Source: an optimization exercise on an open RTL-to-GDS flow (aim: small area). Production flows keep margins and buffers that such runs may drop.
At most, simulation tests tie the RTL to the original design; equivalence was not proved.
The series may have gaps, and a smaller design here may also do less where the tests do not look.
The RTL of runs 2 to 5 was laid out without a check of its function.
Power is estimated from default activity; no workload was simulated.

File: flow/run.sh
#!/bin/bash
# synth_recipe.tcl (not shown) runs the flow's synth.tcl, then flattens the netlist and writes it again
# the make line also repeats each setting of config.mk as NAME=value (left out here)
make -C /OpenROAD-flow-scripts/flow DESIGN_CONFIG=/design/flow/config.mk WORK_HOME=/design/flow/orfs CLKGATE_MAP_FILE= SYNTH_SCRIPT=/design/flow/synth_recipe.tcl finish
File: flow/config.mk
export PLATFORM = sky130hd
export DESIGN_NAME = cpsd_top
export DESIGN_NICKNAME = cpsd_top
export VERILOG_FILES = /design/flow/design.v
export SDC_FILE = /design/flow/constraint.sdc
export NUM_CORES = 4
export LEC_CHECK = 0
export ABC_AREA = 1
export CAP_MARGIN = 20
export CORE_MARGIN = 2
export CORE_UTILIZATION = 30
export PLACE_DENSITY = 0.4
export SLEW_MARGIN = 20
File: flow/constraint.sdc
create_clock -name core_clock -period 120.0 [get_ports {clk}]
set_input_delay 24.0000 -clock core_clock [delete_from_list [all_inputs] [get_ports {clk}]]
set_output_delay 24.0000 -clock core_clock [all_outputs]
set_load 0.01 [all_outputs]
File: flow/design.v
module cpsd_top
  #(parameter DATA_WIDTH = 16)
  (
    input rstn,
    input en,
    input clk,
    input start,
    input [DATA_WIDTH - 1 : 0] xin,
    input [DATA_WIDTH - 1 : 0] max,
    input qrs,
    output normal,
    output AF,
    output VF,
    output [DATA_WIDTH - 1 : 0] cpsd
  );
  localparam DL = 36;    
  localparam KW = 10;    
  localparam NC = 49;    
  integer i;
  reg [15:0] dl [0 : DL - 1];
  always @(posedge clk)
  begin
    if (en)
    begin
      dl[0] <= xin;
      for (i = 1; i < DL; i = i + 1)
        dl[i] <= dl[i - 1];
    end
  end
  reg [5:0] vcnt;
  always @(posedge clk or negedge rstn)
  begin
    if (!rstn)
      vcnt <= 0;
    else if (en && vcnt != DL)
      vcnt <= vcnt + 1'b1;
  end
  wire vy_valid = (vcnt >= DL - 5);
  wire vx_valid = (vcnt == DL);
  function [18:0] add19;    
    input [18:0] a;
    input [18:0] b;
    input ci;
    integer n;
    reg cy;
    begin
      cy = ci;
      for (n = 0; n < 19; n = n + 1)
      begin
        add19[n] = a[n] ^ b[n] ^ cy;
        cy = (a[n] & b[n]) | (a[n] & cy) | (b[n] & cy);
      end
    end
  endfunction
  function gt18;            
    input [17:0] a;
    input [17:0] b;
    integer n;
    reg cy;
    begin
      cy = 1'b0;
      for (n = 0; n < 18; n = n + 1)
        cy = (a[n] & ~b[n]) | (a[n] & cy) | (~b[n] & cy);
      gt18 = cy;
    end
  endfunction
  wire [14:0] m = max[14:0];
  wire [18:0] t1 = {4'b0, m};                                   
  wire [18:0] t3 = add19({3'b0, m, 1'b1}, {4'b0, m}, 1'b1);     
  wire [18:0] t5 = add19({2'b0, m, 2'b11}, {4'b0, m}, 1'b1);    
  wire [2:0] qm = (m == 0) ? 3'd0 : (m == 1) ? 3'd3 : (m < 4) ? 3'd4 :
                  (m < 12) ? 3'd5 : 3'd6;                       
  function [2:0] quant;
    input [15:0] x;
    input [18:0] t1, t3, t5;
    input [2:0] qm;
    reg [18:0] x19, z;
    reg [17:0] v;
    reg [1:0] n;
    reg [2:0] qc;
    begin
      x19 = {{3{x[15]}}, x};
      z = add19({x19[16:0], 2'b00}, add19({x19[17:0], 1'b0}, 19'h7fff9, 1'b0), 1'b0);
      v = z[17:0] ^ {18{z[18]}};
      n[1] = gt18(v, t3[17:0]);
      n[0] = gt18(v, n[1] ? t5[17:0] : t1[17:0]);
      qc = z[18] ? 3'd3 - n : 3'd3 + n;
      quant = (qc < qm) ? qc : qm;
    end
  endfunction
  wire [2:0] q0 = quant(16'd0, t1, t3, t5, qm);
  wire [2:0] qy_n = vy_valid ? quant(dl[DL - 6], t1, t3, t5, qm) : q0;
  wire [2:0] qx_n = vx_valid ? quant(dl[DL - 1], t1, t3, t5, qm) : q0;
  reg [2:0] qa;    
  reg [2:0] qb;    
  always @(posedge clk or negedge rstn)
  begin
    if (!rstn)
    begin
      qa <= 0;
      qb <= 0;
    end
    else if (en)
    begin
      qa <= qy_n;
      qb <= qx_n;
    end
  end
  reg [10:0] c;
  wire test = (c == 11'd1602);
  always @(posedge clk or negedge rstn)
  begin
    if (!rstn)
      c <= 0;
    else if (en)
    begin
      if (c == 0)
      begin
        if (start)
          c <= 1;
      end
      else if (!test)
        c <= c + 1'b1;
    end
  end
  reg cv1_flag;
  always @(posedge clk or negedge rstn)
  begin
    if (!rstn)
      cv1_flag <= 1'b1;
    else if (en && test && qrs)
      cv1_flag <= 1'b0;
  end
  reg kpend;       
  reg rvalid;      
  reg [KW - 1 : 0] km [0 : NC - 1];
  reg [KW - 1 : 0] rm [0 : NC - 1];
  reg [KW - 1 : 0] krow [0 : 6];
  reg [KW - 1 : 0] rrow [0 : 6];
  reg [KW - 1 : 0] kA_raw;
  reg [KW - 1 : 0] rA_raw;
  integer r, s;
  always @(*)
  begin
    for (r = 0; r < 7; r = r + 1)
    begin
      krow[r] = {KW{1'bx}};
      rrow[r] = {KW{1'bx}};
      for (s = 0; s < 7; s = s + 1)
        if (qb == s)
        begin
          krow[r] = km[r * 7 + s];
          rrow[r] = rm[r * 7 + s];
        end
    end
    kA_raw = {KW{1'bx}};
    rA_raw = {KW{1'bx}};
    for (r = 0; r < 7; r = r + 1)
      if (qa == r)
      begin
        kA_raw = krow[r];
        rA_raw = rrow[r];
      end
  end
  wire [KW - 1 : 0] kA = kpend ? {KW{1'b0}} : kA_raw;
  wire [KW - 1 : 0] rA = rvalid ? rA_raw : {KW{1'b0}};
  wire [KW - 1 : 0] kN = kA + 1'b1;
  wire [KW : 0] e = {1'b0, rA} - {1'b0, kA};
  wire k0 = (kA == 0);
  wire thr_fall = !k0 && (e == 3);
  wire thr_rise = (k0 && rA >= 4) || (e == {(KW + 1){1'b1}} - 1'b1);
  wire nz_inc = (k0 && rA != 1) || (e == 0);
  wire nz_dec = !k0 && (e == 1);
  reg [5:0] thr;
  wire copy = !test && qrs && (thr == 0);
  always @(posedge clk or negedge rstn)
  begin
    if (!rstn)
      thr <= 0;
    else if (en && !test)
    begin
      if (qrs)
        thr <= 0;
      else if (thr_fall)
        thr <= thr + 1'b1;
      else if (thr_rise && thr != 0)
        thr <= thr - 1'b1;
    end
  end
  always @(posedge clk or negedge rstn)
  begin
    if (!rstn)
    begin
      kpend <= 1'b1;
      rvalid <= 1'b0;
    end
    else if (en)
    begin
      kpend <= 1'b0;
      if (copy)
        rvalid <= !kpend;
    end
  end
  wire kclr = qrs || kpend;
  wire [5:0] a = qa * 7 + qb;
  always @(posedge clk)
  begin
    if (en)
    begin
      for (i = 0; i < NC; i = i + 1)
      begin
        if (!qrs && a == i)
          km[i] <= kN;
        else if (kclr)
          km[i] <= 0;
        if (copy)
          rm[i] <= km[i];
      end
    end
  end
  reg signed [6:0] nz;
  reg [6:0] cv1;         
  reg [5:0] cvn;
  reg [5:0] cpsd_r;
  always @(posedge clk or negedge rstn)
  begin
    if (!rstn)
      nz <= 0;
    else if (en && test)
    begin
      if (qrs)
        nz <= 0;
      else if (nz_inc)
        nz <= nz + 1'b1;
      else if (nz_dec)
        nz <= nz - 1'b1;
    end
  end
  always @(posedge clk or negedge rstn)
  begin
    if (!rstn)
    begin
      cv1 <= 7'd1;
      cvn <= 6'd0;
    end
    else if (en && test && qrs)
    begin
      if (cv1_flag)
        cv1 <= (nz == 0) ? 7'd1 : nz;
      else
        cvn <= nz[5:0];
    end
  end
  wire [5:0] quo = cv1[6] ? 6'd0 : (cvn / cv1[5:0]);
  always @(posedge clk or negedge rstn)
  begin
    if (!rstn)
      cpsd_r <= 0;
    else if (en && !cv1_flag && qrs)
      cpsd_r <= quo;
  end
  assign cpsd = {10'd0, cpsd_r};
  wire act = rstn && en;
  assign normal = act && (cpsd_r <= 5);
  assign AF = act && (cpsd_r > 5) && (cpsd_r <= 10);
  assign VF = act && (cpsd_r > 10);
endmodule
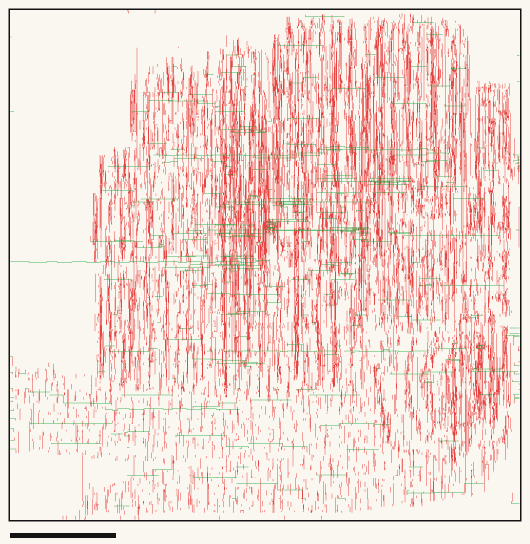
(run_1/metal_stack.png)
Scale bar: 100 um. Only two layers are drawn.
| layer | colour | wire length |
|---|---|---|
| met3 | green | 6590 um |
| met2 | red | 77.2 mm |
total wire length: 167.6 mm
via count: 40000
Global Route Usage Sum: 14.39%

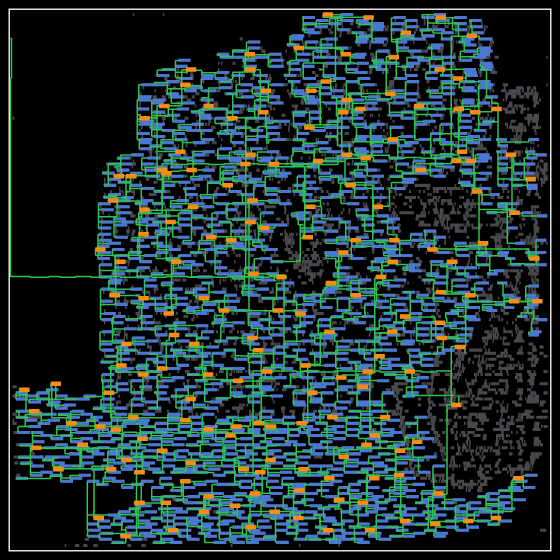
(run_1/clock_map.png)
[clock wires] green | length: 22.5 mm
[cells driving clock nets] orange | count: 182
[flip-flops] blue | count: 1614
flops lie: all over the die
clk_skew: 49.80 ps
Clk Latency, worst-skew pair: 840 ps

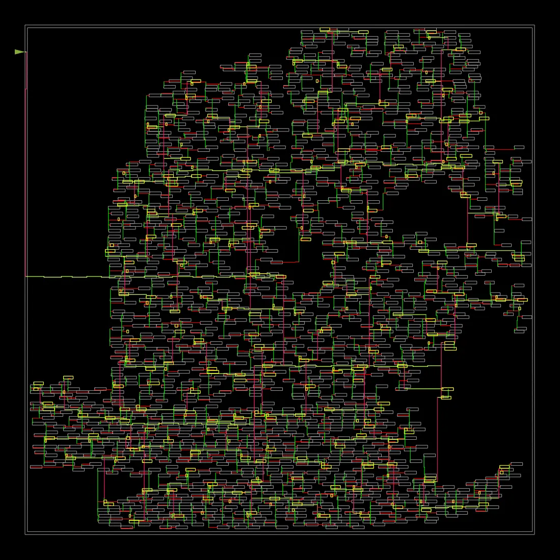
(run_1/final_clocks.png)
Num CTS Buffers: 182
seq_cells: 1614

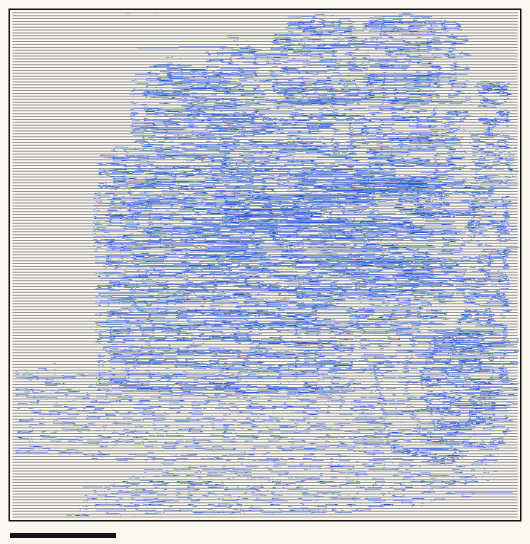
(run_1/met1.png)
Scale bar: 100 um. Supply wires on this layer in grey.
main direction: horizontal
wire length on this layer: 80.2 mm
longest straight run: 135 um
nets with wire on the layer: 5369
share of all routed wire: 48%
met1 usage: 20.30%

==> results.tsv, run 1 <==
stage	metric	value	unit
floorplanning	num_io_pins	56	
cells_and_area	nMultiInputCombCells	3231	
clocking	clock_path_buffers	3	
clocking	h-tree-depth	4	
cells_and_area	largest_reg_flops	576	
worst_setup_path	ff2ff_setup_slack	110190	ps
logic_synthesis	synthCells	5440	
worst_setup_path	startpoint	rstn	
logic_synthesis	synth_common_cells	edfxtp_1, nand2_1, nor2_1	
worst_hold_path	hold_depth	0	
floorplanning	rows	175	
place	post-place-ws	70250	ps
logic_synthesis	synth_top_cell_area_share	68.35	%
logic_synthesis	ys.warnings.count	6	
cells_and_area	clkbuf_count	224	
grt	grt_use_met2	22.97	%
worst_setup_path	r2r-start	qb[0]	
power	p_sw_share	35.62	%
clocking	post_cts_buffers	0	
worst_setup_path	r2r-end	km[4][8]	
floorplanning	tap_cells	3009	
cells_and_area	syn_to_final_growth	14.31	%
timing	min_period	49710	ps
timing	rsz0062_at_grt	false	
power	p_comb_share	26.9	%
power	internal_power	0.001096	W
route	routed-wl-met2	77.16	mm
clocking	cts.sinks	1614	
floorplanning	die_h	481.4	um
cells_and_area	fillers	22213	
logic_synthesis	yosys.cell_types.count	63	
worst_setup_path	slowest_stage	buf_4	
floorplanning	dieWidth	481.4	um
cells_and_area	inverters	273	
timing	tightest_slew	1114	ps
power	p_leak	27.94	nW
power	p_total	0.001703	W
cells_and_area	nonClkBufAreaFrac	1.534	%
route	first_iter_violations	2830	
power	power_density	21.79	nW/um^2
logic_synthesis	yosys.area.top_type	edfxtp_1	
place	place_congestion	0.8145	
worst_hold_path	hold_path_class	reg -> reg	
floorplanning	initial_core_util	30.11	%
cells_and_area	layout_commonest_cell	edfxtp_1	
grt	use_met3	2.259	%
clocking	postCtsResizedCells	0	
cells_and_area	antenna_cells	2	
worst_setup_path	cp_num_buf_inv	3	
timing	final_max_slew_viol_count	0	
route	final_antenna_net_count	0	
timing	finalSetupTns	0	ps
cells_and_area	top_regs	dl: 576 flops, km: 490 flops, rm: 490 flops	
worst_setup_path	cp-endpoint	AF	
cells_and_area	sh_seq_area	61.65	%
cells_and_area	top_register	dl	
power	powerClk	0.000545	W
place	port_buffers	44	
job	drv_cap	0	
power	clock_power_share	32.0	%
grt	grt_overflow_total	0	
cells_and_area	fin_util	34.42	%
worst_setup_path	critPathMaxStageDelay	590	ps
timing	finalWorstSetupSlack	70290	ps
grt	top_usage_layer	met2	
worst_setup_path	crit_chain	buf_2 > buf_4 > nand2_1 > nor3b_1 > clkdlybuf4s50_1	
power	peakVddDrop	0.00003898	V
worst_setup_path	cp.arrival	25710	ps
worst_setup_path	critPathLaunchType	input port	
clocking	tritoncts	done	
cells_and_area	clk_share	7.548	%
run_status	status	complete, no violations	
place	dp.cells	8260	
route	avgViaCountPerCell	4.650	
route	m1WireLength	80.23	mm
power	seq_cell_power	0.000700	W
timing	period_share	41.43	%
timing	slew_headroom	25.47	%
route	route.met3.wl	6.589	mm
cells_and_area	regArea	48180	um^2
cells_and_area	multi_input_area_share	23.11	%
grt	grt_max_degree	172	
route	avgRoutedWirePerCell	19.48	um
logic_synthesis	synth.area.top_cells	edfxtp_1, nand2_1, nor2_1	
route	drc	0	
logic_synthesis	synth_fa_ha_area_share	3.316	%
worst_setup_path	crit_type	in -> out	
cells_and_area	fin_area	78140	um^2
logic_synthesis	yosys.cell_count.top_type	edfxtp_1	
==> run 2, diff against run 1 <==
--- a/flow/design.v
+++ b/flow/design.v
@@ -134,10 +134,15 @@
   reg kpend;       
   reg rvalid;      
-  reg [KW - 1 : 0] km [0 : NC - 1];
-  reg [KW - 1 : 0] rm [0 : NC - 1];
-  reg [KW - 1 : 0] krow [0 : 6];
-  reg [KW - 1 : 0] rrow [0 : 6];
-  reg [KW - 1 : 0] kA_raw;
-  reg [KW - 1 : 0] rA_raw;
+  reg [7:0] klo [0 : NC - 1];
+  reg [5:0] ksa [0 : 2];
+  reg [1:0] ksh [0 : 2];
+  reg [7:0] rlo [0 : NC - 1];
+  reg [5:0] rsa [0 : 2];
+  reg [1:0] rsh [0 : 2];
+  wire [5:0] qab = {qa, qb};
+  reg [7:0] krow [0 : 6];
+  reg [7:0] rrow [0 : 6];
+  reg [7:0] kloA;
+  reg [7:0] rloA;
   integer r, s;
   always @(*)
@@ -145,24 +150,38 @@
     for (r = 0; r < 7; r = r + 1)
     begin
-      krow[r] = {KW{1'bx}};
-      rrow[r] = {KW{1'bx}};
+      krow[r] = 8'bx;
+      rrow[r] = 8'bx;
       for (s = 0; s < 7; s = s + 1)
         if (qb == s)
         begin
-          krow[r] = km[r * 7 + s];
-          rrow[r] = rm[r * 7 + s];
+          krow[r] = klo[r * 7 + s];
+          rrow[r] = rlo[r * 7 + s];
         end
     end
-    kA_raw = {KW{1'bx}};
-    rA_raw = {KW{1'bx}};
+    kloA = 8'bx;
+    rloA = 8'bx;
     for (r = 0; r < 7; r = r + 1)
       if (qa == r)
       begin
-        kA_raw = krow[r];
-        rA_raw = rrow[r];
-      end
-  end
-  wire [KW - 1 : 0] kA = kpend ? {KW{1'b0}} : kA_raw;
-  wire [KW - 1 : 0] rA = rvalid ? rA_raw : {KW{1'b0}};
+        kloA = krow[r];
+        rloA = rrow[r];
+      end
+  end
+  wire [2:0] kmatch;
+  wire [2:0] rmatch;
+  genvar g;
+  generate
+    for (g = 0; g < 3; g = g + 1)
+    begin : slot_match
+      assign kmatch[g] = (ksh[g] != 0) && (ksa[g] == qab);
+      assign rmatch[g] = (rsh[g] != 0) && (rsa[g] == qab);
+    end
+  endgenerate
+  wire [1:0] khA = (kmatch[0] ? ksh[0] : 2'd0) | (kmatch[1] ? ksh[1] : 2'd0) |
+                   (kmatch[2] ? ksh[2] : 2'd0);
+  wire [1:0] rhA = (rmatch[0] ? rsh[0] : 2'd0) | (rmatch[1] ? rsh[1] : 2'd0) |
+                   (rmatch[2] ? rsh[2] : 2'd0);
+  wire [KW - 1 : 0] kA = kpend ? {KW{1'b0}} : {khA, kloA};
+  wire [KW - 1 : 0] rA = rvalid ? {rhA, rloA} : {KW{1'b0}};
   wire [KW - 1 : 0] kN = kA + 1'b1;
   wire [KW : 0] e = {1'b0, rA} - {1'b0, kA};
@@ -203,5 +222,9 @@
   end
   wire kclr = qrs || kpend;
-  wire [5:0] a = qa * 7 + qb;
+  wire [7:0] wbus = kclr ? 8'd0 : kN[7:0];
+  wire wrap = !kclr && (kloA == 8'hff);
+  wire [2:0] kfree = {ksh[2] == 0, ksh[1] == 0, ksh[0] == 0};
+  wire [2:0] kalloc = (kmatch != 0) ? 3'b000 :
+                      kfree[0] ? 3'b001 : kfree[1] ? 3'b010 : kfree[2] ? 3'b100 : 3'b000;
   always @(posedge clk)
   begin
@@ -210,10 +233,25 @@
       for (i = 0; i < NC; i = i + 1)
       begin
-        if (!qrs && a == i)
-          km[i] <= kN;
-        else if (kclr)
-          km[i] <= 0;
+        if (kclr || qab == (i / 7) * 8 + (i % 7))
+          klo[i] <= (i == 0) ? (wbus | {7'd0, kpend && !qrs}) : wbus;
         if (copy)
-          rm[i] <= km[i];
+          rlo[i] <= klo[i];
+      end
+      for (i = 0; i < 3; i = i + 1)
+      begin
+        if (kclr)
+          ksh[i] <= 2'd0;
+        else if (wrap && kmatch[i])
+          ksh[i] <= ksh[i] + 1'b1;
+        else if (wrap && kalloc[i])
+        begin
+          ksh[i] <= 2'd1;
+          ksa[i] <= qab;
+        end
+        if (copy)
+        begin
+          rsh[i] <= ksh[i];
+          rsa[i] <= ksa[i];
+        end
       end
     end
--- a/flow/config.mk
+++ b/flow/config.mk
@@ -9,5 +9,7 @@
 export CAP_MARGIN = 20
 export CORE_MARGIN = 2
-export CORE_UTILIZATION = 30
-export PLACE_DENSITY = 0.4
+export CORE_UTILIZATION = 45
+export CTS_BUF_LIST = sky130_fd_sc_hd__clkbuf_2
+export CTS_CLUSTER_SIZE = 40
+export PLACE_DENSITY = 0.55
 export SLEW_MARGIN = 20
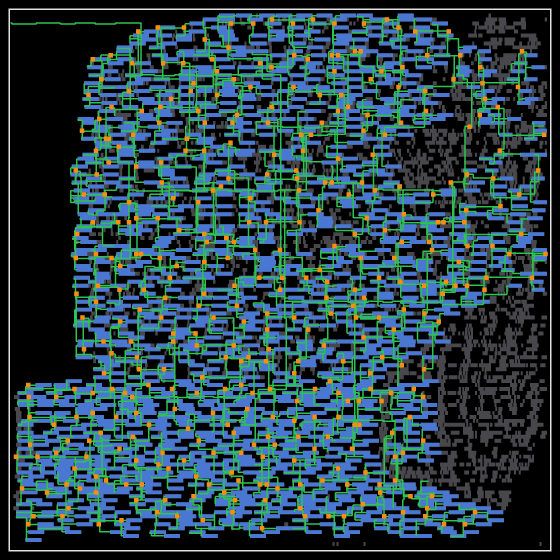
(run_2/clock_map.png)
[cells driving clock nets] orange | count: 385
[flip-flops] blue | count: 1466
[clock wires] green | length: 19200 um
routed clock nets: 386
flops lie: all over the die
clk_skew: 208.3 ps
Clk pwr share: 24.8%
P_clk: 0.000322 W

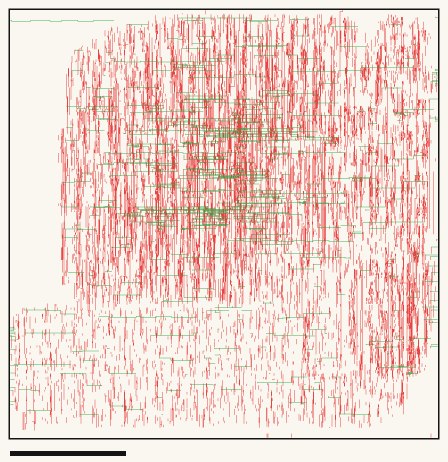
(run_2/metal_stack.png)
Scale bar: 100 um. Only two layers are drawn.
| layer | colour | wire length |
|---|---|---|
| met3 | green | 8500 um |
| met2 | red | 59.2 mm |
average wire per standard cell: 18.62 um
total wire length: 126.9 mm
Global Route Usage Sum: 18.63%
via count: 35682

==> run 2 against run 1 <==
  * Power decreased by 24%
  * Global-route usage rose by 4.2 points
  * Flip-flop and latch count decreased by 148
  * Critical path type unchanged
  * Via count fell by 11%
  * Largest cell class unchanged
  * Still clean
  * Cell count decreased by 21%
==> results.tsv, run 2 <==
stage	metric	value	unit
run_status	status	complete, no violations	
timing	slew_headroom	23.97	%
floorplanning	initial_core_util	45.20	%
cells_and_area	top_regs	dl: 576 flops, klo: 392 flops, rlo: 392 flops	
route	avgViaCountPerCell	5.237	
route	m1WireLength	55.74	mm
place	place_congestion	0.8683	
power	peakVddDrop	0.00001784	V
grt	grt_overflow_total	0	
worst_setup_path	startpoint	rstn	
timing	final_max_slew_viol_count	0	
cells_and_area	fin_util	49.54	%
clocking	post_cts_buffers	0	
cells_and_area	clkbuf_count	562	
worst_setup_path	cp_num_buf_inv	3	
worst_setup_path	critPathLaunchType	input port	
cells_and_area	inverters	286	
logic_synthesis	yosys.cell_types.count	66	
clocking	cts_buffers	385	
logic_synthesis	ys.warnings.count	10	
worst_hold_path	hold_path_class	reg -> reg	
logic_synthesis	yosys.area.top_type	edfxtp_1	
logic_synthesis	synth_top_cell_area_share	70.27	%
cells_and_area	seq_cell_count	1466	
logic_synthesis	synthCells	4478	
logic_synthesis	synth_compound_area_share	8.372	%
cells_and_area	nMultiInputCombCells	2529	
timing	finalSetupTns	0	ps
timing	rsz0062_at_grt	false	
timing	fmax	0.02012	GHz
place	dp.cells	6168	
worst_setup_path	cp-endpoint	AF	
cells_and_area	clk_share	4.823	%
logic_synthesis	synth_common_cells	edfxtp_1, nand2_1, o21ai_0	
power	p_leak	24.54	nW
power	powerComb	0.000284	W
place	place_hpwl	73.93	mm
cells_and_area	buffers	119	
route	final_antenna_net_count	0	
grt	top_usage_layer	met2	
worst_hold_path	hp-start	dl[5][3]	
floorplanning	die_h	369.7	um
timing	min_period	49700	ps
worst_setup_path	r2r-start	qb[0]	
place	port_buffers	44	
logic_synthesis	synth.area.top_cells	edfxtp_1, nand2_1, o21ai_0	
route	first_iter_violations	2918	
cells_and_area	nonClkBufAreaFrac	1.597	%
cells_and_area	sh_seq_area	66.32	%
worst_setup_path	crit_type	in -> out	
cells_and_area	fillers	11715	
timing	tightest_slew	1140	ps
worst_setup_path	cp.arrival	25700	ps
route	route.met3.wl	8.501	mm
clocking	clock_path_buffers	4	
place	post-place-ws	70240	ps
job	drv_cap	0	
cells_and_area	layout_commonest_cell	edfxtp_1	
logic_synthesis	yosys.cell_count.top_type	edfxtp_1	
timing	period_share	41.42	%
worst_setup_path	end_kind	primary output	
worst_setup_path	crit_chain	buf_2 > buf_4 > nand2_1 > nor3b_1 > clkdlybuf4s50_1	
grt	grt_max_degree	179	
clocking	tritoncts	done	
route	routed-wl-met2	59.24	mm
logic_synthesis	muxShareOfSynthArea	0.06862	%
cells_and_area	top_register	dl	
floorplanning	rows	134	
clocking	postCtsResizedCells	0	
worst_setup_path	slowest_stage	buf_4	
timing	finalWorstSetupSlack	70300	ps
power	seq_cell_power	0.000692	W
power	p_comb_share	21.9	%
worst_hold_path	hold_depth	0	
power	p_sw_share	32.47	%
cells_and_area	fin_area	65950	um^2
logic_synthesis	synth_fa_ha_area_share	3.406	%
cells_and_area	largest_reg_flops	576	
worst_setup_path	r2r-end	thr[5]	
clocking	clk_latency	1670	ps
worst_setup_path	critPathMaxStageDelay	590	ps
clocking	cts.sinks	1466	
power	internal_power	0.0008765	W
cells_and_area	regArea	43740	um^2
cells_and_area	antenna_cells	10	
floorplanning	dieWidth	369.7	um
timing	whs	310.4	ps
route	drc	0	
floorplanning	tap_cells	1768	
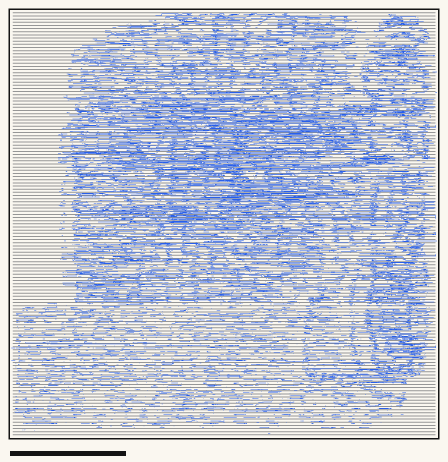
(run_2/met1.png)
Scale bar: 100 um. Supply wires on this layer in grey.
longest straight run: 83.3 um
wire length on this layer: 55.7 mm
share of all routed wire: 44%
met1 usage: 25.38%

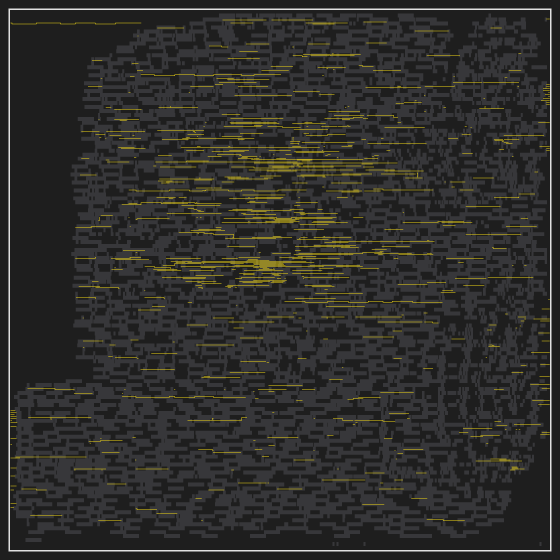
(run_2/met3.png)
Cells faint in the background.
main direction: horizontal
wire length on this layer: 8500 um
share of all routed wire: 6.7%
nets with wire on the layer: 292
met3 Use GR: 3.998%

==> run 3, diff against run 2 <==
--- a/flow/config.mk
+++ b/flow/config.mk
@@ -9,7 +9,6 @@
 export CAP_MARGIN = 20
 export CORE_MARGIN = 2
-export CORE_UTILIZATION = 45
-export CTS_BUF_LIST = sky130_fd_sc_hd__clkbuf_2
-export CTS_CLUSTER_SIZE = 40
-export PLACE_DENSITY = 0.55
+export CORE_UTILIZATION = 60
+export CTS_BUF_LIST = sky130_fd_sc_hd__clkbuf_4
+export PLACE_DENSITY = 0.7
 export SLEW_MARGIN = 20
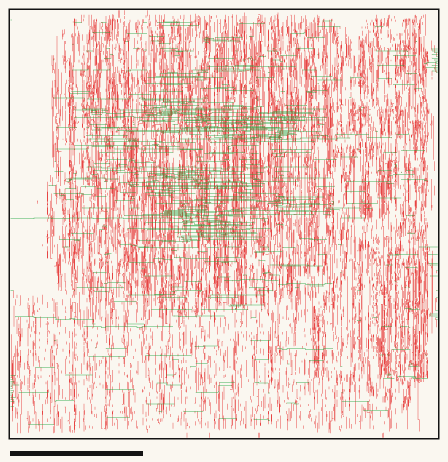
(run_3/metal_stack.png)
Scale bar: 100 um. Only two layers are drawn.
| layer | colour | wire length |
|---|---|---|
| met3 | green | 10000 um |
| met2 | red | 57.5 mm |
via count: 35883
Global Route Usage Sum: 23.91%
total wire length: 121.2 mm

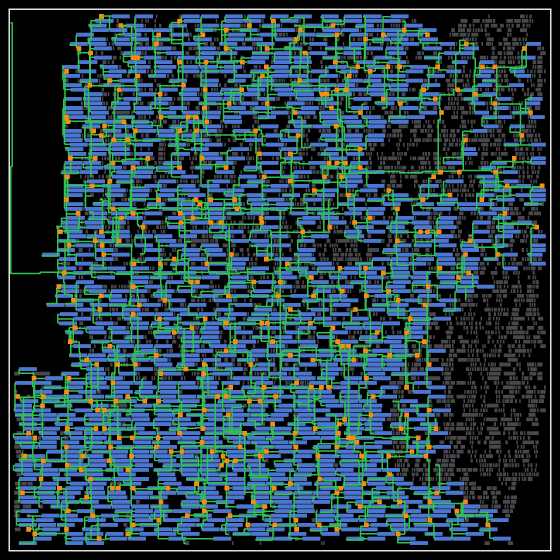
(run_3/clock_map.png)
[cells driving clock nets] orange | count: 380
[clock wires] green | length: 16900 um
[flip-flops] blue | count: 1466
routed clock nets: 381
flops lie: all over the die
P_clk: 0.000402 W
clk_skew: 169.4 ps
Clk pwr share: 29.2%

==> run 3 against run 2 <==
  * Count of clock-buffer cells in the layout down 11
  * Combinational power about the same
  * Synthesized cell count unchanged
  * Critical path depth unchanged
  * Critical path type unchanged
  * Power up 6.2%
  * Hold slack better by 44 ps
  * Non-clock buffer count down 9
  * Worst setup slack better by 46 ps
  * Sequential share of layout area down 0.73 points
  * Still clean on timing, DRC and antenna
  * Clock power up 25%
==> results.tsv, run 3 <==
stage	metric	value	unit
route	m1WireLength	50.21	mm
worst_setup_path	ff2ff_setup_slack	110480	ps
timing	slew_headroom	21.41	%
cells_and_area	clk_share	6.826	%
run_status	status	complete, no violations	
cells_and_area	fin_util	66.88	%
cells_and_area	multi_input_area_share	21.99	%
job	drv_cap	0	
worst_hold_path	hold_depth	0	
clocking	postCtsResizedCells	0	
power	p_sw_share	29.84	%
worst_setup_path	r2r-end	thr[5]	
logic_synthesis	yosys.area.top_type	edfxtp_1	
worst_setup_path	cp.arrival	25650	ps
timing	finalWorstSetupSlack	70350	ps
route	routed-wl-met2	57.46	mm
timing	tightest_slew	1179	ps
worst_setup_path	crit_chain	buf_2 > buf_4 > nand2_1 > nor3b_1 > clkdlybuf4s50_1	
worst_setup_path	cp-endpoint	AF	
place	place_hpwl	72.05	mm
power	power_density	20.66	nW/um^2
route	first_iter_violations	3872	
timing	finalSetupTns	0	ps
place	port_buffers	44	
clocking	clk_latency	1240	ps
cells_and_area	seq_cell_count	1466	
power	p_comb_share	20.4	%
floorplanning	rows	116	
cells_and_area	top_regs	dl: 576 flops, klo: 392 flops, rlo: 392 flops	
worst_hold_path	hp-start	dl[24][7]	
grt	top_usage_layer	met2	
logic_synthesis	synth_fa_ha_area_share	3.406	%
cells_and_area	largest_reg_flops	576	
grt	grt_max_degree	113	
grt	grt_overflow_total	0	
worst_setup_path	cp_num_buf_inv	3	
cells_and_area	clkbuf_count	551	
cells_and_area	inverters	286	
clocking	h-tree-depth	5	
power	seq_cell_power	0.000695	W
power	peakVddDrop	0.00002020	V
logic_synthesis	synth_top_cell_area_share	70.27	%
grt	grt_use_met2	37.78	%
floorplanning	die_h	320.7	um
timing	rsz0062_at_grt	false	
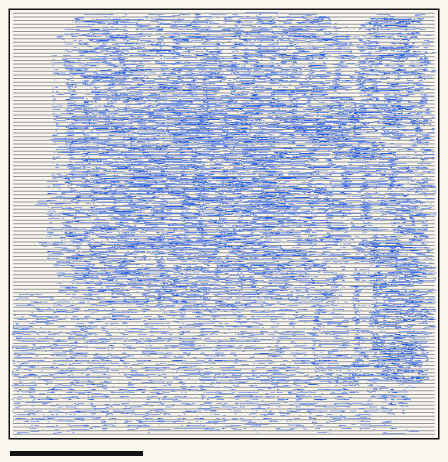
(run_3/met1.png)
Scale bar: 100 um. Supply wires on this layer in grey.
longest straight run: 75.9 um
share of all routed wire: 41%
wire length on this layer: 50.2 mm
met1 usage: 31.99%

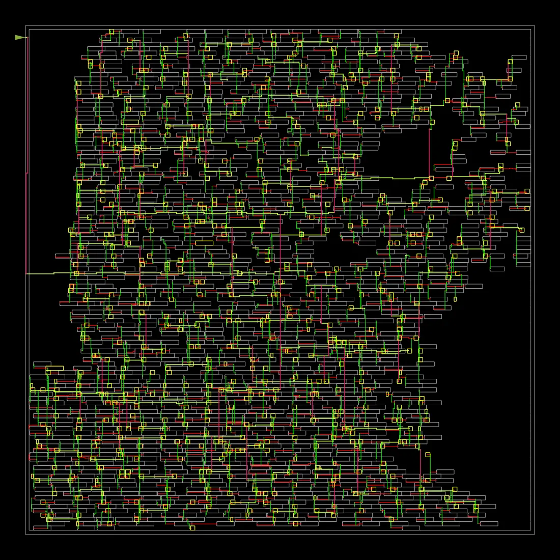
(run_3/final_clocks.png)
Num CTS Buffers: 380
Sink Count: 1466

## Run 4: files that changed since run 3, shown whole
==> flow/design.v <==
module cpsd_top
  #(parameter DATA_WIDTH = 16)
  (
    input rstn,
    input en,
    input clk,
    input start,
    input [DATA_WIDTH - 1 : 0] xin,
    input [DATA_WIDTH - 1 : 0] max,
    input qrs,
    output normal,
    output AF,
    output VF,
    output [DATA_WIDTH - 1 : 0] cpsd
  );
  localparam DL = 36;    
  localparam KW = 10;    
  localparam NC = 49;    
  integer i;
  function [15:0] add16;
    input [15:0] a;
    input [15:0] b;
    input ci;
    integer n;
    reg cy;
    begin
      cy = ci;
      for (n = 0; n < 16; n = n + 1)
      begin
        add16[n] = a[n] ^ b[n] ^ cy;
        cy = (a[n] & b[n]) | (a[n] & cy) | (b[n] & cy);
      end
    end
  endfunction
  function [15:0] inc16;
    input [15:0] a;
    integer n;
    reg cy;
    begin
      cy = 1'b1;
      for (n = 0; n < 16; n = n + 1)
      begin
        inc16[n] = a[n] ^ cy;
        cy = a[n] & cy;
      end
    end
  endfunction
  reg [15:0] dl [0 : DL - 6];
  reg [18:0] zl [0 : 4];
  always @(posedge clk)
  begin
    if (en)
    begin
      dl[0] <= xin;
      for (i = 1; i < DL - 5; i = i + 1)
        dl[i] <= dl[i - 1];
      zl[0] <= zv(dl[DL - 6]);
      for (i = 1; i < 5; i = i + 1)
        zl[i] <= zl[i - 1];
    end
  end
  reg [5:0] vcnt;
  always @(posedge clk or negedge rstn)
  begin
    if (!rstn)
      vcnt <= 0;
    else if (en && vcnt != DL)
      vcnt <= inc16({10'd0, vcnt});
  end
  wire vy_valid = vcnt[5] | (&vcnt[4:0]);    
  wire vx_valid = (vcnt == DL);
  function [18:0] add19;    
    input [18:0] a;
    input [18:0] b;
    input ci;
    integer n;
    reg cy;
    begin
      cy = ci;
      for (n = 0; n < 19; n = n + 1)
      begin
        add19[n] = a[n] ^ b[n] ^ cy;
        cy = (a[n] & b[n]) | (a[n] & cy) | (b[n] & cy);
      end
    end
  endfunction
  function gt18;            
    input [17:0] a;
    input [17:0] b;
    integer n;
    reg cy;
    begin
      cy = 1'b0;
      for (n = 0; n < 18; n = n + 1)
        cy = (a[n] & ~b[n]) | (a[n] & cy) | (~b[n] & cy);
      gt18 = cy;
    end
  endfunction
  wire [14:0] m = max[14:0];
  wire [18:0] t1 = {4'b0, m};                                   
  wire [18:0] t3 = add19({3'b0, m, 1'b1}, {4'b0, m}, 1'b1);     
  wire [18:0] t5 = add19({2'b0, m, 2'b11}, {4'b0, m}, 1'b1);    
  wire [2:0] qm = (m == 0) ? 3'd0 : (m == 1) ? 3'd3 : (m < 4) ? 3'd4 :
                  (m < 12) ? 3'd5 : 3'd6;                       
  function [18:0] zv;
    input [15:0] x;
    reg [18:0] x19, z;
    begin
      x19 = {{3{x[15]}}, x};
      z = add19({x19[16:0], 2'b00}, add19({x19[17:0], 1'b0}, 19'h7fff9, 1'b0), 1'b0);
      zv = {z[18], z[17:0] ^ {18{z[18]}}};
    end
  endfunction
  function [2:0] quant;
    input [18:0] sv;
    input [18:0] t1, t3, t5;
    input [2:0] qm;
    reg [1:0] n;
    reg [2:0] qc;
    begin
      n[1] = gt18(sv[17:0], t3[17:0]);
      n[0] = gt18(sv[17:0], n[1] ? t5[17:0] : t1[17:0]);
      qc = sv[18] ? 3'd3 - n : 3'd3 + n;
      quant = (qc < qm) ? qc : qm;
    end
  endfunction
  wire [2:0] q0 = quant({1'b1, 18'd6}, t1, t3, t5, qm);    
  wire [2:0] qy_n = vy_valid ? quant(zv(dl[DL - 6]), t1, t3, t5, qm) : q0;
  wire [2:0] qx_n = vx_valid ? quant(zl[4], t1, t3, t5, qm) : q0;
  reg [2:0] qa;    
  reg [2:0] qb;    
  always @(posedge clk or negedge rstn)
  begin
    if (!rstn)
    begin
      qa <= 0;
      qb <= 0;
    end
    else if (en)
    begin
      qa <= qy_n;
      qb <= qx_n;
    end
  end
  reg [10:0] c;
  wire test = (c == 11'd1602);
  always @(posedge clk or negedge rstn)
  begin
    if (!rstn)
      c <= 0;
    else if (en)
    begin
      if (c == 0)
      begin
        if (start)
          c <= 1;
      end
      else if (!test)
        c <= inc16({5'd0, c});
    end
  end
  reg cv1_flag;
  always @(posedge clk or negedge rstn)
  begin
    if (!rstn)
      cv1_flag <= 1'b1;
    else if (en && test && qrs)
      cv1_flag <= 1'b0;
  end
  reg kpend;       
  reg rvalid;      
  reg [7:0] klo [0 : NC - 1];
  reg [5:0] ksa [0 : 2];
  reg [1:0] ksh [0 : 2];
  reg [7:0] rlo [0 : NC - 1];
  reg [5:0] rsa [0 : 2];
  reg [1:0] rsh [0 : 2];
  wire [5:0] qab = {qa, qb};
  reg [NC - 1 : 0] sel;
  reg [7:0] kloA;
  reg [7:0] rloA;
  always @(*)
  begin
    kloA = 8'd0;
    rloA = 8'd0;
    for (i = 0; i < NC; i = i + 1)
    begin
      sel[i] = (qa == i / 7) && (qb == i % 7);
      kloA = kloA | (klo[i] & {8{sel[i]}});
      rloA = rloA | (rlo[i] & {8{sel[i]}});
    end
  end
  wire [2:0] kmatch;
  wire [2:0] rmatch;
  genvar g;
  generate
    for (g = 0; g < 3; g = g + 1)
    begin : slot_match
      assign kmatch[g] = (ksh[g] != 0) && (ksa[g] == qab);
      assign rmatch[g] = (rsh[g] != 0) && (rsa[g] == qab);
    end
  endgenerate
  wire [1:0] khA = (kmatch[0] ? ksh[0] : 2'd0) | (kmatch[1] ? ksh[1] : 2'd0) |
                   (kmatch[2] ? ksh[2] : 2'd0);
  wire [1:0] rhA = (rmatch[0] ? rsh[0] : 2'd0) | (rmatch[1] ? rsh[1] : 2'd0) |
                   (rmatch[2] ? rsh[2] : 2'd0);
  wire [KW - 1 : 0] kA = kpend ? {KW{1'b0}} : {khA, kloA};
  wire [KW - 1 : 0] rA = rvalid ? {rhA, rloA} : {KW{1'b0}};
  wire [KW - 1 : 0] kN = inc16({6'd0, kA});
  wire [KW : 0] e = add16({5'd0, rA}, ~{5'd0, kA}, 1'b1);
  wire k0 = (kA == 0);
  wire thr_fall = !k0 && (e == 3);
  wire thr_rise = (k0 && rA[KW - 1 : 2] != 0) || (e == {(KW + 1){1'b1}} - 1'b1);
  wire nz_inc = (k0 && rA != 1) || (e == 0);
  wire nz_dec = !k0 && (e == 1);
  reg [5:0] thr;
  wire copy = !test && qrs && (thr == 0);
  always @(posedge clk or negedge rstn)
  begin
    if (!rstn)
      thr <= 0;
    else if (en && !test)
    begin
      if (qrs)
        thr <= 0;
      else if (thr_fall)
        thr <= inc16({10'd0, thr});
      else if (thr_rise && thr != 0)
        thr <= add16({10'd0, thr}, 16'hffff, 1'b0);
    end
  end
  always @(posedge clk or negedge rstn)
  begin
    if (!rstn)
    begin
      kpend <= 1'b1;
      rvalid <= 1'b0;
    end
    else if (en)
    begin
      kpend <= 1'b0;
      if (copy)
        rvalid <= !kpend;
    end
  end
  wire kclr = qrs || kpend;
  wire [7:0] wbus = kclr ? 8'd0 : kN[7:0];
  wire wrap = !kclr && (kloA == 8'hff);
  wire [2:0] kfree = {ksh[2] == 0, ksh[1] == 0, ksh[0] == 0};
  wire [2:0] kalloc = (kmatch != 0) ? 3'b000 :
                      kfree[0] ? 3'b001 : kfree[1] ? 3'b010 : kfree[2] ? 3'b100 : 3'b000;
  always @(posedge clk)
  begin
    if (en)
    begin
      for (i = 0; i < NC; i = i + 1)
      begin
        if (kclr || sel[i])
          klo[i] <= (i == 0) ? (wbus | {7'd0, kpend && !qrs}) : wbus;
        if (copy)
          rlo[i] <= klo[i];
      end
      for (i = 0; i < 3; i = i + 1)
      begin
        if (kclr)
          ksh[i] <= 2'd0;
        else if (wrap && kmatch[i])
          ksh[i] <= ksh[i] + 1'b1;
        else if (wrap && kalloc[i])
        begin
          ksh[i] <= 2'd1;
          ksa[i] <= qab;
        end
        if (copy)
        begin
          rsh[i] <= ksh[i];
          rsa[i] <= ksa[i];
        end
      end
    end
  end
  reg [6:0] nz;
  reg [5:0] nq;
  reg [5:0] cv1m1;       
  reg cv1neg;
  reg [5:0] cvq;         
  reg [5:0] cpsd_r;
  wire nz0 = (nz == 0);
  wire nwrap = !cv1_flag && !cv1neg && (nz[5:0] == cv1m1);
  wire nborrow = !cv1_flag && nz0;
  always @(posedge clk or negedge rstn)
  begin
    if (!rstn)
    begin
      nz <= 0;
      nq <= 0;
    end
    else if (en && test)
    begin
      if (qrs)
      begin
        nz <= 0;
        nq <= 0;
      end
      else if (nz_inc)
      begin
        nz <= nwrap ? 7'd0 : inc16({9'd0, nz});
        if (nwrap)
          nq <= inc16({10'd0, nq});
      end
      else if (nz_dec)
      begin
        nz <= nborrow ? {1'b0, cv1m1} : add16({9'd0, nz}, 16'hffff, 1'b0);
        if (nborrow)
          nq <= add16({10'd0, nq}, 16'hffff, 1'b0);
      end
    end
  end
  always @(posedge clk or negedge rstn)
  begin
    if (!rstn)
    begin
      cv1m1 <= 6'd0;
      cv1neg <= 1'b0;
      cvq <= 6'd0;
    end
    else if (en && test && qrs)
    begin
      if (cv1_flag)
      begin
        cv1neg <= nz[6];
        cv1m1 <= nz0 ? 6'd0 : add16({10'd0, nz[5:0]}, 16'hffff, 1'b0);
      end
      else
        cvq <= nq;
    end
  end
  always @(posedge clk or negedge rstn)
  begin
    if (!rstn)
      cpsd_r <= 0;
    else if (en && !cv1_flag && qrs)
      cpsd_r <= cvq;
  end
  assign cpsd = {10'd0, cpsd_r};
  wire act = rstn && en;
  wire le5 = (cpsd_r[5:3] == 0) && !(cpsd_r[2] && cpsd_r[1]);
  wire gt10 = (cpsd_r[5:4] != 0) || (cpsd_r[3] && (cpsd_r[2] || (cpsd_r[1] && cpsd_r[0])));
  assign normal = act && le5;
  assign AF = act && !le5 && !gt10;
  assign VF = act && gt10;
endmodule
==> flow/config.mk <==
export PLATFORM = sky130hd
export DESIGN_NAME = cpsd_top
export DESIGN_NICKNAME = cpsd_top
export VERILOG_FILES = /design/flow/design.v
export SDC_FILE = /design/flow/constraint.sdc
export NUM_CORES = 4
export LEC_CHECK = 0
export ABC_AREA = 1
export CAP_MARGIN = 20
export CORE_MARGIN = 2
export CORE_UTILIZATION = 55
export CTS_BUF_LIST = sky130_fd_sc_hd__clkbuf_8
export CTS_CLUSTER_DIAMETER = 60
export CTS_CLUSTER_SIZE = 16
export PLACE_DENSITY = 0.65
export SLEW_MARGIN = 20
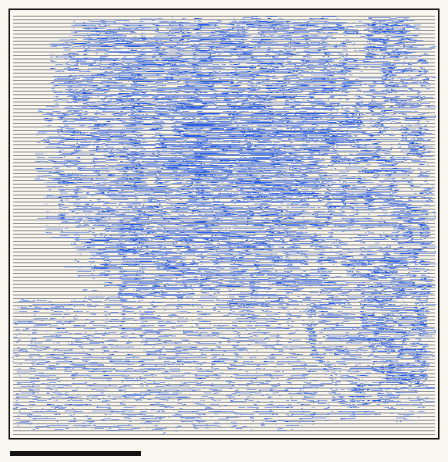
(run_4/met1.png)
Scale bar: 100 um. Supply wires on this layer in grey.
longest straight run: 101 um
wire length on this layer: 51.1 mm
nets with wire on the layer: 3846
total wire length: 117.9 mm
via count: 30536
met1 usage: 32.72%

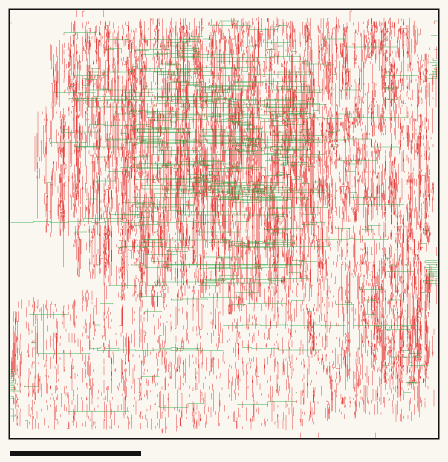
(run_4/metal_stack.png)
Scale bar: 100 um. Only two layers are drawn.
| layer | colour | wire length |
|---|---|---|
| met2 | red | 53.6 mm |
| met3 | green | 9920 um |
Global Route Usage Sum: 22.07%
average wire per standard cell: 22.23 um

==> run 4 against run 3 <==
  * Still clean on timing, DRC and antenna
  * Die area up 3.1%
  * Clock power down 38%
  * Synthesized cell count down 17%
  * Utilization down 6.8 points
  * Cell count down 16%
  * Critical endpoint is now normal
  * Highest routed layer unchanged
==> results.tsv, run 4 <==
stage	metric	value	unit
cells_and_area	sh_seq_area	72.25	%
logic_synthesis	synth_fa_ha_area_share	3.307	%
job	drv_cap	0	
clocking	clock_path_buffers	3	
route	m1WireLength	51.13	mm
cells_and_area	multi_input_area_share	18.38	%
place	place_hpwl	76.75	mm
timing	rsz0062_at_grt	false	
cells_and_area	clk_share	3.103	%
clocking	h-tree-depth	3	
timing	finalSetupTns	0	ps
place	place_congestion	0.9523	
floorplanning	num_io_pins	56	
route	route.met3.wl	9.917	mm
timing	final_max_slew_viol_count	0	
worst_setup_path	cp_num_buf_inv	3	
cells_and_area	antenna_cells	2	
power	p_comb_share	17.4	%
worst_setup_path	crit_type	in -> out	
run_status	status	complete, no violations	
floorplanning	rows	117	
cells_and_area	buffers	130	
cells_and_area	syn_to_final_growth	7.832	%
logic_synthesis	synth.area.top_cells	edfxtp_1, nand2_1, dfrtp_1	
worst_setup_path	startpoint	rstn	
worst_setup_path	end_kind	primary output	
clocking	tritoncts	done	
cells_and_area	seq_cell_count	1487	
clocking	postCtsResizedCells	0	
worst_hold_path	hold_path_class	reg -> reg	
cells_and_area	top_register	dl	
cells_and_area	top_regs	dl: 496 flops, klo: 392 flops, rlo: 392 flops	
worst_setup_path	critPathMaxStageDelay	630	ps
clocking	post_cts_buffers	0	
route	routed-wl-met2	53.60	mm
route	avgViaCountPerCell	5.755	
power	peakVddDrop	0.00001676	V
worst_setup_path	ff2ff_setup_slack	109130	ps
timing	finClkSkew	51.60	ps
power	p_total	0.001143	W
cells_and_area	inverters	261	
floorplanning	tap_cells	1368	
cells_and_area	nonClkBufAreaFrac	1.870	%
route	drc	0	
logic_synthesis	yosys.cell_types.count	63	
floorplanning	die_h	325.7	um
place	port_buffers	44	
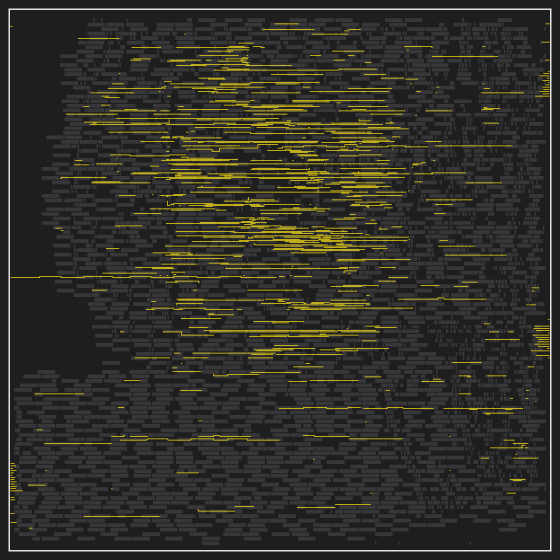
(run_4/met3.png)
Cells faint in the background.
wire length on this layer: 9920 um
nets with wire on the layer: 336
met3 Use GR: 4.183%

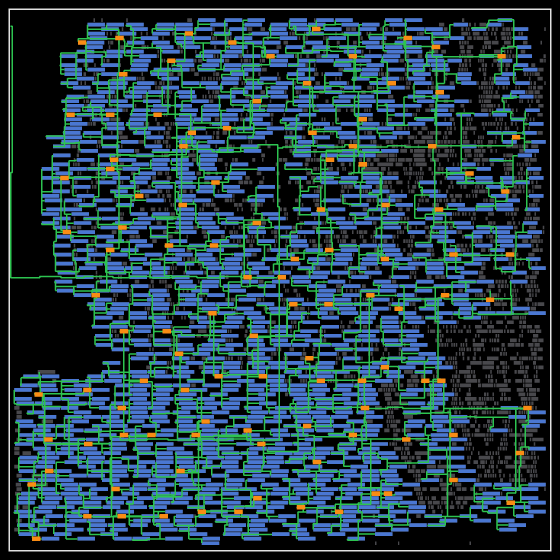
(run_4/clock_map.png)
P_clk: 0.000250 W
Clk pwr share: 21.9%

==> run 5, diff against run 4 <==
--- a/flow/config.mk
+++ b/flow/config.mk
@@ -10,7 +10,7 @@
 export CORE_MARGIN = 2
 export CORE_UTILIZATION = 55
-export CTS_BUF_LIST = sky130_fd_sc_hd__clkbuf_8
-export CTS_CLUSTER_DIAMETER = 60
-export CTS_CLUSTER_SIZE = 16
+export CTS_BUF_LIST = sky130_fd_sc_hd__clkbuf_16
+export CTS_CLUSTER_DIAMETER = 80
+export CTS_CLUSTER_SIZE = 26
 export PLACE_DENSITY = 0.65
 export SLEW_MARGIN = 20
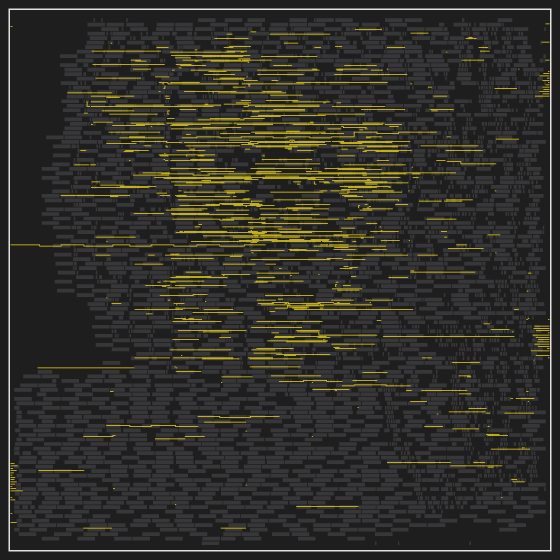
(run_5/met3.png)
Cells faint in the background.
wire length on this layer: 9570 um
longest straight run: 148 um
nets with wire on the layer: 342
share of all routed wire: 8.1%
main direction: horizontal
total wire length: 117.6 mm
via count: 30517

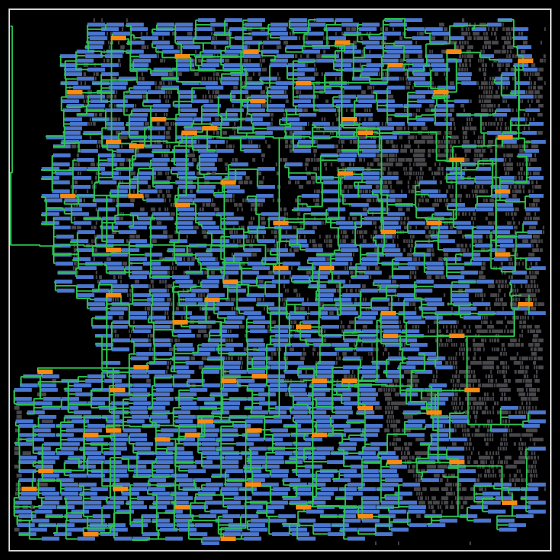
(run_5/clock_map.png)
[flip-flops] blue | count: 1487
[clock wires] green | length: 14600 um
[cells driving clock nets] orange | count: 71
flops lie: all over the die
routed clock nets: 72
Clk Latency, worst-skew pair: 690 ps
P_clk: 0.000269 W
Clk pwr share: 23.2%

==> run 5 against run 4 <==
  * Power rose by 1.6%
  * Sequential power barely moved
  * Utilization rose by 0.14 points
  * Via count barely moved
  * Synthesized cell count did not move
  * Synthesized area did not move
  * Final area rose by 0.24%
  * Flip-flop and latch count did not move
  * Critical endpoint unchanged
==> results.tsv, run 5 <==
stage	metric	value	unit
run_status	status	complete, no violations	
worst_setup_path	critPathLaunchType	input port	
cells_and_area	top_register	dl	
timing	fmax	0.02007	GHz
logic_synthesis	yosys.cell_count.top_type	edfxtp_1	
power	p_comb_share	17.0	%
cells_and_area	antenna_cells	0	
logic_synthesis	synth_common_cells	edfxtp_1, nand2_1, inv_1	
cells_and_area	syn_to_final_growth	8.091	%
logic_synthesis	muxShareOfSynthArea	0.03958	%
route	m1WireLength	50.80	mm
timing	final_max_slew_viol_count	0	
cells_and_area	layout_commonest_cell	edfxtp_1	
power	power_density	18.88	nW/um^2
cells_and_area	fillers	7695	
floorplanning	die_h	325.7	um
logic_synthesis	yosys.cell_types.count	63	
power	seq_cell_power	0.000695	W
worst_setup_path	end_kind	primary output	
route	final_antenna_net_count	0	
timing	tightest_slew	1215	ps
worst_setup_path	slowest_stage	buf_4	
worst_hold_path	hold_path_class	reg -> reg	
worst_setup_path	critPathMaxStageDelay	640	ps
grt	use_met3	3.008	%
clocking	h-tree-depth	3	
logic_synthesis	synth.area.top_cells	edfxtp_1, nand2_1, dfrtp_1	
place	dp.cells	5146	
power	p_sw_share	28.17	%
logic_synthesis	synthCells	3733	
cells_and_area	clk_share	3.344	%
worst_setup_path	ff2ff_setup_slack	109170	ps
worst_setup_path	r2r-end	nz[5]	
worst_setup_path	cp_num_buf_inv	3	
grt	grt_use_met2	34.13	%
route	avgViaCountPerCell	5.821	
cells_and_area	seq_cell_count	1487	
cells_and_area	inverters	261	
route	routed-wl-met2	54.23	mm
route	first_iter_violations	3602	
timing	finClkSkew	36.40	ps
power	powerComb	0.000198	W
cells_and_area	clkbuf_count	72	
grt	top_usage_layer	met2	
timing	whs	413.4	ps
logic_synthesis	yosys.area.top_type	edfxtp_1	
clocking	postCtsResizedCells	0	
worst_hold_path	hold_depth	0	
clocking	post_cts_buffers	0	
cells_and_area	multi_input_area_share	18.34	%
worst_setup_path	startpoint	rstn	
worst_setup_path	crit_chain	buf_2 > buf_4 > nand2_1 > nor4_1 > clkdlybuf4s50_1	
cells_and_area	fin_util	60.20	%
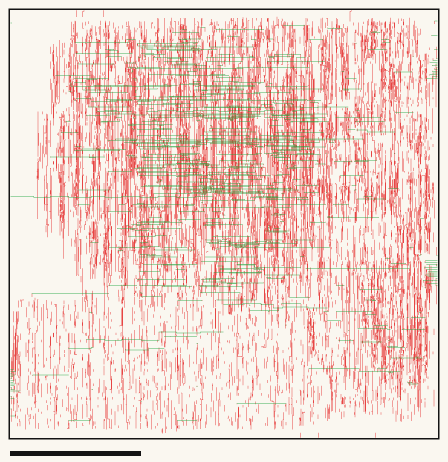
(run_5/metal_stack.png)
Scale bar: 100 um. Only two layers are drawn.
| layer | colour | wire length |
|---|---|---|
| met2 | red | 54.2 mm |
| met3 | green | 9570 um |
Global Route Usage Sum: 22.01%
average wire per standard cell: 22.43 um

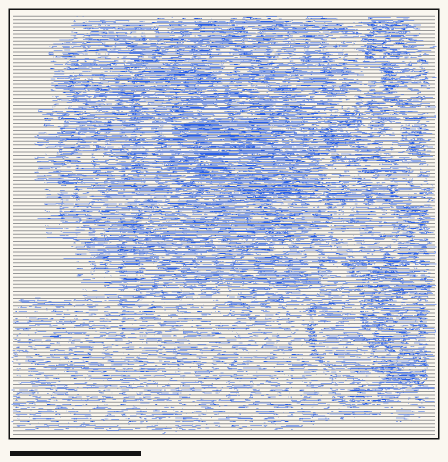
(run_5/met1.png)
Scale bar: 100 um. Supply wires on this layer in grey.
nets with wire on the layer: 3816
main direction: horizontal
longest straight run: 98.9 um
wire length on this layer: 50.8 mm
met1 usage: 33.28%

==> run 6, diff against run 5 <==
--- a/flow/design.v
+++ b/flow/design.v
@@ -47,5 +47,5 @@
   endfunction
   reg [15:0] dl [0 : DL - 6];
-  reg [18:0] zl [0 : 4];
+  reg [17:0] zl [0 : 4];
   always @(posedge clk)
   begin
@@ -55,5 +55,5 @@
       for (i = 1; i < DL - 5; i = i + 1)
         dl[i] <= dl[i - 1];
-      zl[0] <= zv(dl[DL - 6]);
+      zl[0] <= zvq[18:1];
       for (i = 1; i < 5; i = i + 1)
         zl[i] <= zl[i - 1];
@@ -126,6 +126,7 @@
   endfunction
   wire [2:0] q0 = quant({1'b1, 18'd6}, t1, t3, t5, qm);    
-  wire [2:0] qy_n = vy_valid ? quant(zv(dl[DL - 6]), t1, t3, t5, qm) : q0;
-  wire [2:0] qx_n = vx_valid ? quant(zl[4], t1, t3, t5, qm) : q0;
+  wire [18:0] zvq = zv(dl[DL - 6]);
+  wire [2:0] qy_n = vy_valid ? quant(zvq, t1, t3, t5, qm) : q0;
+  wire [2:0] qx_n = vx_valid ? quant({zl[4], !zl[4][17]}, t1, t3, t5, qm) : q0;
   reg [2:0] qa;    
   reg [2:0] qb;    
@@ -214,23 +215,10 @@
   wire nz_inc = (k0 && rA != 1) || (e == 0);
   wire nz_dec = !k0 && (e == 1);
-  reg [5:0] thr;
+  reg [6:0] cnt;
+  wire [5:0] thr = cnt[5:0];
   wire copy = !test && qrs && (thr == 0);
   always @(posedge clk or negedge rstn)
   begin
     if (!rstn)
-      thr <= 0;
-    else if (en && !test)
-    begin
-      if (qrs)
-        thr <= 0;
-      else if (thr_fall)
-        thr <= inc16({10'd0, thr});
-      else if (thr_rise && thr != 0)
-        thr <= add16({10'd0, thr}, 16'hffff, 1'b0);
-    end
-  end
-  always @(posedge clk or negedge rstn)
-  begin
-    if (!rstn)
     begin
       kpend <= 1'b1;
@@ -280,5 +268,5 @@
     end
   end
-  reg [6:0] nz;
+  wire [6:0] nz = cnt;
   reg [5:0] nq;
   reg [5:0] cv1m1;       
@@ -287,32 +275,34 @@
   reg [5:0] cpsd_r;
   wire nz0 = (nz == 0);
-  wire nwrap = !cv1_flag && !cv1neg && (nz[5:0] == cv1m1);
-  wire nborrow = !cv1_flag && nz0;
+  wire nwrap = test && !cv1_flag && !cv1neg && (nz[5:0] == cv1m1);
+  wire nborrow = test && !cv1_flag && nz0;
+  wire cinc = test ? nz_inc : thr_fall;
+  wire cdec = test ? nz_dec : (thr_rise && thr != 0);
   always @(posedge clk or negedge rstn)
   begin
     if (!rstn)
+      cnt <= 0;
+    else if (en)
     begin
-      nz <= 0;
-      nq <= 0;
+      if (qrs || c == 11'd1601)
+        cnt <= 0;
+      else if (cinc)
+        cnt <= nwrap ? 7'd0 : inc16({9'd0, cnt});
+      else if (cdec)
+        cnt <= nborrow ? {1'b0, cv1m1} : add16({9'd0, cnt}, 16'hffff, 1'b0);
     end
+  end
+  always @(posedge clk or negedge rstn)
+  begin
+    if (!rstn)
+      nq <= 0;
     else if (en && test)
     begin
       if (qrs)
-      begin
-        nz <= 0;
         nq <= 0;
-      end
-      else if (nz_inc)
-      begin
-        nz <= nwrap ? 7'd0 : inc16({9'd0, nz});
-        if (nwrap)
-          nq <= inc16({10'd0, nq});
-      end
-      else if (nz_dec)
-      begin
-        nz <= nborrow ? {1'b0, cv1m1} : add16({9'd0, nz}, 16'hffff, 1'b0);
-        if (nborrow)
-          nq <= add16({10'd0, nq}, 16'hffff, 1'b0);
-      end
+      else if (nz_inc && nwrap)
+        nq <= inc16({10'd0, nq});
+      else if (nz_dec && nborrow)
+        nq <= add16({10'd0, nq}, 16'hffff, 1'b0);
     end
   end
--- a/flow/config.mk
+++ b/flow/config.mk
@@ -10,7 +10,7 @@
 export CORE_MARGIN = 2
 export CORE_UTILIZATION = 55
-export CTS_BUF_LIST = sky130_fd_sc_hd__clkbuf_16
-export CTS_CLUSTER_DIAMETER = 80
-export CTS_CLUSTER_SIZE = 26
+export CTS_BUF_LIST = sky130_fd_sc_hd__clkbuf_8
+export CTS_CLUSTER_DIAMETER = 60
+export CTS_CLUSTER_SIZE = 16
 export PLACE_DENSITY = 0.65
 export SLEW_MARGIN = 20
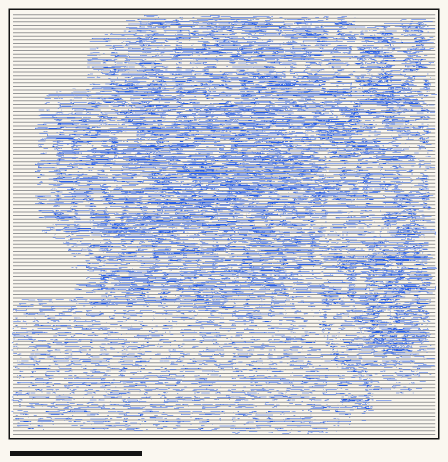
(run_6/met1.png)
Scale bar: 100 um. Supply wires on this layer in grey.
wire length on this layer: 47.2 mm
share of all routed wire: 42%
main direction: horizontal
total wire length: 112.3 mm
via count: 29887

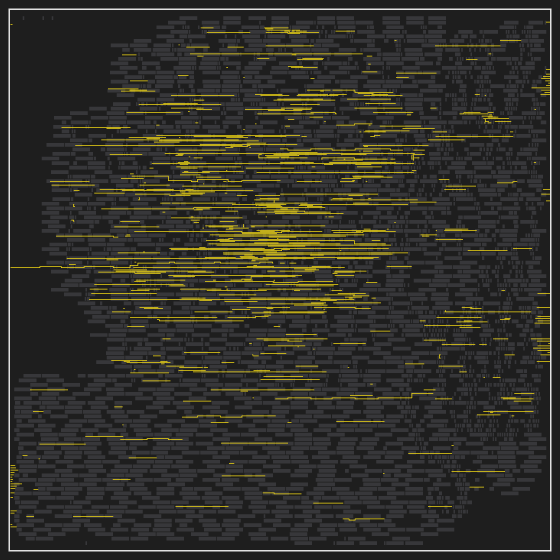
(run_6/met3.png)
Cells faint in the background.
share of all routed wire: 9.0%
wire length on this layer: 10100 um
nets with wire on the layer: 320
met3 Use GR: 5.771%

==> run 6 against run 5 <==
  * Synthesized area fell by 0.71%
  * Clock skew rose by 23 ps
  * Flip-flop and latch count fell by 11
  * Sequential power fell by 2%
  * Utilization fell by 0.18 points
  * Largest power group unchanged
==> results.tsv, run 6 <==
stage	metric	value	unit
timing	finalWorstSetupSlack	70220	ps
logic_synthesis	synth_top_cell_area_share	75.36	%
logic_synthesis	synth_common_cells	edfxtp_1, nand2_1, inv_1	
grt	grt_use_met2	32.99	%
cells_and_area	buffers	124	
worst_setup_path	crit_chain	buf_2 > buf_4 > nand2_1 > nor4_1 > clkdlybuf4s50_1	
cells_and_area	inverters	252	
worst_setup_path	critPathLaunchType	input port	
power	internal_power	0.0008155	W
logic_synthesis	muxShareOfSynthArea	0.05536	%
logic_synthesis	yosys.area.top_type	edfxtp_1	
worst_setup_path	cp-endpoint	normal	
timing	tightest_slew	1169	ps
logic_synthesis	yosys.cell_count.top_type	edfxtp_1	
clocking	h-tree-depth	3	
worst_setup_path	critPathMaxStageDelay	610	ps
grt	top_usage_layer	met2	
worst_setup_path	cp.arrival	25780	ps
timing	whs	400.0	ps
route	avgViaCountPerCell	5.683	
power	power_density	18.47	nW/um^2
route	final_antenna_net_count	0	
place	place_congestion	0.8686	
run_status	status	complete, no violations	
timing	final_max_slew_viol_count	0	
place	post-place-ws	70170	ps
worst_setup_path	startpoint	rstn	
route	route.met3.wl	10.06	mm
cells_and_area	layout_commonest_cell	edfxtp_1	
cells_and_area	regArea	44030	um^2
cells_and_area	antenna_cells	1	
cells_and_area	largest_reg_flops	496	
clocking	clock_path_buffers	3	
power	peakVddDrop	0.00001166	V
cells_and_area	fillers	7707	
worst_setup_path	slowest_stage	buf_4	
clocking	cts_buffers	113	
logic_synthesis	synth.area.top_cells	edfxtp_1, nand2_1, dfrtp_1	
logic_synthesis	synth_fa_ha_area_share	3.264	%
grt	use_met1	29.51	%
timing	min_period	49780	ps
logic_synthesis	synth_compound_area_share	5.779	%
route	routed-wl-met2	51.67	mm
power	seq_cell_power	0.000681	W
power	powerComb	0.000182	W
clocking	cts.sinks	1476	
power	p_total	0.001129	W
power	p_comb_share	16.1	%
worst_hold_path	hp-start	dl[25][0]	
worst_hold_path	hold_depth	0	
place	dp.cells	5093	
cells_and_area	top_register	dl	
power	p_leak	21.88	nW
place	place_hpwl	72.13	mm
cells_and_area	syn_to_final_growth	8.217	%
worst_setup_path	r2r-end	cnt[0]	
worst_setup_path	cp_num_buf_inv	3	
cells_and_area	clkbuf_count	113	
cells_and_area	top_regs	dl: 496 flops, klo: 392 flops, rlo: 392 flops	
cells_and_area	fin_area	61150	um^2
clocking	post_cts_buffers	0	
worst_hold_path	hold_path_class	reg -> reg	
route	first_iter_violations	2982	
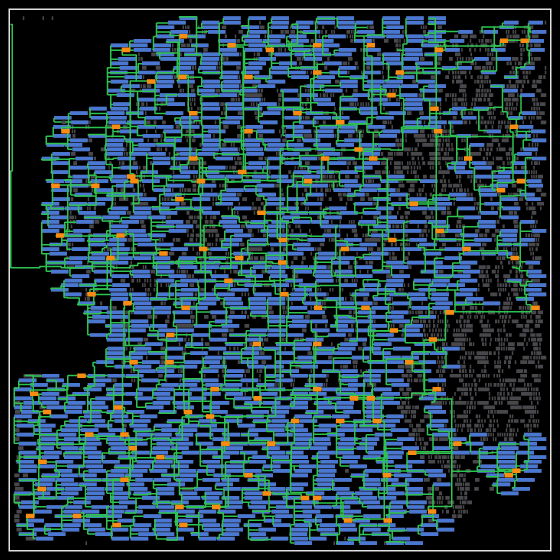
(run_6/clock_map.png)
clk_skew: 59.64 ps
Clk pwr share: 23.6%
Clk Latency, worst-skew pair: 820 ps
P_clk: 0.000266 W

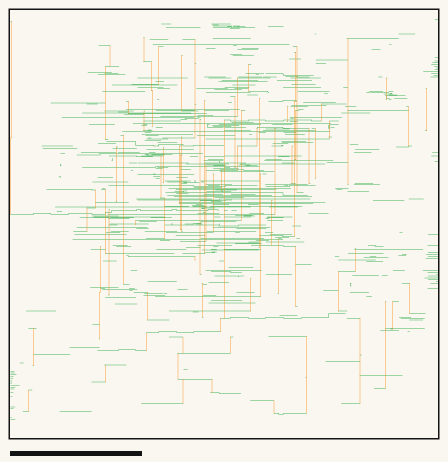
(run_6/metal_stack.png)
Scale bar: 100 um. Only two layers are drawn.
average wire per standard cell: 21.35 um
Global Route Usage Sum: 21.21%

==> run 7, diff against run 6 <==
==> flow/flow/run.sh (new file) <==
#!/bin/bash
# Own layout flow: the standard flow (standard.sh) with three changes.
#  1. Technology mapping: ABC maps the logic with an area-oriented script
#     (flow/abc_map.script) instead of the default one. Everything before
#     that step is the standard synthesis, so the registers are the same.
#  2. Clock tree: leaf clusters of up to 16 sinks driven by clkbuf_8, and no
#     dummy loads.
#  3. Port buffers: buf_1 instead of the default delay buffer.
#  4. No separate full/half-adder extraction before ABC (ADDER_MAP_FILE
#     empty): ABC maps the adders with the rest of the logic.
# Each tool's output goes to its own log: flow_make.log (make), and ORFS's
# per-step logs under orfs/logs.
set -euo pipefail
W=$(pwd)
ORIG=$(grep -o 'SYNTH_SCRIPT=[^ ]*' standard.sh | head -1 | cut -d= -f2 | tr -d "'")
cat > "$W/own_synth.tcl" <<EOF
proc abc {args} {
  set i [lsearch -exact \$args -script]
  if {\$i >= 0} { lset args [expr {\$i + 1}] $W/flow/abc_map.script }
  yosys abc {*}\$args
}
source $ORIG
EOF
bash standard.sh \
  "SYNTH_SCRIPT=$W/own_synth.tcl" \
  "CTS_ARGS=-sink_clustering_enable -repair_clock_nets -sink_clustering_size 16 -sink_clustering_max_diameter 60 -buf_list sky130_fd_sc_hd__clkbuf_8 -dont_use_dummy_load" \
  "BUFFER_PORTS_ARGS=-buffer_cell sky130_fd_sc_hd__buf_1" \
  "ADDER_MAP_FILE=" \
  finish > "$W/flow_make.log" 2>&1
==> flow/flow/abc_map.script (new file) <==
strash
dc2
dc2
&get -n
&dch -f
&nf -a -R 1000
&put
==> flow/standard.sh (new file) <==
#!/bin/bash
# synth_recipe.tcl (not shown) runs the flow's synth.tcl, then flattens the netlist and writes it again
# the make line also repeats each setting of config.mk as NAME=value (left out here)
make -C /OpenROAD-flow-scripts/flow DESIGN_CONFIG=/design/flow/config.mk WORK_HOME=/design/flow/orfs CLKGATE_MAP_FILE= SYNTH_SCRIPT=/design/flow/synth_recipe.tcl "${@:-finish}"
removed: flow/run.sh
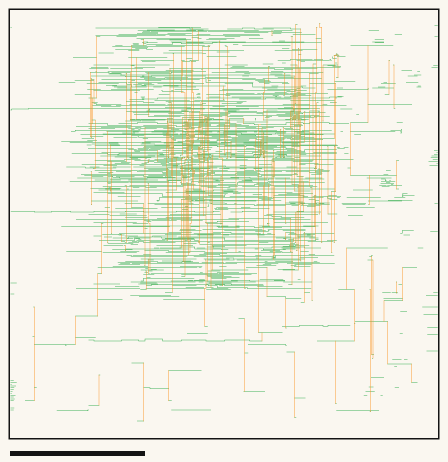
(run_7/metal_stack.png)
Scale bar: 100 um. Only two layers are drawn.
| layer | colour | wire length |
|---|---|---|
| met4 | orange | 7580 um |
| met3 | green | 20.8 mm |
total wire length: 136.5 mm
via count: 30098
Global Route Usage Sum: 27.20%
average wire per standard cell: 30.42 um

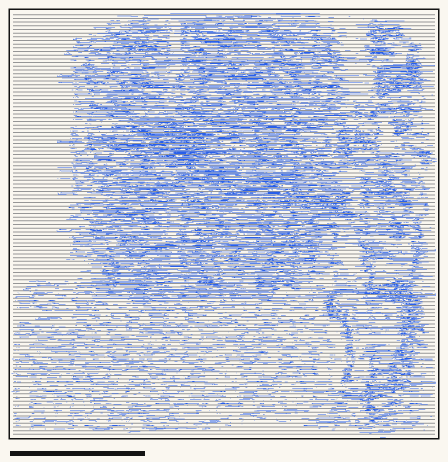
(run_7/met1.png)
Scale bar: 100 um. Supply wires on this layer in grey.
met1 usage: 36.35%

==> run 7 against run 6 <==
  * Sequential power grew 2%
  * Largest cell class unchanged
  * Critical path depth is the same
  * Still clean
  * Clock power shrank 14%
  * Largest power group unchanged
  * Count of clock-buffer cells in the layout shrank 3
  * Power shrank 0.87%
  * Flip-flop and latch count is the same
  * Highest routed layer unchanged
  * Sequential share of layout area grew 4.0 points
==> results.tsv, run 7 <==
stage	metric	value	unit
cells_and_area	inverters	45	
timing	whs	396.2	ps
grt	grt_max_degree	204	
power	clock_power_share	20.3	%
cells_and_area	regArea	44030	um^2
floorplanning	die_h	316.3	um
logic_synthesis	synth_compound_area_share	8.471	%
power	p_comb_share	17.6	%
logic_synthesis	yosys.area.top_type	edfxtp_1	
route	first_iter_violations	5769	
power	powerComb	0.000197	W
power	p_seq_share	62.1	%
timing	rsz0062_at_grt	false	
worst_setup_path	crit_type	in -> out	
timing	period_share	41.07	%
cells_and_area	fin_util	59.89	%
grt	grt_use_met2	40.24	%
power	power_density	19.33	nW/um^2
place	place_congestion	0.9336	
timing	slew_headroom	15.98	%
route	route.met3.wl	20.83	mm
clocking	postCtsResizedCells	0	
job	drv_cap	0	
cells_and_area	buffers	142	
clocking	post_cts_buffers	0	
power	peakVddDrop	0.00001309	V
worst_hold_path	hold_depth	0	
cells_and_area	multi_input_area_share	16.65	%
clocking	cts.sinks	1476	
cells_and_area	sh_seq_area	76.02	%
cells_and_area	top_regs	dl: 496 flops, klo: 392 flops, rlo: 392 flops	
route	avgViaCountPerCell	6.708	
worst_setup_path	slowest_stage	buf_4	
worst_hold_path	hold_path_class	reg -> reg	
worst_setup_path	r2r-start	dl[30][2]	
cells_and_area	top_register	dl	
logic_synthesis	ys.warnings.count	9	
worst_setup_path	critPathMaxStageDelay	550	ps
logic_synthesis	synthCells	2957	
grt	top_usage_layer	met2	
worst_setup_path	critPathLaunchType	input port	
timing	finalWorstSetupSlack	70720	ps
worst_setup_path	startpoint	rstn	
cells_and_area	layout_commonest_cell	edfxtp_1	
route	routed-wl-met2	59.65	mm
logic_synthesis	muxShareOfSynthArea	0.7603	%
power	p_sw_share	28.38	%
place	port_buffers	44	
grt	grt_overflow_total	0	
cells_and_area	syn_to_final_growth	7.972	%
cells_and_area	seq_cell_count	1476	
floorplanning	dieArea	100100	um^2
cells_and_area	fillers	6962	
route	drc	0	
cells_and_area	clkbuf_count	110	
logic_synthesis	yosys.cell_count.top_type	edfxtp_1	
worst_setup_path	ff2ff_setup_slack	108540	ps
cells_and_area	nonClkBufAreaFrac	1.648	%
floorplanning	tap_cells	1276	
worst_setup_path	cp.arrival	25280	ps
timing	final_max_slew_viol_count	0	
worst_setup_path	end_kind	primary output	
floorplanning	dieWidth	316.3	um
clocking	cts_root_buffer	clkbuf_8	
logic_synthesis	synth_common_cells	edfxtp_1, nor2_1, a222oi_1	
logic_synthesis	synth.area.top_cells	edfxtp_1, a222oi_1, dfrtp_1	
power	p_leak	18.94	nW
logic_synthesis	synth_seq_cells	1476	
power	p_total	0.001120	W
worst_setup_path	crit_chain	clkbuf_2 > buf_4 > nand2_1 > nor3_1 > buf_1	
floorplanning	rows	114	
logic_synthesis	synth_top_cell_area_share	79.37	%
clocking	cts_buffers	110	
cells_and_area	largest_reg_flops	496	
place	post-place-ws	70670	ps
timing	finalSetupTns	0	ps
worst_setup_path	cp_num_buf_inv	3	
logic_synthesis	synth_fa_ha_area_share	0.5971	%
cells_and_area	clk_share	2.614	%
power	seq_cell_power	0.000695	W
worst_setup_path	cp-endpoint	AF	
clocking	tritoncts	done	
place	place_hpwl	81.13	mm
worst_setup_path	r2r-end	qa[0]	
place	dp.cells	4374	
timing	min_period	49280	ps
power	internal_power	0.0008018	W
route	m1WireLength	48.40	mm
cells_and_area	drive_above_1_share	8.479	%
cells_and_area	fin_area	57920	um^2
clocking	clock_path_buffers	3	
floorplanning	initial_core_util	55.47	%
run_status	status	complete, no violations	
floorplanning	num_io_pins	56	
clocking	h-tree-depth	3	
logic_synthesis	yosys.cell_types.count	60	
cells_and_area	antenna_cells	3	
clocking	clkTransAtPathRegs	90	ps
route	final_antenna_net_count	0	
worst_hold_path	hp-start	zl[2][10]	
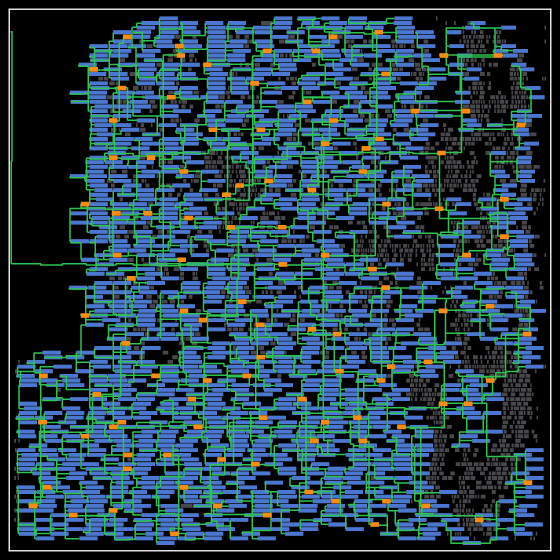
(run_7/clock_map.png)
clk_skew: 124.0 ps
P_clk: 0.000228 W

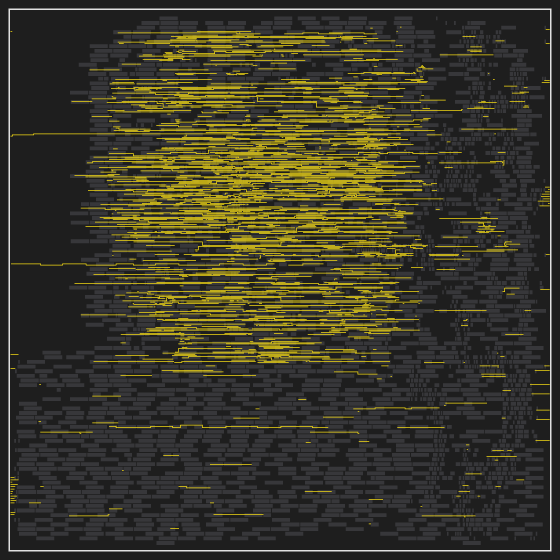
(run_7/met3.png)
Cells faint in the background.
longest straight run: 215 um
share of all routed wire: 15%
main direction: horizontal
wire length on this layer: 20.8 mm
met3 Use GR: 10.08%

==> run 8, diff against run 7 <==
--- a/flow/flow/run.sh
+++ b/flow/flow/run.sh
@@ -7,6 +7,4 @@
 #     dummy loads.
 #  3. Port buffers: buf_1 instead of the default delay buffer.
-#  4. No separate full/half-adder extraction before ABC (ADDER_MAP_FILE
-#     empty): ABC maps the adders with the rest of the logic.
 # Each tool's output goes to its own log: flow_make.log (make), and ORFS's
 # per-step logs under orfs/logs.
@@ -26,4 +24,3 @@
   "CTS_ARGS=-sink_clustering_enable -repair_clock_nets -sink_clustering_size 16 -sink_clustering_max_diameter 60 -buf_list sky130_fd_sc_hd__clkbuf_8 -dont_use_dummy_load" \
   "BUFFER_PORTS_ARGS=-buffer_cell sky130_fd_sc_hd__buf_1" \
-  "ADDER_MAP_FILE=" \
   finish > "$W/flow_make.log" 2>&1
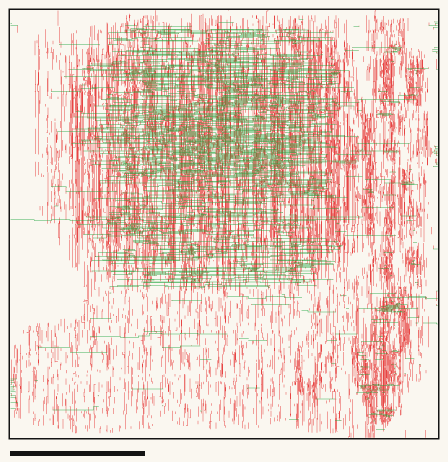
(run_8/metal_stack.png)
Scale bar: 100 um. Only two layers are drawn.
| layer | colour | wire length |
|---|---|---|
| met3 | green | 22.5 mm |
| met2 | red | 59.7 mm |
average wire per standard cell: 31.95 um
via count: 29871
total wire length: 140.6 mm
Global Route Usage Sum: 27.67%

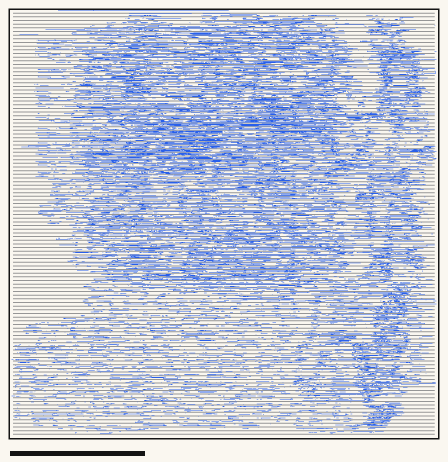
(run_8/met1.png)
Scale bar: 100 um. Supply wires on this layer in grey.
longest straight run: 100 um
wire length on this layer: 49.7 mm
main direction: horizontal
share of all routed wire: 35%
met1 usage: 36.90%

==> run 8 against run 7 <==
  * Still clean
  * Utilization shrank 0.47 points
  * Non-clock buffer count shrank 17
  * Hold slack lost 36 ps
  * Power shrank 0.58%
  * Worst setup slack lost 360 ps
  * Sequential share of layout area shrank 0.39 points
  * Count of clock-buffer cells in the layout grew 4
  * Largest power group unchanged
==> results.tsv, run 8 <==
stage	metric	value	unit
cells_and_area	syn_to_final_growth	7.449	%
cells_and_area	top_regs	dl: 496 flops, klo: 392 flops, rlo: 392 flops	
power	p_leak	19.23	nW
cells_and_area	fillers	7066	
power	seq_cell_power	0.000696	W
clocking	post_cts_buffers	0	
worst_setup_path	end_kind	primary output	
floorplanning	dieArea	101100	um^2
timing	fmax	0.02014	GHz
clocking	cts_buffers	114	
grt	grt_overflow_total	0	
worst_setup_path	cp.arrival	25640	ps
worst_setup_path	cp_num_buf_inv	3	
place	place_congestion	0.9593	
cells_and_area	fin_area	58220	um^2
worst_setup_path	r2r-end	qa[0]	
power	peakVddDrop	0.00001032	V
power	p_total	0.001113	W
route	dr.pass1.iters	9	
logic_synthesis	yosys.area.top_type	edfxtp_1	
power	power_density	19.12	nW/um^2
logic_synthesis	synth_common_cells	edfxtp_1, a222oi_1, nor2_1	
cells_and_area	nMultiInputCombCells	1301	
logic_synthesis	synth_fa_ha_area_share	3.533	%
job	drv_cap	0	
cells_and_area	sh_seq_area	75.63	%
worst_setup_path	r2r-start	dl[30][2]	
route	route.met3.wl	22.51	mm
power	powerComb	0.000185	W
route	first_iter_violations	6017	
route	routed-wl-met2	59.72	mm
run_status	status	complete, no violations	
place	place_hpwl	83.64	mm
grt	top_usage_layer	met2	
floorplanning	initial_core_util	55.30	%
logic_synthesis	synth_seq_cells	1476	
logic_synthesis	muxShareOfSynthArea	0.3233	%
power	p_sw_share	28.08	%
worst_hold_path	hold_path_class	reg -> reg	
timing	finalWorstSetupSlack	70360	ps
floorplanning	die_h	317.9	um
grt	grt_use_met2	39.94	%
timing	whs	359.7	ps
worst_setup_path	critPathMaxStageDelay	630	ps
floorplanning	num_io_pins	56	
place	post-place-ws	70370	ps
route	final_antenna_net_count	0	
logic_synthesis	synth_top_cell_area_share	78.58	%
timing	tightest_slew	1289	ps
cells_and_area	fin_util	59.42	%
clocking	clkTransAtPathRegs	90	ps
cells_and_area	nonClkBufAreaFrac	1.435	%
worst_setup_path	crit_family	buffers and inverters	
logic_synthesis	yosys.cell_count.top_type	edfxtp_1	
worst_hold_path	hold_depth	0	
clocking	cts.sinks	1476	
cells_and_area	multi_input_area	9819	um^2
clocking	postCtsResizedCells	0	
timing	period_share	41.37	%
timing	final_max_slew_viol_count	0	
clocking	h-tree-depth	3	
worst_setup_path	crit_type	in -> out	
cells_and_area	antenna_cells	4	
clocking	tritoncts	done	
timing	min_period	49640	ps
logic_synthesis	synthCells	2870	
route	avgViaCountPerCell	6.790	
power	p_seq_share	62.5	%
logic_synthesis	ys.warnings.count	9	
worst_setup_path	slowest_stage	buf_4	
floorplanning	tap_cells	1287	
cells_and_area	inverters	92	
worst_setup_path	crit_chain	clkbuf_4 > buf_4 > and3_1 > buf_1	
cells_and_area	layout_commonest_cell	edfxtp_1	
place	dp.cells	4278	
clocking	clock_path_buffers	3	
logic_synthesis	yosys.cell_types.count	63	
cells_and_area	regArea	44030	um^2
timing	finalSetupTns	0	ps
logic_synthesis	synth_compound_area_share	8.906	%
route	drc	0	
cells_and_area	clk_share	2.695	%
logic_synthesis	synth_top_family_by_area	compound AO/OA/AOI/OAI gates	
cells_and_area	seq_cell_count	1476	
power	internal_power	0.0008005	W
worst_hold_path	hp-start	dl[4][2]	
timing	rsz0062_at_grt	false	
worst_setup_path	startpoint	en	
route	m1WireLength	49.74	mm
floorplanning	rows	115	
logic_synthesis	synthXorXnorAreaFrac	1.083	%
timing	slew_headroom	14.10	%
clocking	cts_root_buffer	clkbuf_8	
cells_and_area	drive_above_1_share	6.918	%
worst_setup_path	critPathLaunchType	input port	
power	p_comb_share	16.6	%
timing	setup_viol	0	
floorplanning	dieWidth	317.9	um
worst_setup_path	ff2ff_setup_slack	108250	ps
cells_and_area	top_register	dl	
logic_synthesis	synth.area.top_cells	edfxtp_1, a222oi_1, dfrtp_1	
cells_and_area	clkbuf_count	114	
place	port_buffers	44	
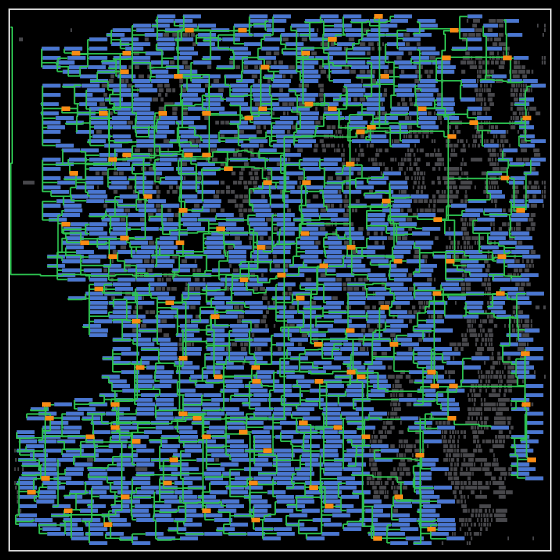
(run_8/clock_map.png)
P_clk: 0.000232 W
Clk Latency, worst-skew pair: 830 ps
clk_skew: 108.7 ps
Clk pwr share: 20.9%

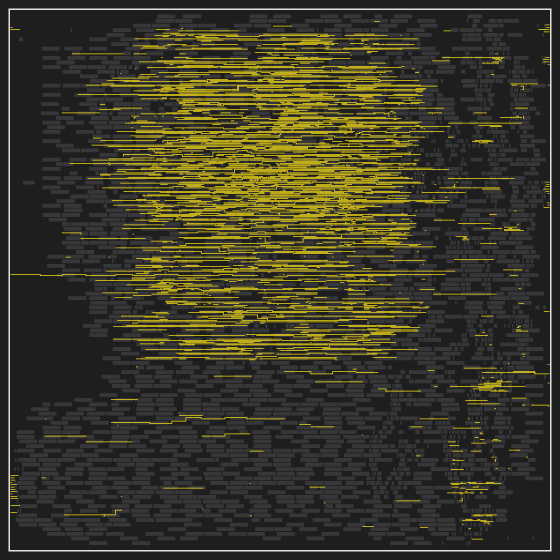
(run_8/met3.png)
Cells faint in the background.
met3 Use GR: 10.62%

==> run 9, diff against run 8 <==
--- a/flow/design.v
+++ b/flow/design.v
@@ -101,6 +101,8 @@
   wire [18:0] t3 = add19({3'b0, m, 1'b1}, {4'b0, m}, 1'b1);     
   wire [18:0] t5 = add19({2'b0, m, 2'b11}, {4'b0, m}, 1'b1);    
-  wire [2:0] qm = (m == 0) ? 3'd0 : (m == 1) ? 3'd3 : (m < 4) ? 3'd4 :
-                  (m < 12) ? 3'd5 : 3'd6;                       
+  wire m_lt4 = (m[14:2] == 0);
+  wire m_lt12 = (m[14:4] == 0) && !(m[3] && m[2]);
+  wire [2:0] qm = (m == 0) ? 3'd0 : (m == 1) ? 3'd3 : m_lt4 ? 3'd4 :
+                  m_lt12 ? 3'd5 : 3'd6;                         
   function [18:0] zv;
     input [15:0] x;
--- a/flow/flow/run.sh
+++ b/flow/flow/run.sh
@@ -7,4 +7,6 @@
 #     dummy loads.
 #  3. Port buffers: buf_1 instead of the default delay buffer.
+#  4. No separate full/half-adder extraction before ABC (ADDER_MAP_FILE
+#     empty): ABC maps the adders with the rest of the logic.
 # Each tool's output goes to its own log: flow_make.log (make), and ORFS's
 # per-step logs under orfs/logs.
@@ -24,3 +26,4 @@
   "CTS_ARGS=-sink_clustering_enable -repair_clock_nets -sink_clustering_size 16 -sink_clustering_max_diameter 60 -buf_list sky130_fd_sc_hd__clkbuf_8 -dont_use_dummy_load" \
   "BUFFER_PORTS_ARGS=-buffer_cell sky130_fd_sc_hd__buf_1" \
+  "ADDER_MAP_FILE=" \
   finish > "$W/flow_make.log" 2>&1
--- a/flow/config.mk
+++ b/flow/config.mk
@@ -13,4 +13,5 @@
 export CTS_CLUSTER_DIAMETER = 60
 export CTS_CLUSTER_SIZE = 16
+export GPL_TIMING_DRIVEN = 0
 export PLACE_DENSITY = 0.65
 export SLEW_MARGIN = 20
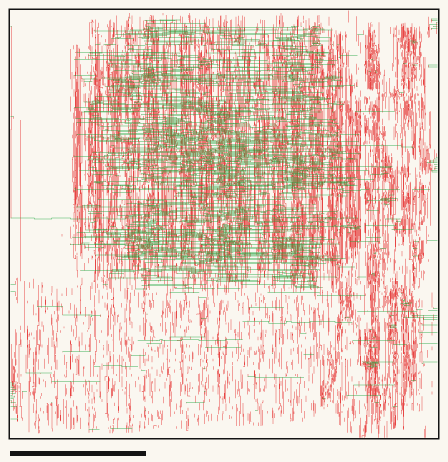
(run_9/metal_stack.png)
Scale bar: 100 um. Only two layers are drawn.
via count: 30421
average wire per standard cell: 30.61 um

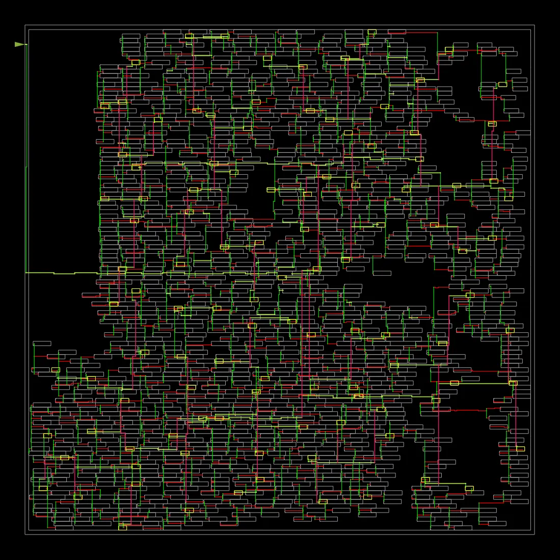
(run_9/final_clocks.png)
clk_skew: 127.3 ps
Clk Latency, worst-skew pair: 850 ps
Sink Count: 1476

==> run 9 against run 8 <==
  * Highest routed layer unchanged
  * Register-to-register slack improved by 70 ps
  * Cell count rose by 2.7%
  * Synthesized area fell by 1.4%
  * Still clean on timing, DRC and antenna
==> results.tsv, run 9 <==
stage	metric	value	unit
worst_hold_path	hp-start	dl[11][2]	
place	place_hpwl	91.13	mm
cells_and_area	antenna_cells	2	
cells_and_area	fin_area	60020	um^2
clocking	tritoncts	done	
timing	slew_headroom	22.18	%
worst_setup_path	r2r-start	dl[30][2]	
clocking	clkTransAtPathRegs	90	ps
cells_and_area	regArea	44030	um^2
timing	min_period	49990	ps
logic_synthesis	synth_top_family_by_area	compound AO/OA/AOI/OAI gates	
route	first_iter_violations	6325	
floorplanning	num_io_pins	56	
timing	final_max_slew_viol_count	0	
cells_and_area	inverters	40	
cells_and_area	top_regs	dl: 496 flops, klo: 392 flops, rlo: 392 flops	
logic_synthesis	synth_fa_ha_area_share	0.5808	%
clocking	postCtsResizedCells	0	
logic_synthesis	yosys.area.top_type	edfxtp_1	
worst_setup_path	critPathMaxStageDelay	450	ps
job	drv_cap	0	
power	p_seq_share	61.6	%
cells_and_area	seq_cell_count	1476	
route	routed-wl-met2	60.50	mm
worst_setup_path	slowest_stage	buf_2	
cells_and_area	top_register	dl	
worst_setup_path	cp.arrival	25990	ps
cells_and_area	fillers	6710	
power	p_total	0.001105	W
floorplanning	initial_core_util	55.41	%
timing	fmax	0.02000	GHz
place	port_buffers	44	
power	powerClk	0.000229	W
timing	finalWorstSetupSlack	70010	ps
worst_setup_path	end_kind	primary output	
floorplanning	die_h	315.7	um
logic_synthesis	yosys.cell_count.top_type	edfxtp_1	
timing	tightest_slew	1157	ps
clocking	cts_buffers	110	
route	avgViaCountPerCell	6.732	
logic_synthesis	synth_compound_area_share	8.270	%
cells_and_area	clkbuf_count	110	
logic_synthesis	synth_common_cells	edfxtp_1, nor2_1, a222oi_1	
route	final_antenna_net_count	0	
clocking	clock_path_buffers	3	
grt	grt_overflow_total	0	
route	m1WireLength	47.80	mm
cells_and_area	multi_input_area	9902	um^2
run_status	status	complete, no violations	
grt	grt_util_all_layers	27.69	%
worst_setup_path	crit_chain	buf_2 > buf_16 > buf_12 > buf_12 > buf_12 > nand2_1 > nor3_1 > buf_1	
power	p_comb_share	17.7	%
power	peakVddDrop	0.00001218	V
logic_synthesis	synth.area.top_cells	edfxtp_1, a222oi_1, dfrtp_1	
worst_setup_path	cp_num_buf_inv	6	
floorplanning	rows	114	
route	route.met3.wl	21.70	mm
timing	period_share	41.66	%
power	seq_cell_power	0.000681	W
cells_and_area	drive_above_1_share	12.28	%
grt	grt_max_degree	61	
logic_synthesis	ys.warnings.count	9	
route	dr.pass1.iters	9	
place	place_congestion	0.9073	
power	internal_power	0.0007978	W
cells_and_area	nMultiInputCombCells	1403	
worst_setup_path	crit_family	buffers and inverters	
worst_hold_path	hold_depth	0	
cells_and_area	multi_input_area_share	16.50	%
floorplanning	tap_cells	1276	
cells_and_area	fin_util	62.24	%
cells_and_area	sh_seq_area	73.37	%
power	powerComb	0.000195	W
grt	grt_use_met2	40.98	%
clocking	cts_root_buffer	clkbuf_8	
power	clock_power_share	20.7	%
worst_setup_path	critPathLaunchType	input port	
logic_synthesis	synthCells	2920	
grt	top_usage_layer	met2	
cells_and_area	largest_reg_flops	496	
cells_and_area	buffers	212	
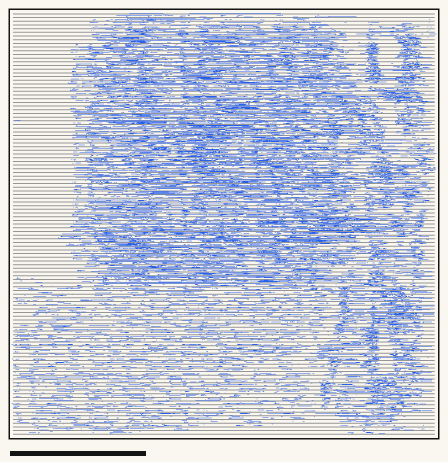
(run_9/met1.png)
Scale bar: 100 um. Supply wires on this layer in grey.
total wire length: 138.3 mm
met1 usage: 36.48%

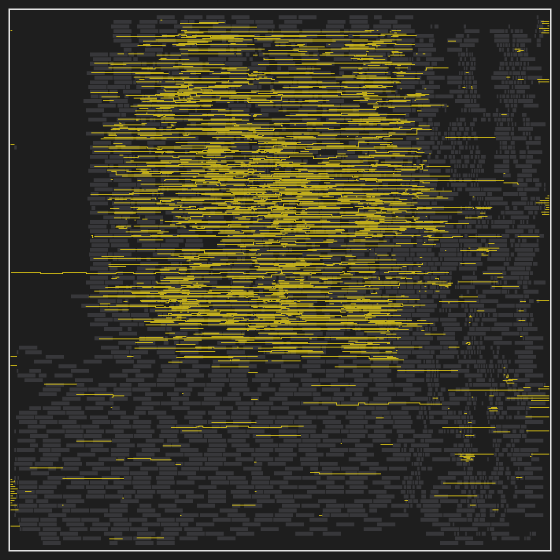
(run_9/met3.png)
Cells faint in the background.
main direction: horizontal
share of all routed wire: 16%
nets with wire on the layer: 547
met3 Use GR: 10.09%

==> run 10, diff against run 9 <==
--- a/flow/config.mk
+++ b/flow/config.mk
@@ -13,5 +13,4 @@
 export CTS_CLUSTER_DIAMETER = 60
 export CTS_CLUSTER_SIZE = 16
-export GPL_TIMING_DRIVEN = 0
 export PLACE_DENSITY = 0.65
 export SLEW_MARGIN = 20
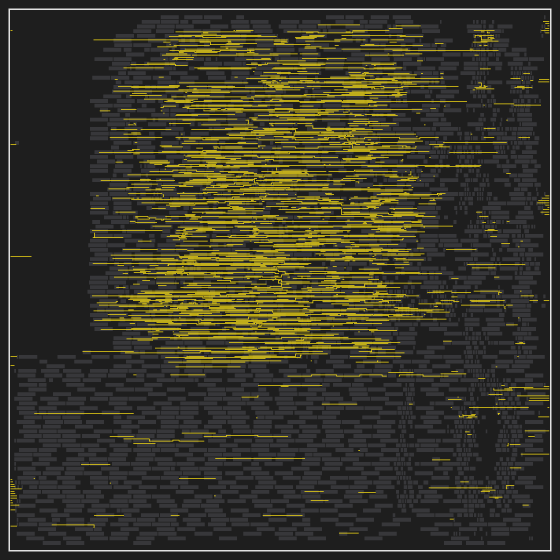
(run_10/met3.png)
Cells faint in the background.
wire length on this layer: 20.0 mm
main direction: horizontal
longest straight run: 160 um
nets with wire on the layer: 449
share of all routed wire: 15%
total wire length: 134.9 mm
met3 Use GR: 8.625%
via count: 29993

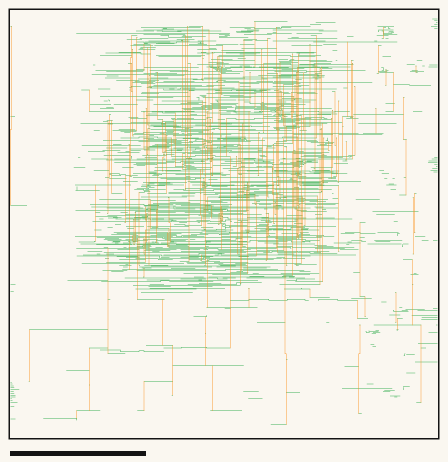
(run_10/metal_stack.png)
Scale bar: 100 um. Only two layers are drawn.
| layer | colour | wire length |
|---|---|---|
| met4 | orange | 8240 um |
| met3 | green | 20.0 mm |
average wire per standard cell: 30.31 um
Global Route Usage Sum: 27.01%

==> run 10 against run 9 <==
  * Still clean on timing, DRC and antenna
  * Global-route usage shrank 0.68 points
  * Wire length is 2.5% lower
  * Clock power about the same
  * Sequential share of layout area increased by 2.9 points
  * Via count is 1.4% lower
  * Non-clock buffer count fell by 72
  * Largest cell class unchanged
==> results.tsv, run 10 <==
stage	metric	value	unit
run_status	status	complete, no violations	
timing	tightest_slew	1364	ps
cells_and_area	fin_util	59.85	%
cells_and_area	top_regs	dl: 496 flops, klo: 392 flops, rlo: 392 flops	
timing	whs	310.2	ps
cells_and_area	fillers	7079	
logic_synthesis	yosys.cell_types.count	58	
place	place_congestion	0.9440	
worst_setup_path	startpoint	rstn	
clocking	h-tree-depth	3	
worst_setup_path	slowest_stage	buf_4	
power	peakVddDrop	0.00001322	V
logic_synthesis	yosys.area.top_type	edfxtp_1	
power	p_seq_share	62.8	%
logic_synthesis	synth_enable_flop_cells	1418	
cells_and_area	top_register	dl	
power	powerComb	0.000175	W
cells_and_area	nonClkBufAreaFrac	1.622	%
cells_and_area	nMultiInputCombCells	1403	
cells_and_area	clk_share	2.647	%
power	power_density	18.79	nW/um^2
timing	finalWorstSetupSlack	70770	ps
worst_hold_path	hp-start	dl[25][15]	
power	seq_cell_power	0.000681	W
cells_and_area	layout_commonest_cell	edfxtp_1	
place	place_hpwl	79.71	mm
power	internal_power	0.0007869	W
logic_synthesis	synthCells	2920	
place	post-place-ws	70730	ps
route	first_iter_violations	6038	
clocking	cts.sinks	1476	
power	switchingPower	0.0002978	W
cells_and_area	syn_to_final_growth	8.029	%
worst_hold_path	hold_path_class	reg -> reg	
power	p_comb_share	16.1	%
timing	rsz0062_at_grt	false	
route	route.met3.wl	20.03	mm
timing	period_share	41.03	%
cells_and_area	clkbuf_count	111	
timing	final_max_slew_viol_count	0	
cells_and_area	fin_area	57710	um^2
cells_and_area	largest_reg_flops	496	
floorplanning	rows	114	
place	dp.cells	4334	
route	avgViaCountPerCell	6.738	
logic_synthesis	synth_top_cell_area_share	79.70	%
cells_and_area	buffers	140	
job	drv_cap	0	
cells_and_area	multi_input_area	9455	um^2
cells_and_area	drive_above_1_share	8.549	%
power	p_sw_share	27.45	%
power	p_leak	18.93	nW
cells_and_area	multi_input_area_share	16.38	%
timing	setup_viol	0	
logic_synthesis	synth.area.top_cells	edfxtp_1, a222oi_1, dfrtp_1	
timing	finClkSkew	147.5	ps
grt	top_usage_layer	met2	
place	port_buffers	44	
logic_synthesis	synth_seq_cells	1476	
clocking	cts_hold_buf	0	
clocking	clock_path_buffers	3	
logic_synthesis	synth_top_family_by_area	compound AO/OA/AOI/OAI gates	
cells_and_area	inverters	40	
clocking	tritoncts	done	
clocking	cts_root_buffer	clkbuf_8	
clocking	clkTransAtPathRegs	90	ps
logic_synthesis	ys.warnings.count	9	
worst_setup_path	critPathMaxStageDelay	580	ps
worst_setup_path	cp-endpoint	AF	
timing	fmax	0.02031	GHz
logic_synthesis	synthXorXnorAreaFrac	2.082	%
worst_setup_path	ff2ff_setup_slack	108120	ps
logic_synthesis	synthArstFlopShare	3.930	%
worst_setup_path	crit_family	buffers and inverters	
cells_and_area	sh_seq_area	76.30	%
grt	grt_use_met2	40.01	%
floorplanning	dieWidth	315.7	um
route	drc	0	
worst_setup_path	cp_num_buf_inv	3	
worst_setup_path	r2r-start	dl[30][2]	
grt	grt_max_degree	193	
timing	slew_headroom	9.100	%
clocking	post_cts_buffers	0	
logic_synthesis	yosys.cell_count.top_type	edfxtp_1	
route	dr.pass1.iters	10	
cells_and_area	regArea	44030	um^2
power	clock_power_share	21.1	%
worst_setup_path	end_kind	primary output	
logic_synthesis	muxShareOfSynthArea	0.8010	%
clocking	cts_buffers	111	
floorplanning	dieArea	99640	um^2
route	routed-wl-met2	58.57	mm
clocking	postCtsResizedCells	0	
floorplanning	tap_cells	1276	
worst_setup_path	crit_type	in -> out	
worst_setup_path	cp.arrival	25230	ps
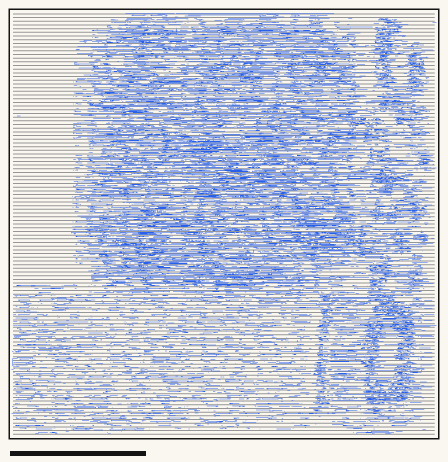
(run_10/met1.png)
Scale bar: 100 um. Supply wires on this layer in grey.
longest straight run: 116 um
share of all routed wire: 36%
nets with wire on the layer: 3096
main direction: horizontal
met1 usage: 36.56%

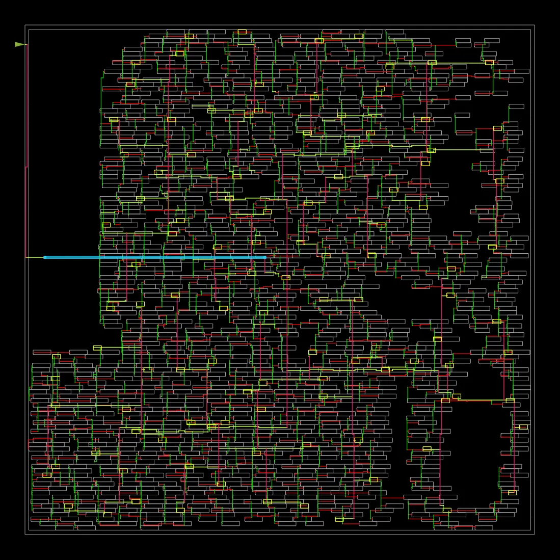
(run_10/final_clocks.png)
Clk Latency, worst-skew pair: 840 ps
seq_cells: 1476

==> run 11, diff against run 10 <==
==> flow/flow/abc_map.script (replaced) <==
strash
dc2
dc2
&get -n
&dch -f
&nf -a -R 1000
&put
topo
stime -c
buffer -c
upsize -c
dnsize -c
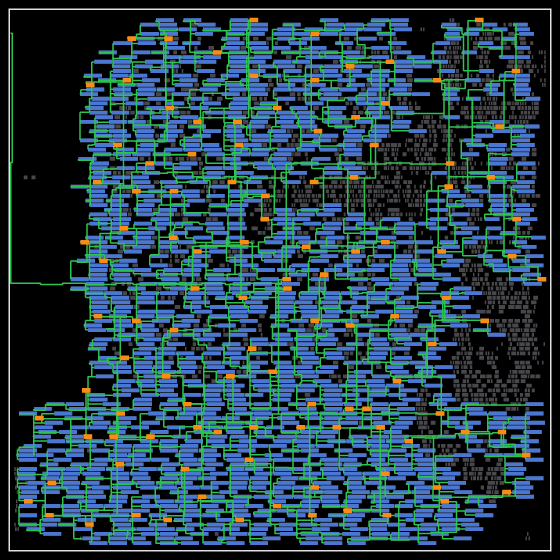
(run_11/clock_map.png)
[cells driving clock nets] orange | count: 112
[clock wires] green | length: 14300 um
[flip-flops] blue | count: 1476
flops lie: all over the die
P_clk: 0.000229 W
clk_skew: 83.55 ps
Clk Latency, worst-skew pair: 820 ps
Clk pwr share: 21.0%

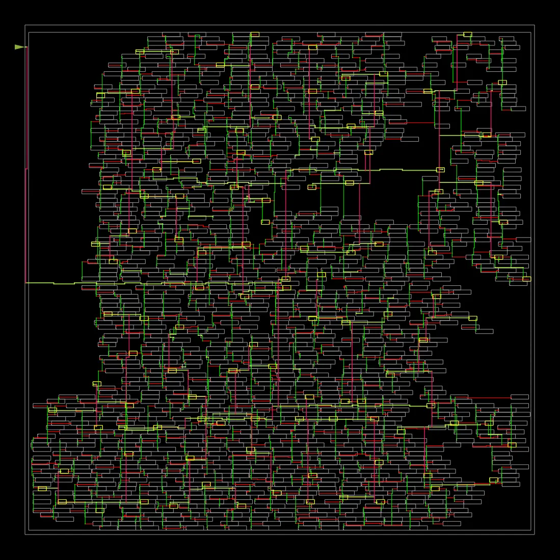
(run_11/final_clocks.png)
clock buf count: 112
Num CTS Buffers: 112

==> run 11 against run 10 <==
  * Sequential share of layout area shrank 0.33 points
  * Combinational power increased by 3%
  * Largest cell class unchanged
  * Still clean
  * Highest routed layer unchanged
  * First-iteration DRC count fell by 5.5%
  * Clock power about the same
  * Critical endpoint unchanged
  * Largest power group unchanged
  * Clock skew decreased by 64 ps
  * Die area grew 1.1%
  * Synthesized cell count grew 3.7%
==> results.tsv, run 11 <==
stage	metric	value	unit
run_status	status	complete, no violations	
grt	grt_use_met2	40.67	%
timing	min_period	49280	ps
cells_and_area	multi_input_area_share	16.47	%
cells_and_area	multi_input_area	9548	um^2
worst_setup_path	end_kind	primary output	
route	first_iter_violations	5708	
timing	tightest_slew	1298	ps
clocking	cts.sinks	1476	
route	dr.pass1.iters	8	
worst_setup_path	crit_chain	clkbuf_2 > buf_4 > nand2_1 > nor3_1 > buf_1	
floorplanning	dieWidth	317.4	um
worst_setup_path	ff2ff_setup_slack	109550	ps
logic_synthesis	synthArstFlopShare	3.930	%
place	place_congestion	0.9608	
floorplanning	tap_cells	1276	
logic_synthesis	synth.area.top_cells	edfxtp_1, a222oi_1, dfrtp_1	
grt	grt_util_all_layers	27.07	%
cells_and_area	top_regs	dl: 496 flops, klo: 392 flops, rlo: 392 flops	
logic_synthesis	synthCells	3028	
logic_synthesis	synth_seq_cells	1476	
power	internal_power	0.0007903	W
place	place_hpwl	84.90	mm
cells_and_area	top_register	dl	
logic_synthesis	synth_enable_flop_cells	1418	
logic_synthesis	synth_compound_area_share	8.294	%
timing	finalSetupTns	0	ps
route	final_antenna_net_count	0	
clocking	h-tree-depth	3	
worst_setup_path	cp-endpoint	AF	
timing	final_max_slew_viol_count	0	
timing	period_share	41.06	%
worst_setup_path	startpoint	rstn	
worst_setup_path	crit_family	buffers and inverters	
power	power_density	18.81	nW/um^2
timing	whs	372.2	ps
clocking	cts_hold_buf	0	
power	peakVddDrop	0.00001120	V
timing	slew_headroom	13.36	%
worst_setup_path	cp_num_buf_inv	3	
floorplanning	dieArea	100700	um^2
power	seq_cell_power	0.000682	W
logic_synthesis	yosys.cell_count.top_type	edfxtp_1	
cells_and_area	nMultiInputCombCells	1403	
job	drv_cap	0	
floorplanning	initial_core_util	55.68	%
logic_synthesis	yosys.cell_types.count	83	
cells_and_area	clk_share	2.659	%
cells_and_area	nonClkBufAreaFrac	1.876	%
worst_hold_path	hp-start	dl[0][5]	
cells_and_area	fin_area	57970	um^2
power	p_sw_share	27.51	%
worst_setup_path	r2r-end	qa[1]	
cells_and_area	antenna_cells	3	
logic_synthesis	synth_fa_ha_area_share	0.6070	%
power	powerComb	0.000180	W
cells_and_area	regArea	44030	um^2
worst_setup_path	r2r-start	dl[30][2]	
grt	grt_overflow_total	0	
clocking	clkTransAtPathRegs	90	ps
power	p_leak	19.23	nW
floorplanning	die_h	317.4	um
cells_and_area	inverters	40	
timing	rsz0062_at_grt	false	
cells_and_area	sh_seq_area	75.97	%
cells_and_area	seq_cell_count	1476	
route	avgRoutedWirePerCell	30.76	um
logic_synthesis	synth_top_cell_area_share	78.85	%
cells_and_area	buffers	157	
power	p_total	0.001090	W
timing	finalWorstSetupSlack	70720	ps
clocking	clock_path_buffers	3	
place	port_buffers	44	
worst_hold_path	hold_path_class	reg -> reg	
clocking	postCtsResizedCells	0	
cells_and_area	fin_util	59.76	%
route	routed-wl-met2	60.67	mm
grt	top_usage_layer	met2	
cells_and_area	largest_reg_flops	496	
floorplanning	rows	114	
logic_synthesis	synth_common_cells	edfxtp_1, nor2_1, a222oi_1	
clocking	cts_root_buffer	clkbuf_8	
power	p_comb_share	16.5	%
route	drc	0	
logic_synthesis	synth_top_family_by_area	compound AO/OA/AOI/OAI gates	
worst_setup_path	cp.arrival	25280	ps
worst_setup_path	slowest_stage	buf_4	
place	dp.cells	4349	
power	p_seq_share	62.5	%
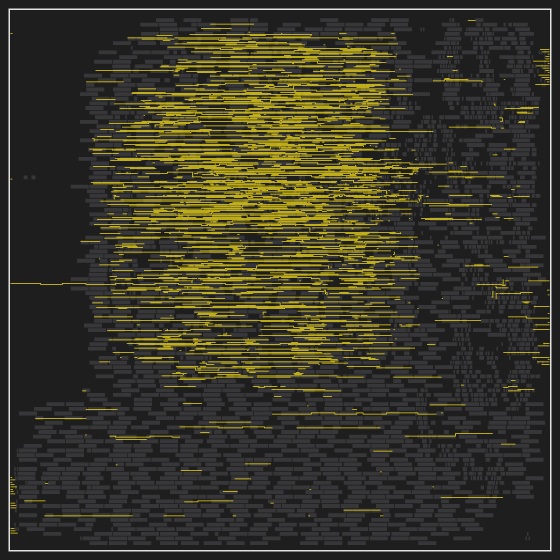
(run_11/met3.png)
Cells faint in the background.
met3 Use GR: 9.437%
via count: 29794
total wire length: 137.4 mm

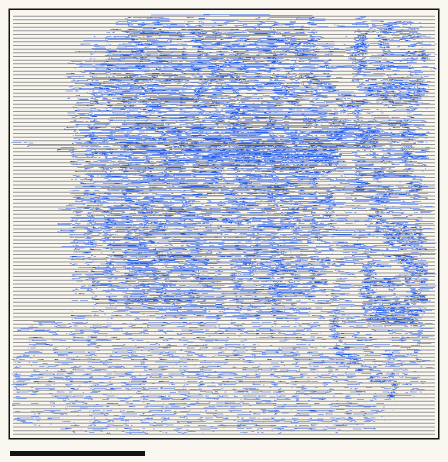
(run_11/met1.png)
Scale bar: 100 um. Supply wires on this layer in grey.
met1 usage: 36.10%

==> run 12, diff against run 11 <==
==> flow/flow/abc_map.script (replaced) <==
strash
dc2
dc2
&get -n
&dch -f
&nf -a -R 1000
&put
--- a/flow/config.mk
+++ b/flow/config.mk
@@ -9,8 +9,8 @@
 export CAP_MARGIN = 20
 export CORE_MARGIN = 2
-export CORE_UTILIZATION = 55
+export CORE_UTILIZATION = 48
 export CTS_BUF_LIST = sky130_fd_sc_hd__clkbuf_8
 export CTS_CLUSTER_DIAMETER = 60
 export CTS_CLUSTER_SIZE = 16
-export PLACE_DENSITY = 0.65
+export PLACE_DENSITY = 0.6
 export SLEW_MARGIN = 20
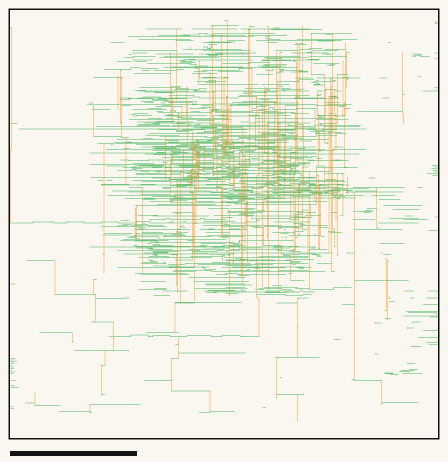
(run_12/metal_stack.png)
Scale bar: 100 um. Only two layers are drawn.
via count: 29624
average wire per standard cell: 29.67 um
total wire length: 138.9 mm
Global Route Usage Sum: 24.17%

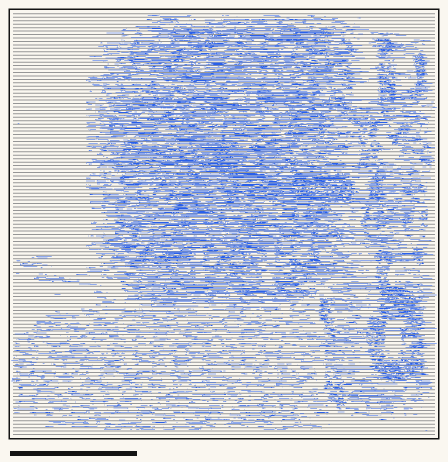
(run_12/met1.png)
Scale bar: 100 um. Supply wires on this layer in grey.
met1 usage: 31.91%

==> run 12 against run 11 <==
  * Die area rose by 13%
  * Largest cell class unchanged
  * Non-clock buffer count stayed put
  * Sequential power barely moved
  * Global-route usage down 2.9 points
  * Utilization fell by 7.1 points
  * Worst setup slack better by 76 ps
  * Clock power up 2%
  * Register-to-register slack worse by 1000 ps
  * Power increased by 0.12%
  * Synthesized area shrank 1.1%
  * Final area increased by 0.34%
==> results.tsv, run 12 <==
stage	metric	value	unit
logic_synthesis	synthCells	2920	
clocking	clkTransAtPathRegs	90	ps
cells_and_area	fin_area	58160	um^2
cells_and_area	regArea	44030	um^2
cells_and_area	nonClkBufAreaFrac	1.904	%
floorplanning	initial_core_util	48.34	%
power	p_comb_share	16.3	%
clocking	h-tree-depth	3	
cells_and_area	multi_input_area	9434	um^2
logic_synthesis	muxShareOfSynthArea	0.8010	%
timing	final_max_slew_viol_count	0	
route	routed-wl-met2	61.43	mm
floorplanning	rows	122	
run_status	status	complete, no violations	
logic_synthesis	synth_top_cell_area_share	79.70	%
worst_setup_path	critPathLaunchType	input port	
place	place_congestion	0.9386	
job	drv_cap	0	
timing	tightest_slew	1287	ps
clocking	cts.sinks	1476	
worst_setup_path	critPathMaxStageDelay	580	ps
cells_and_area	seq_cell_count	1476	
cells_and_area	sh_seq_area	75.71	%
logic_synthesis	synth.area.top_cells	edfxtp_1, a222oi_1, dfrtp_1	
cells_and_area	buffers	157	
worst_setup_path	ff2ff_setup_slack	108540	ps
clocking	cts_root_buffer	clkbuf_8	
timing	period_share	41.00	%
route	drc	0	
cells_and_area	syn_to_final_growth	8.874	%
power	internal_power	0.0007900	W
logic_synthesis	synth_common_cells	edfxtp_1, nor2_1, a222oi_1	
logic_synthesis	synth_fa_ha_area_share	0.5808	%
worst_setup_path	r2r-end	qa[1]	
logic_synthesis	ys.warnings.count	9	
timing	finalSetupTns	0	ps
cells_and_area	inverters	40	
power	p_seq_share	62.4	%
cells_and_area	antenna_cells	3	
floorplanning	tap_cells	1488	
power	p_sw_share	27.63	%
place	dp.cells	4560	
logic_synthesis	yosys.cell_count.top_type	edfxtp_1	
cells_and_area	layout_commonest_cell	edfxtp_1	
place	place_hpwl	83.39	mm
floorplanning	dieWidth	337.6	um
power	p_leak	19.05	nW
cells_and_area	drive_above_1_share	9.154	%
cells_and_area	largest_reg_flops	496	
worst_setup_path	crit_type	in -> out	
route	dr.pass1.iters	11	
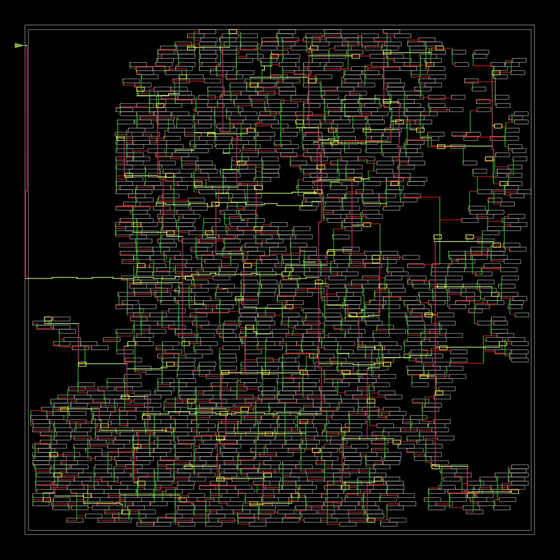
(run_12/final_clocks.png)
clock buf count: 114
P_clk: 0.000233 W
Clk Latency, worst-skew pair: 860 ps

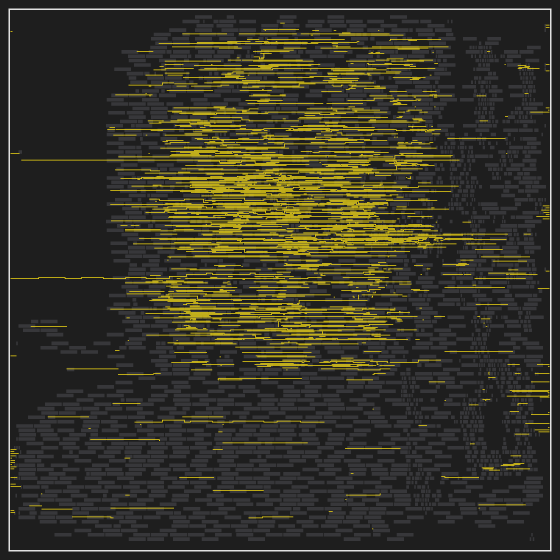
(run_12/met3.png)
Cells faint in the background.
share of all routed wire: 14%
main direction: horizontal
wire length on this layer: 19500 um
longest straight run: 274 um
nets with wire on the layer: 449
met3 Use GR: 8.472%

==> run 13, diff against run 12 <==
--- a/flow/flow/run.sh
+++ b/flow/flow/run.sh
@@ -4,5 +4,5 @@
 #     (flow/abc_map.script) instead of the default one. Everything before
 #     that step is the standard synthesis, so the registers are the same.
-#  2. Clock tree: leaf clusters of up to 16 sinks driven by clkbuf_8, and no
+#  2. Clock tree: leaf clusters of up to 18 sinks driven by clkbuf_8, and no
 #     dummy loads.
 #  3. Port buffers: buf_1 instead of the default delay buffer.
@@ -24,5 +24,5 @@
 bash standard.sh \
   "SYNTH_SCRIPT=$W/own_synth.tcl" \
-  "CTS_ARGS=-sink_clustering_enable -repair_clock_nets -sink_clustering_size 16 -sink_clustering_max_diameter 60 -buf_list sky130_fd_sc_hd__clkbuf_8 -dont_use_dummy_load" \
+  "CTS_ARGS=-sink_clustering_enable -repair_clock_nets -sink_clustering_size 18 -sink_clustering_max_diameter 45 -buf_list sky130_fd_sc_hd__clkbuf_8 -dont_use_dummy_load" \
   "BUFFER_PORTS_ARGS=-buffer_cell sky130_fd_sc_hd__buf_1" \
   "ADDER_MAP_FILE=" \
--- a/flow/config.mk
+++ b/flow/config.mk
@@ -9,8 +9,8 @@
 export CAP_MARGIN = 20
 export CORE_MARGIN = 2
-export CORE_UTILIZATION = 48
+export CORE_UTILIZATION = 55
 export CTS_BUF_LIST = sky130_fd_sc_hd__clkbuf_8
 export CTS_CLUSTER_DIAMETER = 60
 export CTS_CLUSTER_SIZE = 16
-export PLACE_DENSITY = 0.6
+export PLACE_DENSITY = 0.65
 export SLEW_MARGIN = 20
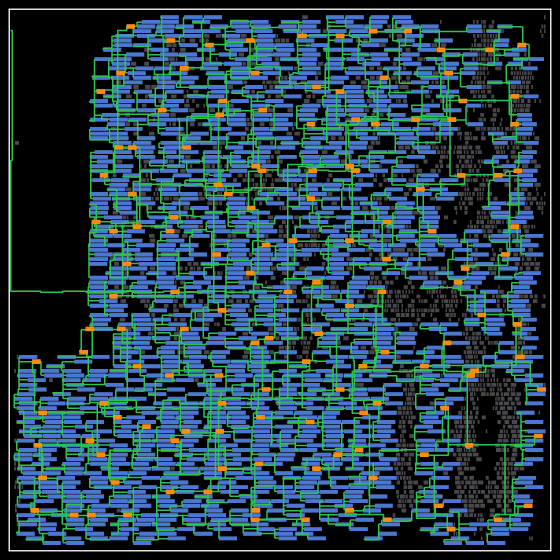
(run_13/clock_map.png)
[cells driving clock nets] orange | count: 140
[clock wires] green | length: 14900 um
[flip-flops] blue | count: 1476
routed clock nets: 141
clk_skew: 97.54 ps
P_clk: 0.000255 W
Clk Latency, worst-skew pair: 870 ps
Clk pwr share: 23.0%

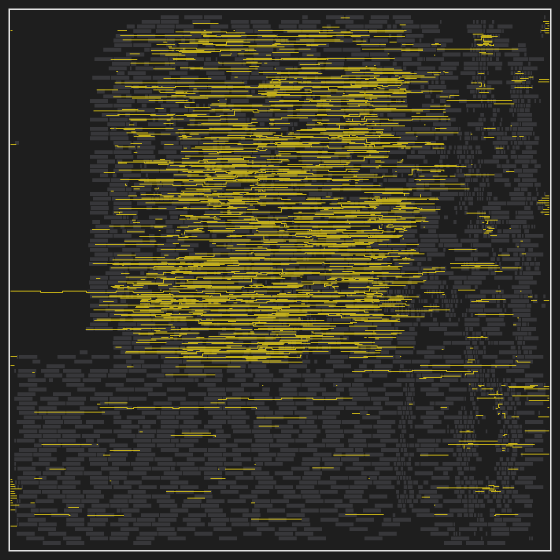
(run_13/met3.png)
Cells faint in the background.
wire length on this layer: 20.7 mm
share of all routed wire: 15%
total wire length: 134.9 mm
met3 Use GR: 8.586%
via count: 29981

==> run 13 against run 12 <==
  * Still clean
  * Count of clock-buffer cells in the layout increased by 26
  * Non-clock buffer count decreased by 18
  * Final area decreased by 0.14%
  * Critical endpoint unchanged
  * Largest cell class unchanged
  * Highest routed layer is now met4
==> results.tsv, run 13 <==
stage	metric	value	unit
logic_synthesis	synthArstFlopShare	3.930	%
clocking	cts_hold_buf	0	
cells_and_area	nonClkBufAreaFrac	1.592	%
grt	top_usage_layer	met2	
cells_and_area	drive_above_1_share	9.318	%
cells_and_area	multi_input_area	9450	um^2
worst_setup_path	cp.arrival	25230	ps
floorplanning	dieArea	99640	um^2
cells_and_area	fin_util	60.24	%
power	switchingPower	0.0003023	W
cells_and_area	regArea	44030	um^2
floorplanning	rows	114	
logic_synthesis	synth_top_cell_area_share	79.70	%
clocking	postCtsResizedCells	0	
clocking	cts.sinks	1476	
logic_synthesis	synth_common_cells	edfxtp_1, nor2_1, a222oi_1	
floorplanning	num_io_pins	56	
worst_hold_path	hp-start	dl[25][12]	
route	avgViaCountPerCell	6.700	
run_status	status	complete, no violations	
place	place_hpwl	79.71	mm
logic_synthesis	synth_enable_flop_cells	1418	
route	m1WireLength	47.33	mm
worst_setup_path	slowest_stage	buf_4	
worst_hold_path	hold_depth	0	
floorplanning	die_h	315.7	um
power	p_sw_share	27.21	%
worst_setup_path	critPathLaunchType	input port	
route	first_iter_violations	5702	
place	port_buffers	44	
timing	min_period	49230	ps
logic_synthesis	synth_seq_cells	1476	
floorplanning	tap_cells	1276	
power	powerComb	0.000175	W
worst_hold_path	hold_path_class	reg -> reg	
route	dr.pass1.iters	10	
timing	tightest_slew	1245	ps
power	power_density	19.13	nW/um^2
cells_and_area	fin_area	58090	um^2
timing	period_share	41.03	%
logic_synthesis	synth_fa_ha_area_share	0.5808	%
cells_and_area	fillers	7040	
timing	final_max_slew_viol_count	0	
cells_and_area	buffers	139	
power	p_leak	19.13	nW
timing	finalWorstSetupSlack	70770	ps
cells_and_area	syn_to_final_growth	8.726	%
cells_and_area	sh_seq_area	75.81	%
logic_synthesis	ys.warnings.count	9	
place	dp.cells	4334	
grt	grt_overflow_total	0	
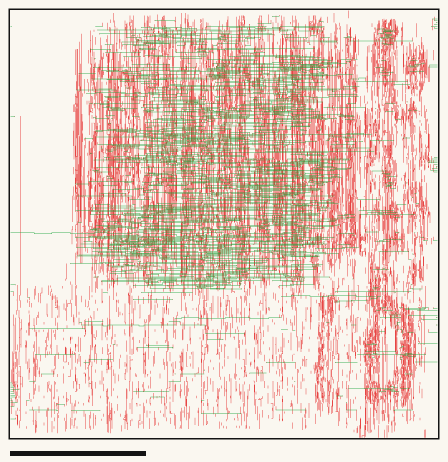
(run_13/metal_stack.png)
Scale bar: 100 um. Only two layers are drawn.
Global Route Usage Sum: 27.20%
average wire per standard cell: 30.15 um

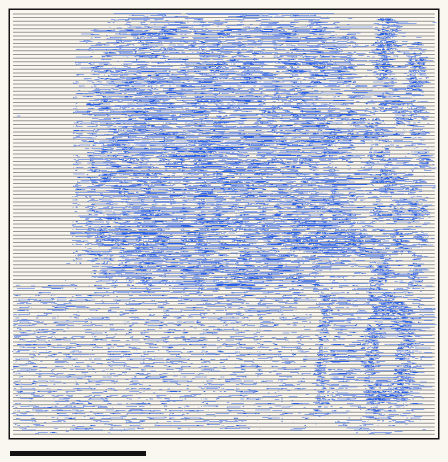
(run_13/met1.png)
Scale bar: 100 um. Supply wires on this layer in grey.
nets with wire on the layer: 3120
share of all routed wire: 35%
longest straight run: 134 um
met1 usage: 36.46%

## separate check: timing with driven ports
Ports are ideal in the flow. The routed layouts listed here were re-timed in OpenROAD.
Step 1 (the two cells are an assumption about what drives the block):
set clk [get_ports {clk}]
set_driving_cell -lib_cell sky130_fd_sc_hd__clkbuf_16 $clk
set_driving_cell -lib_cell sky130_fd_sc_hd__buf_2 [delete_from_list [all_inputs] $clk]
Step 2 also shifts input and output timing later by t, the mid clock arrival at the registers, as if the neighbouring blocks saw the same clock.
Three values: ideal, step 1, step 2; two values: the first two.
run	shift t [ns]	slack for setup (ns)	worst register clock-pin slew, ns
run 1	0.893	70.288 / 70.268 / 70.268	0.06 / 0.06
run 2	1.655	70.302 / 70.279 / 70.279	0.12 / 0.12
run 3	1.223	70.348 / 70.323 / 70.323	0.07 / 0.07
run 4	0.855	70.178 / 70.153 / 70.153	0.11 / 0.11
run 5	0.735	70.171 / 70.147 / 70.147	0.11 / 0.11
run 6	0.855	70.217 / 70.197 / 70.197	0.11 / 0.11
run 7	0.818	70.721 / 70.695 / 70.695	0.11 / 0.11
run 8	0.830	70.356 / 70.329 / 70.329	0.10 / 0.10
run 9	0.841	70.011 / 69.991 / 69.991	0.11 / 0.11
run 10	0.832	70.769 / 70.746 / 70.746	0.10 / 0.10
run 11	0.812	70.724 / 70.696 / 70.696	0.11 / 0.11
run 12	0.857	70.800 / 70.773 / 70.773	0.11 / 0.11
run 13	0.877	70.768 / 70.746 / 70.746	0.11 / 0.11
After both steps every run listed still meets setup and hold. The setup slack of run 11, which loses most, moves by -0.028 ns with the drivers and by -0.028 ns with both steps.
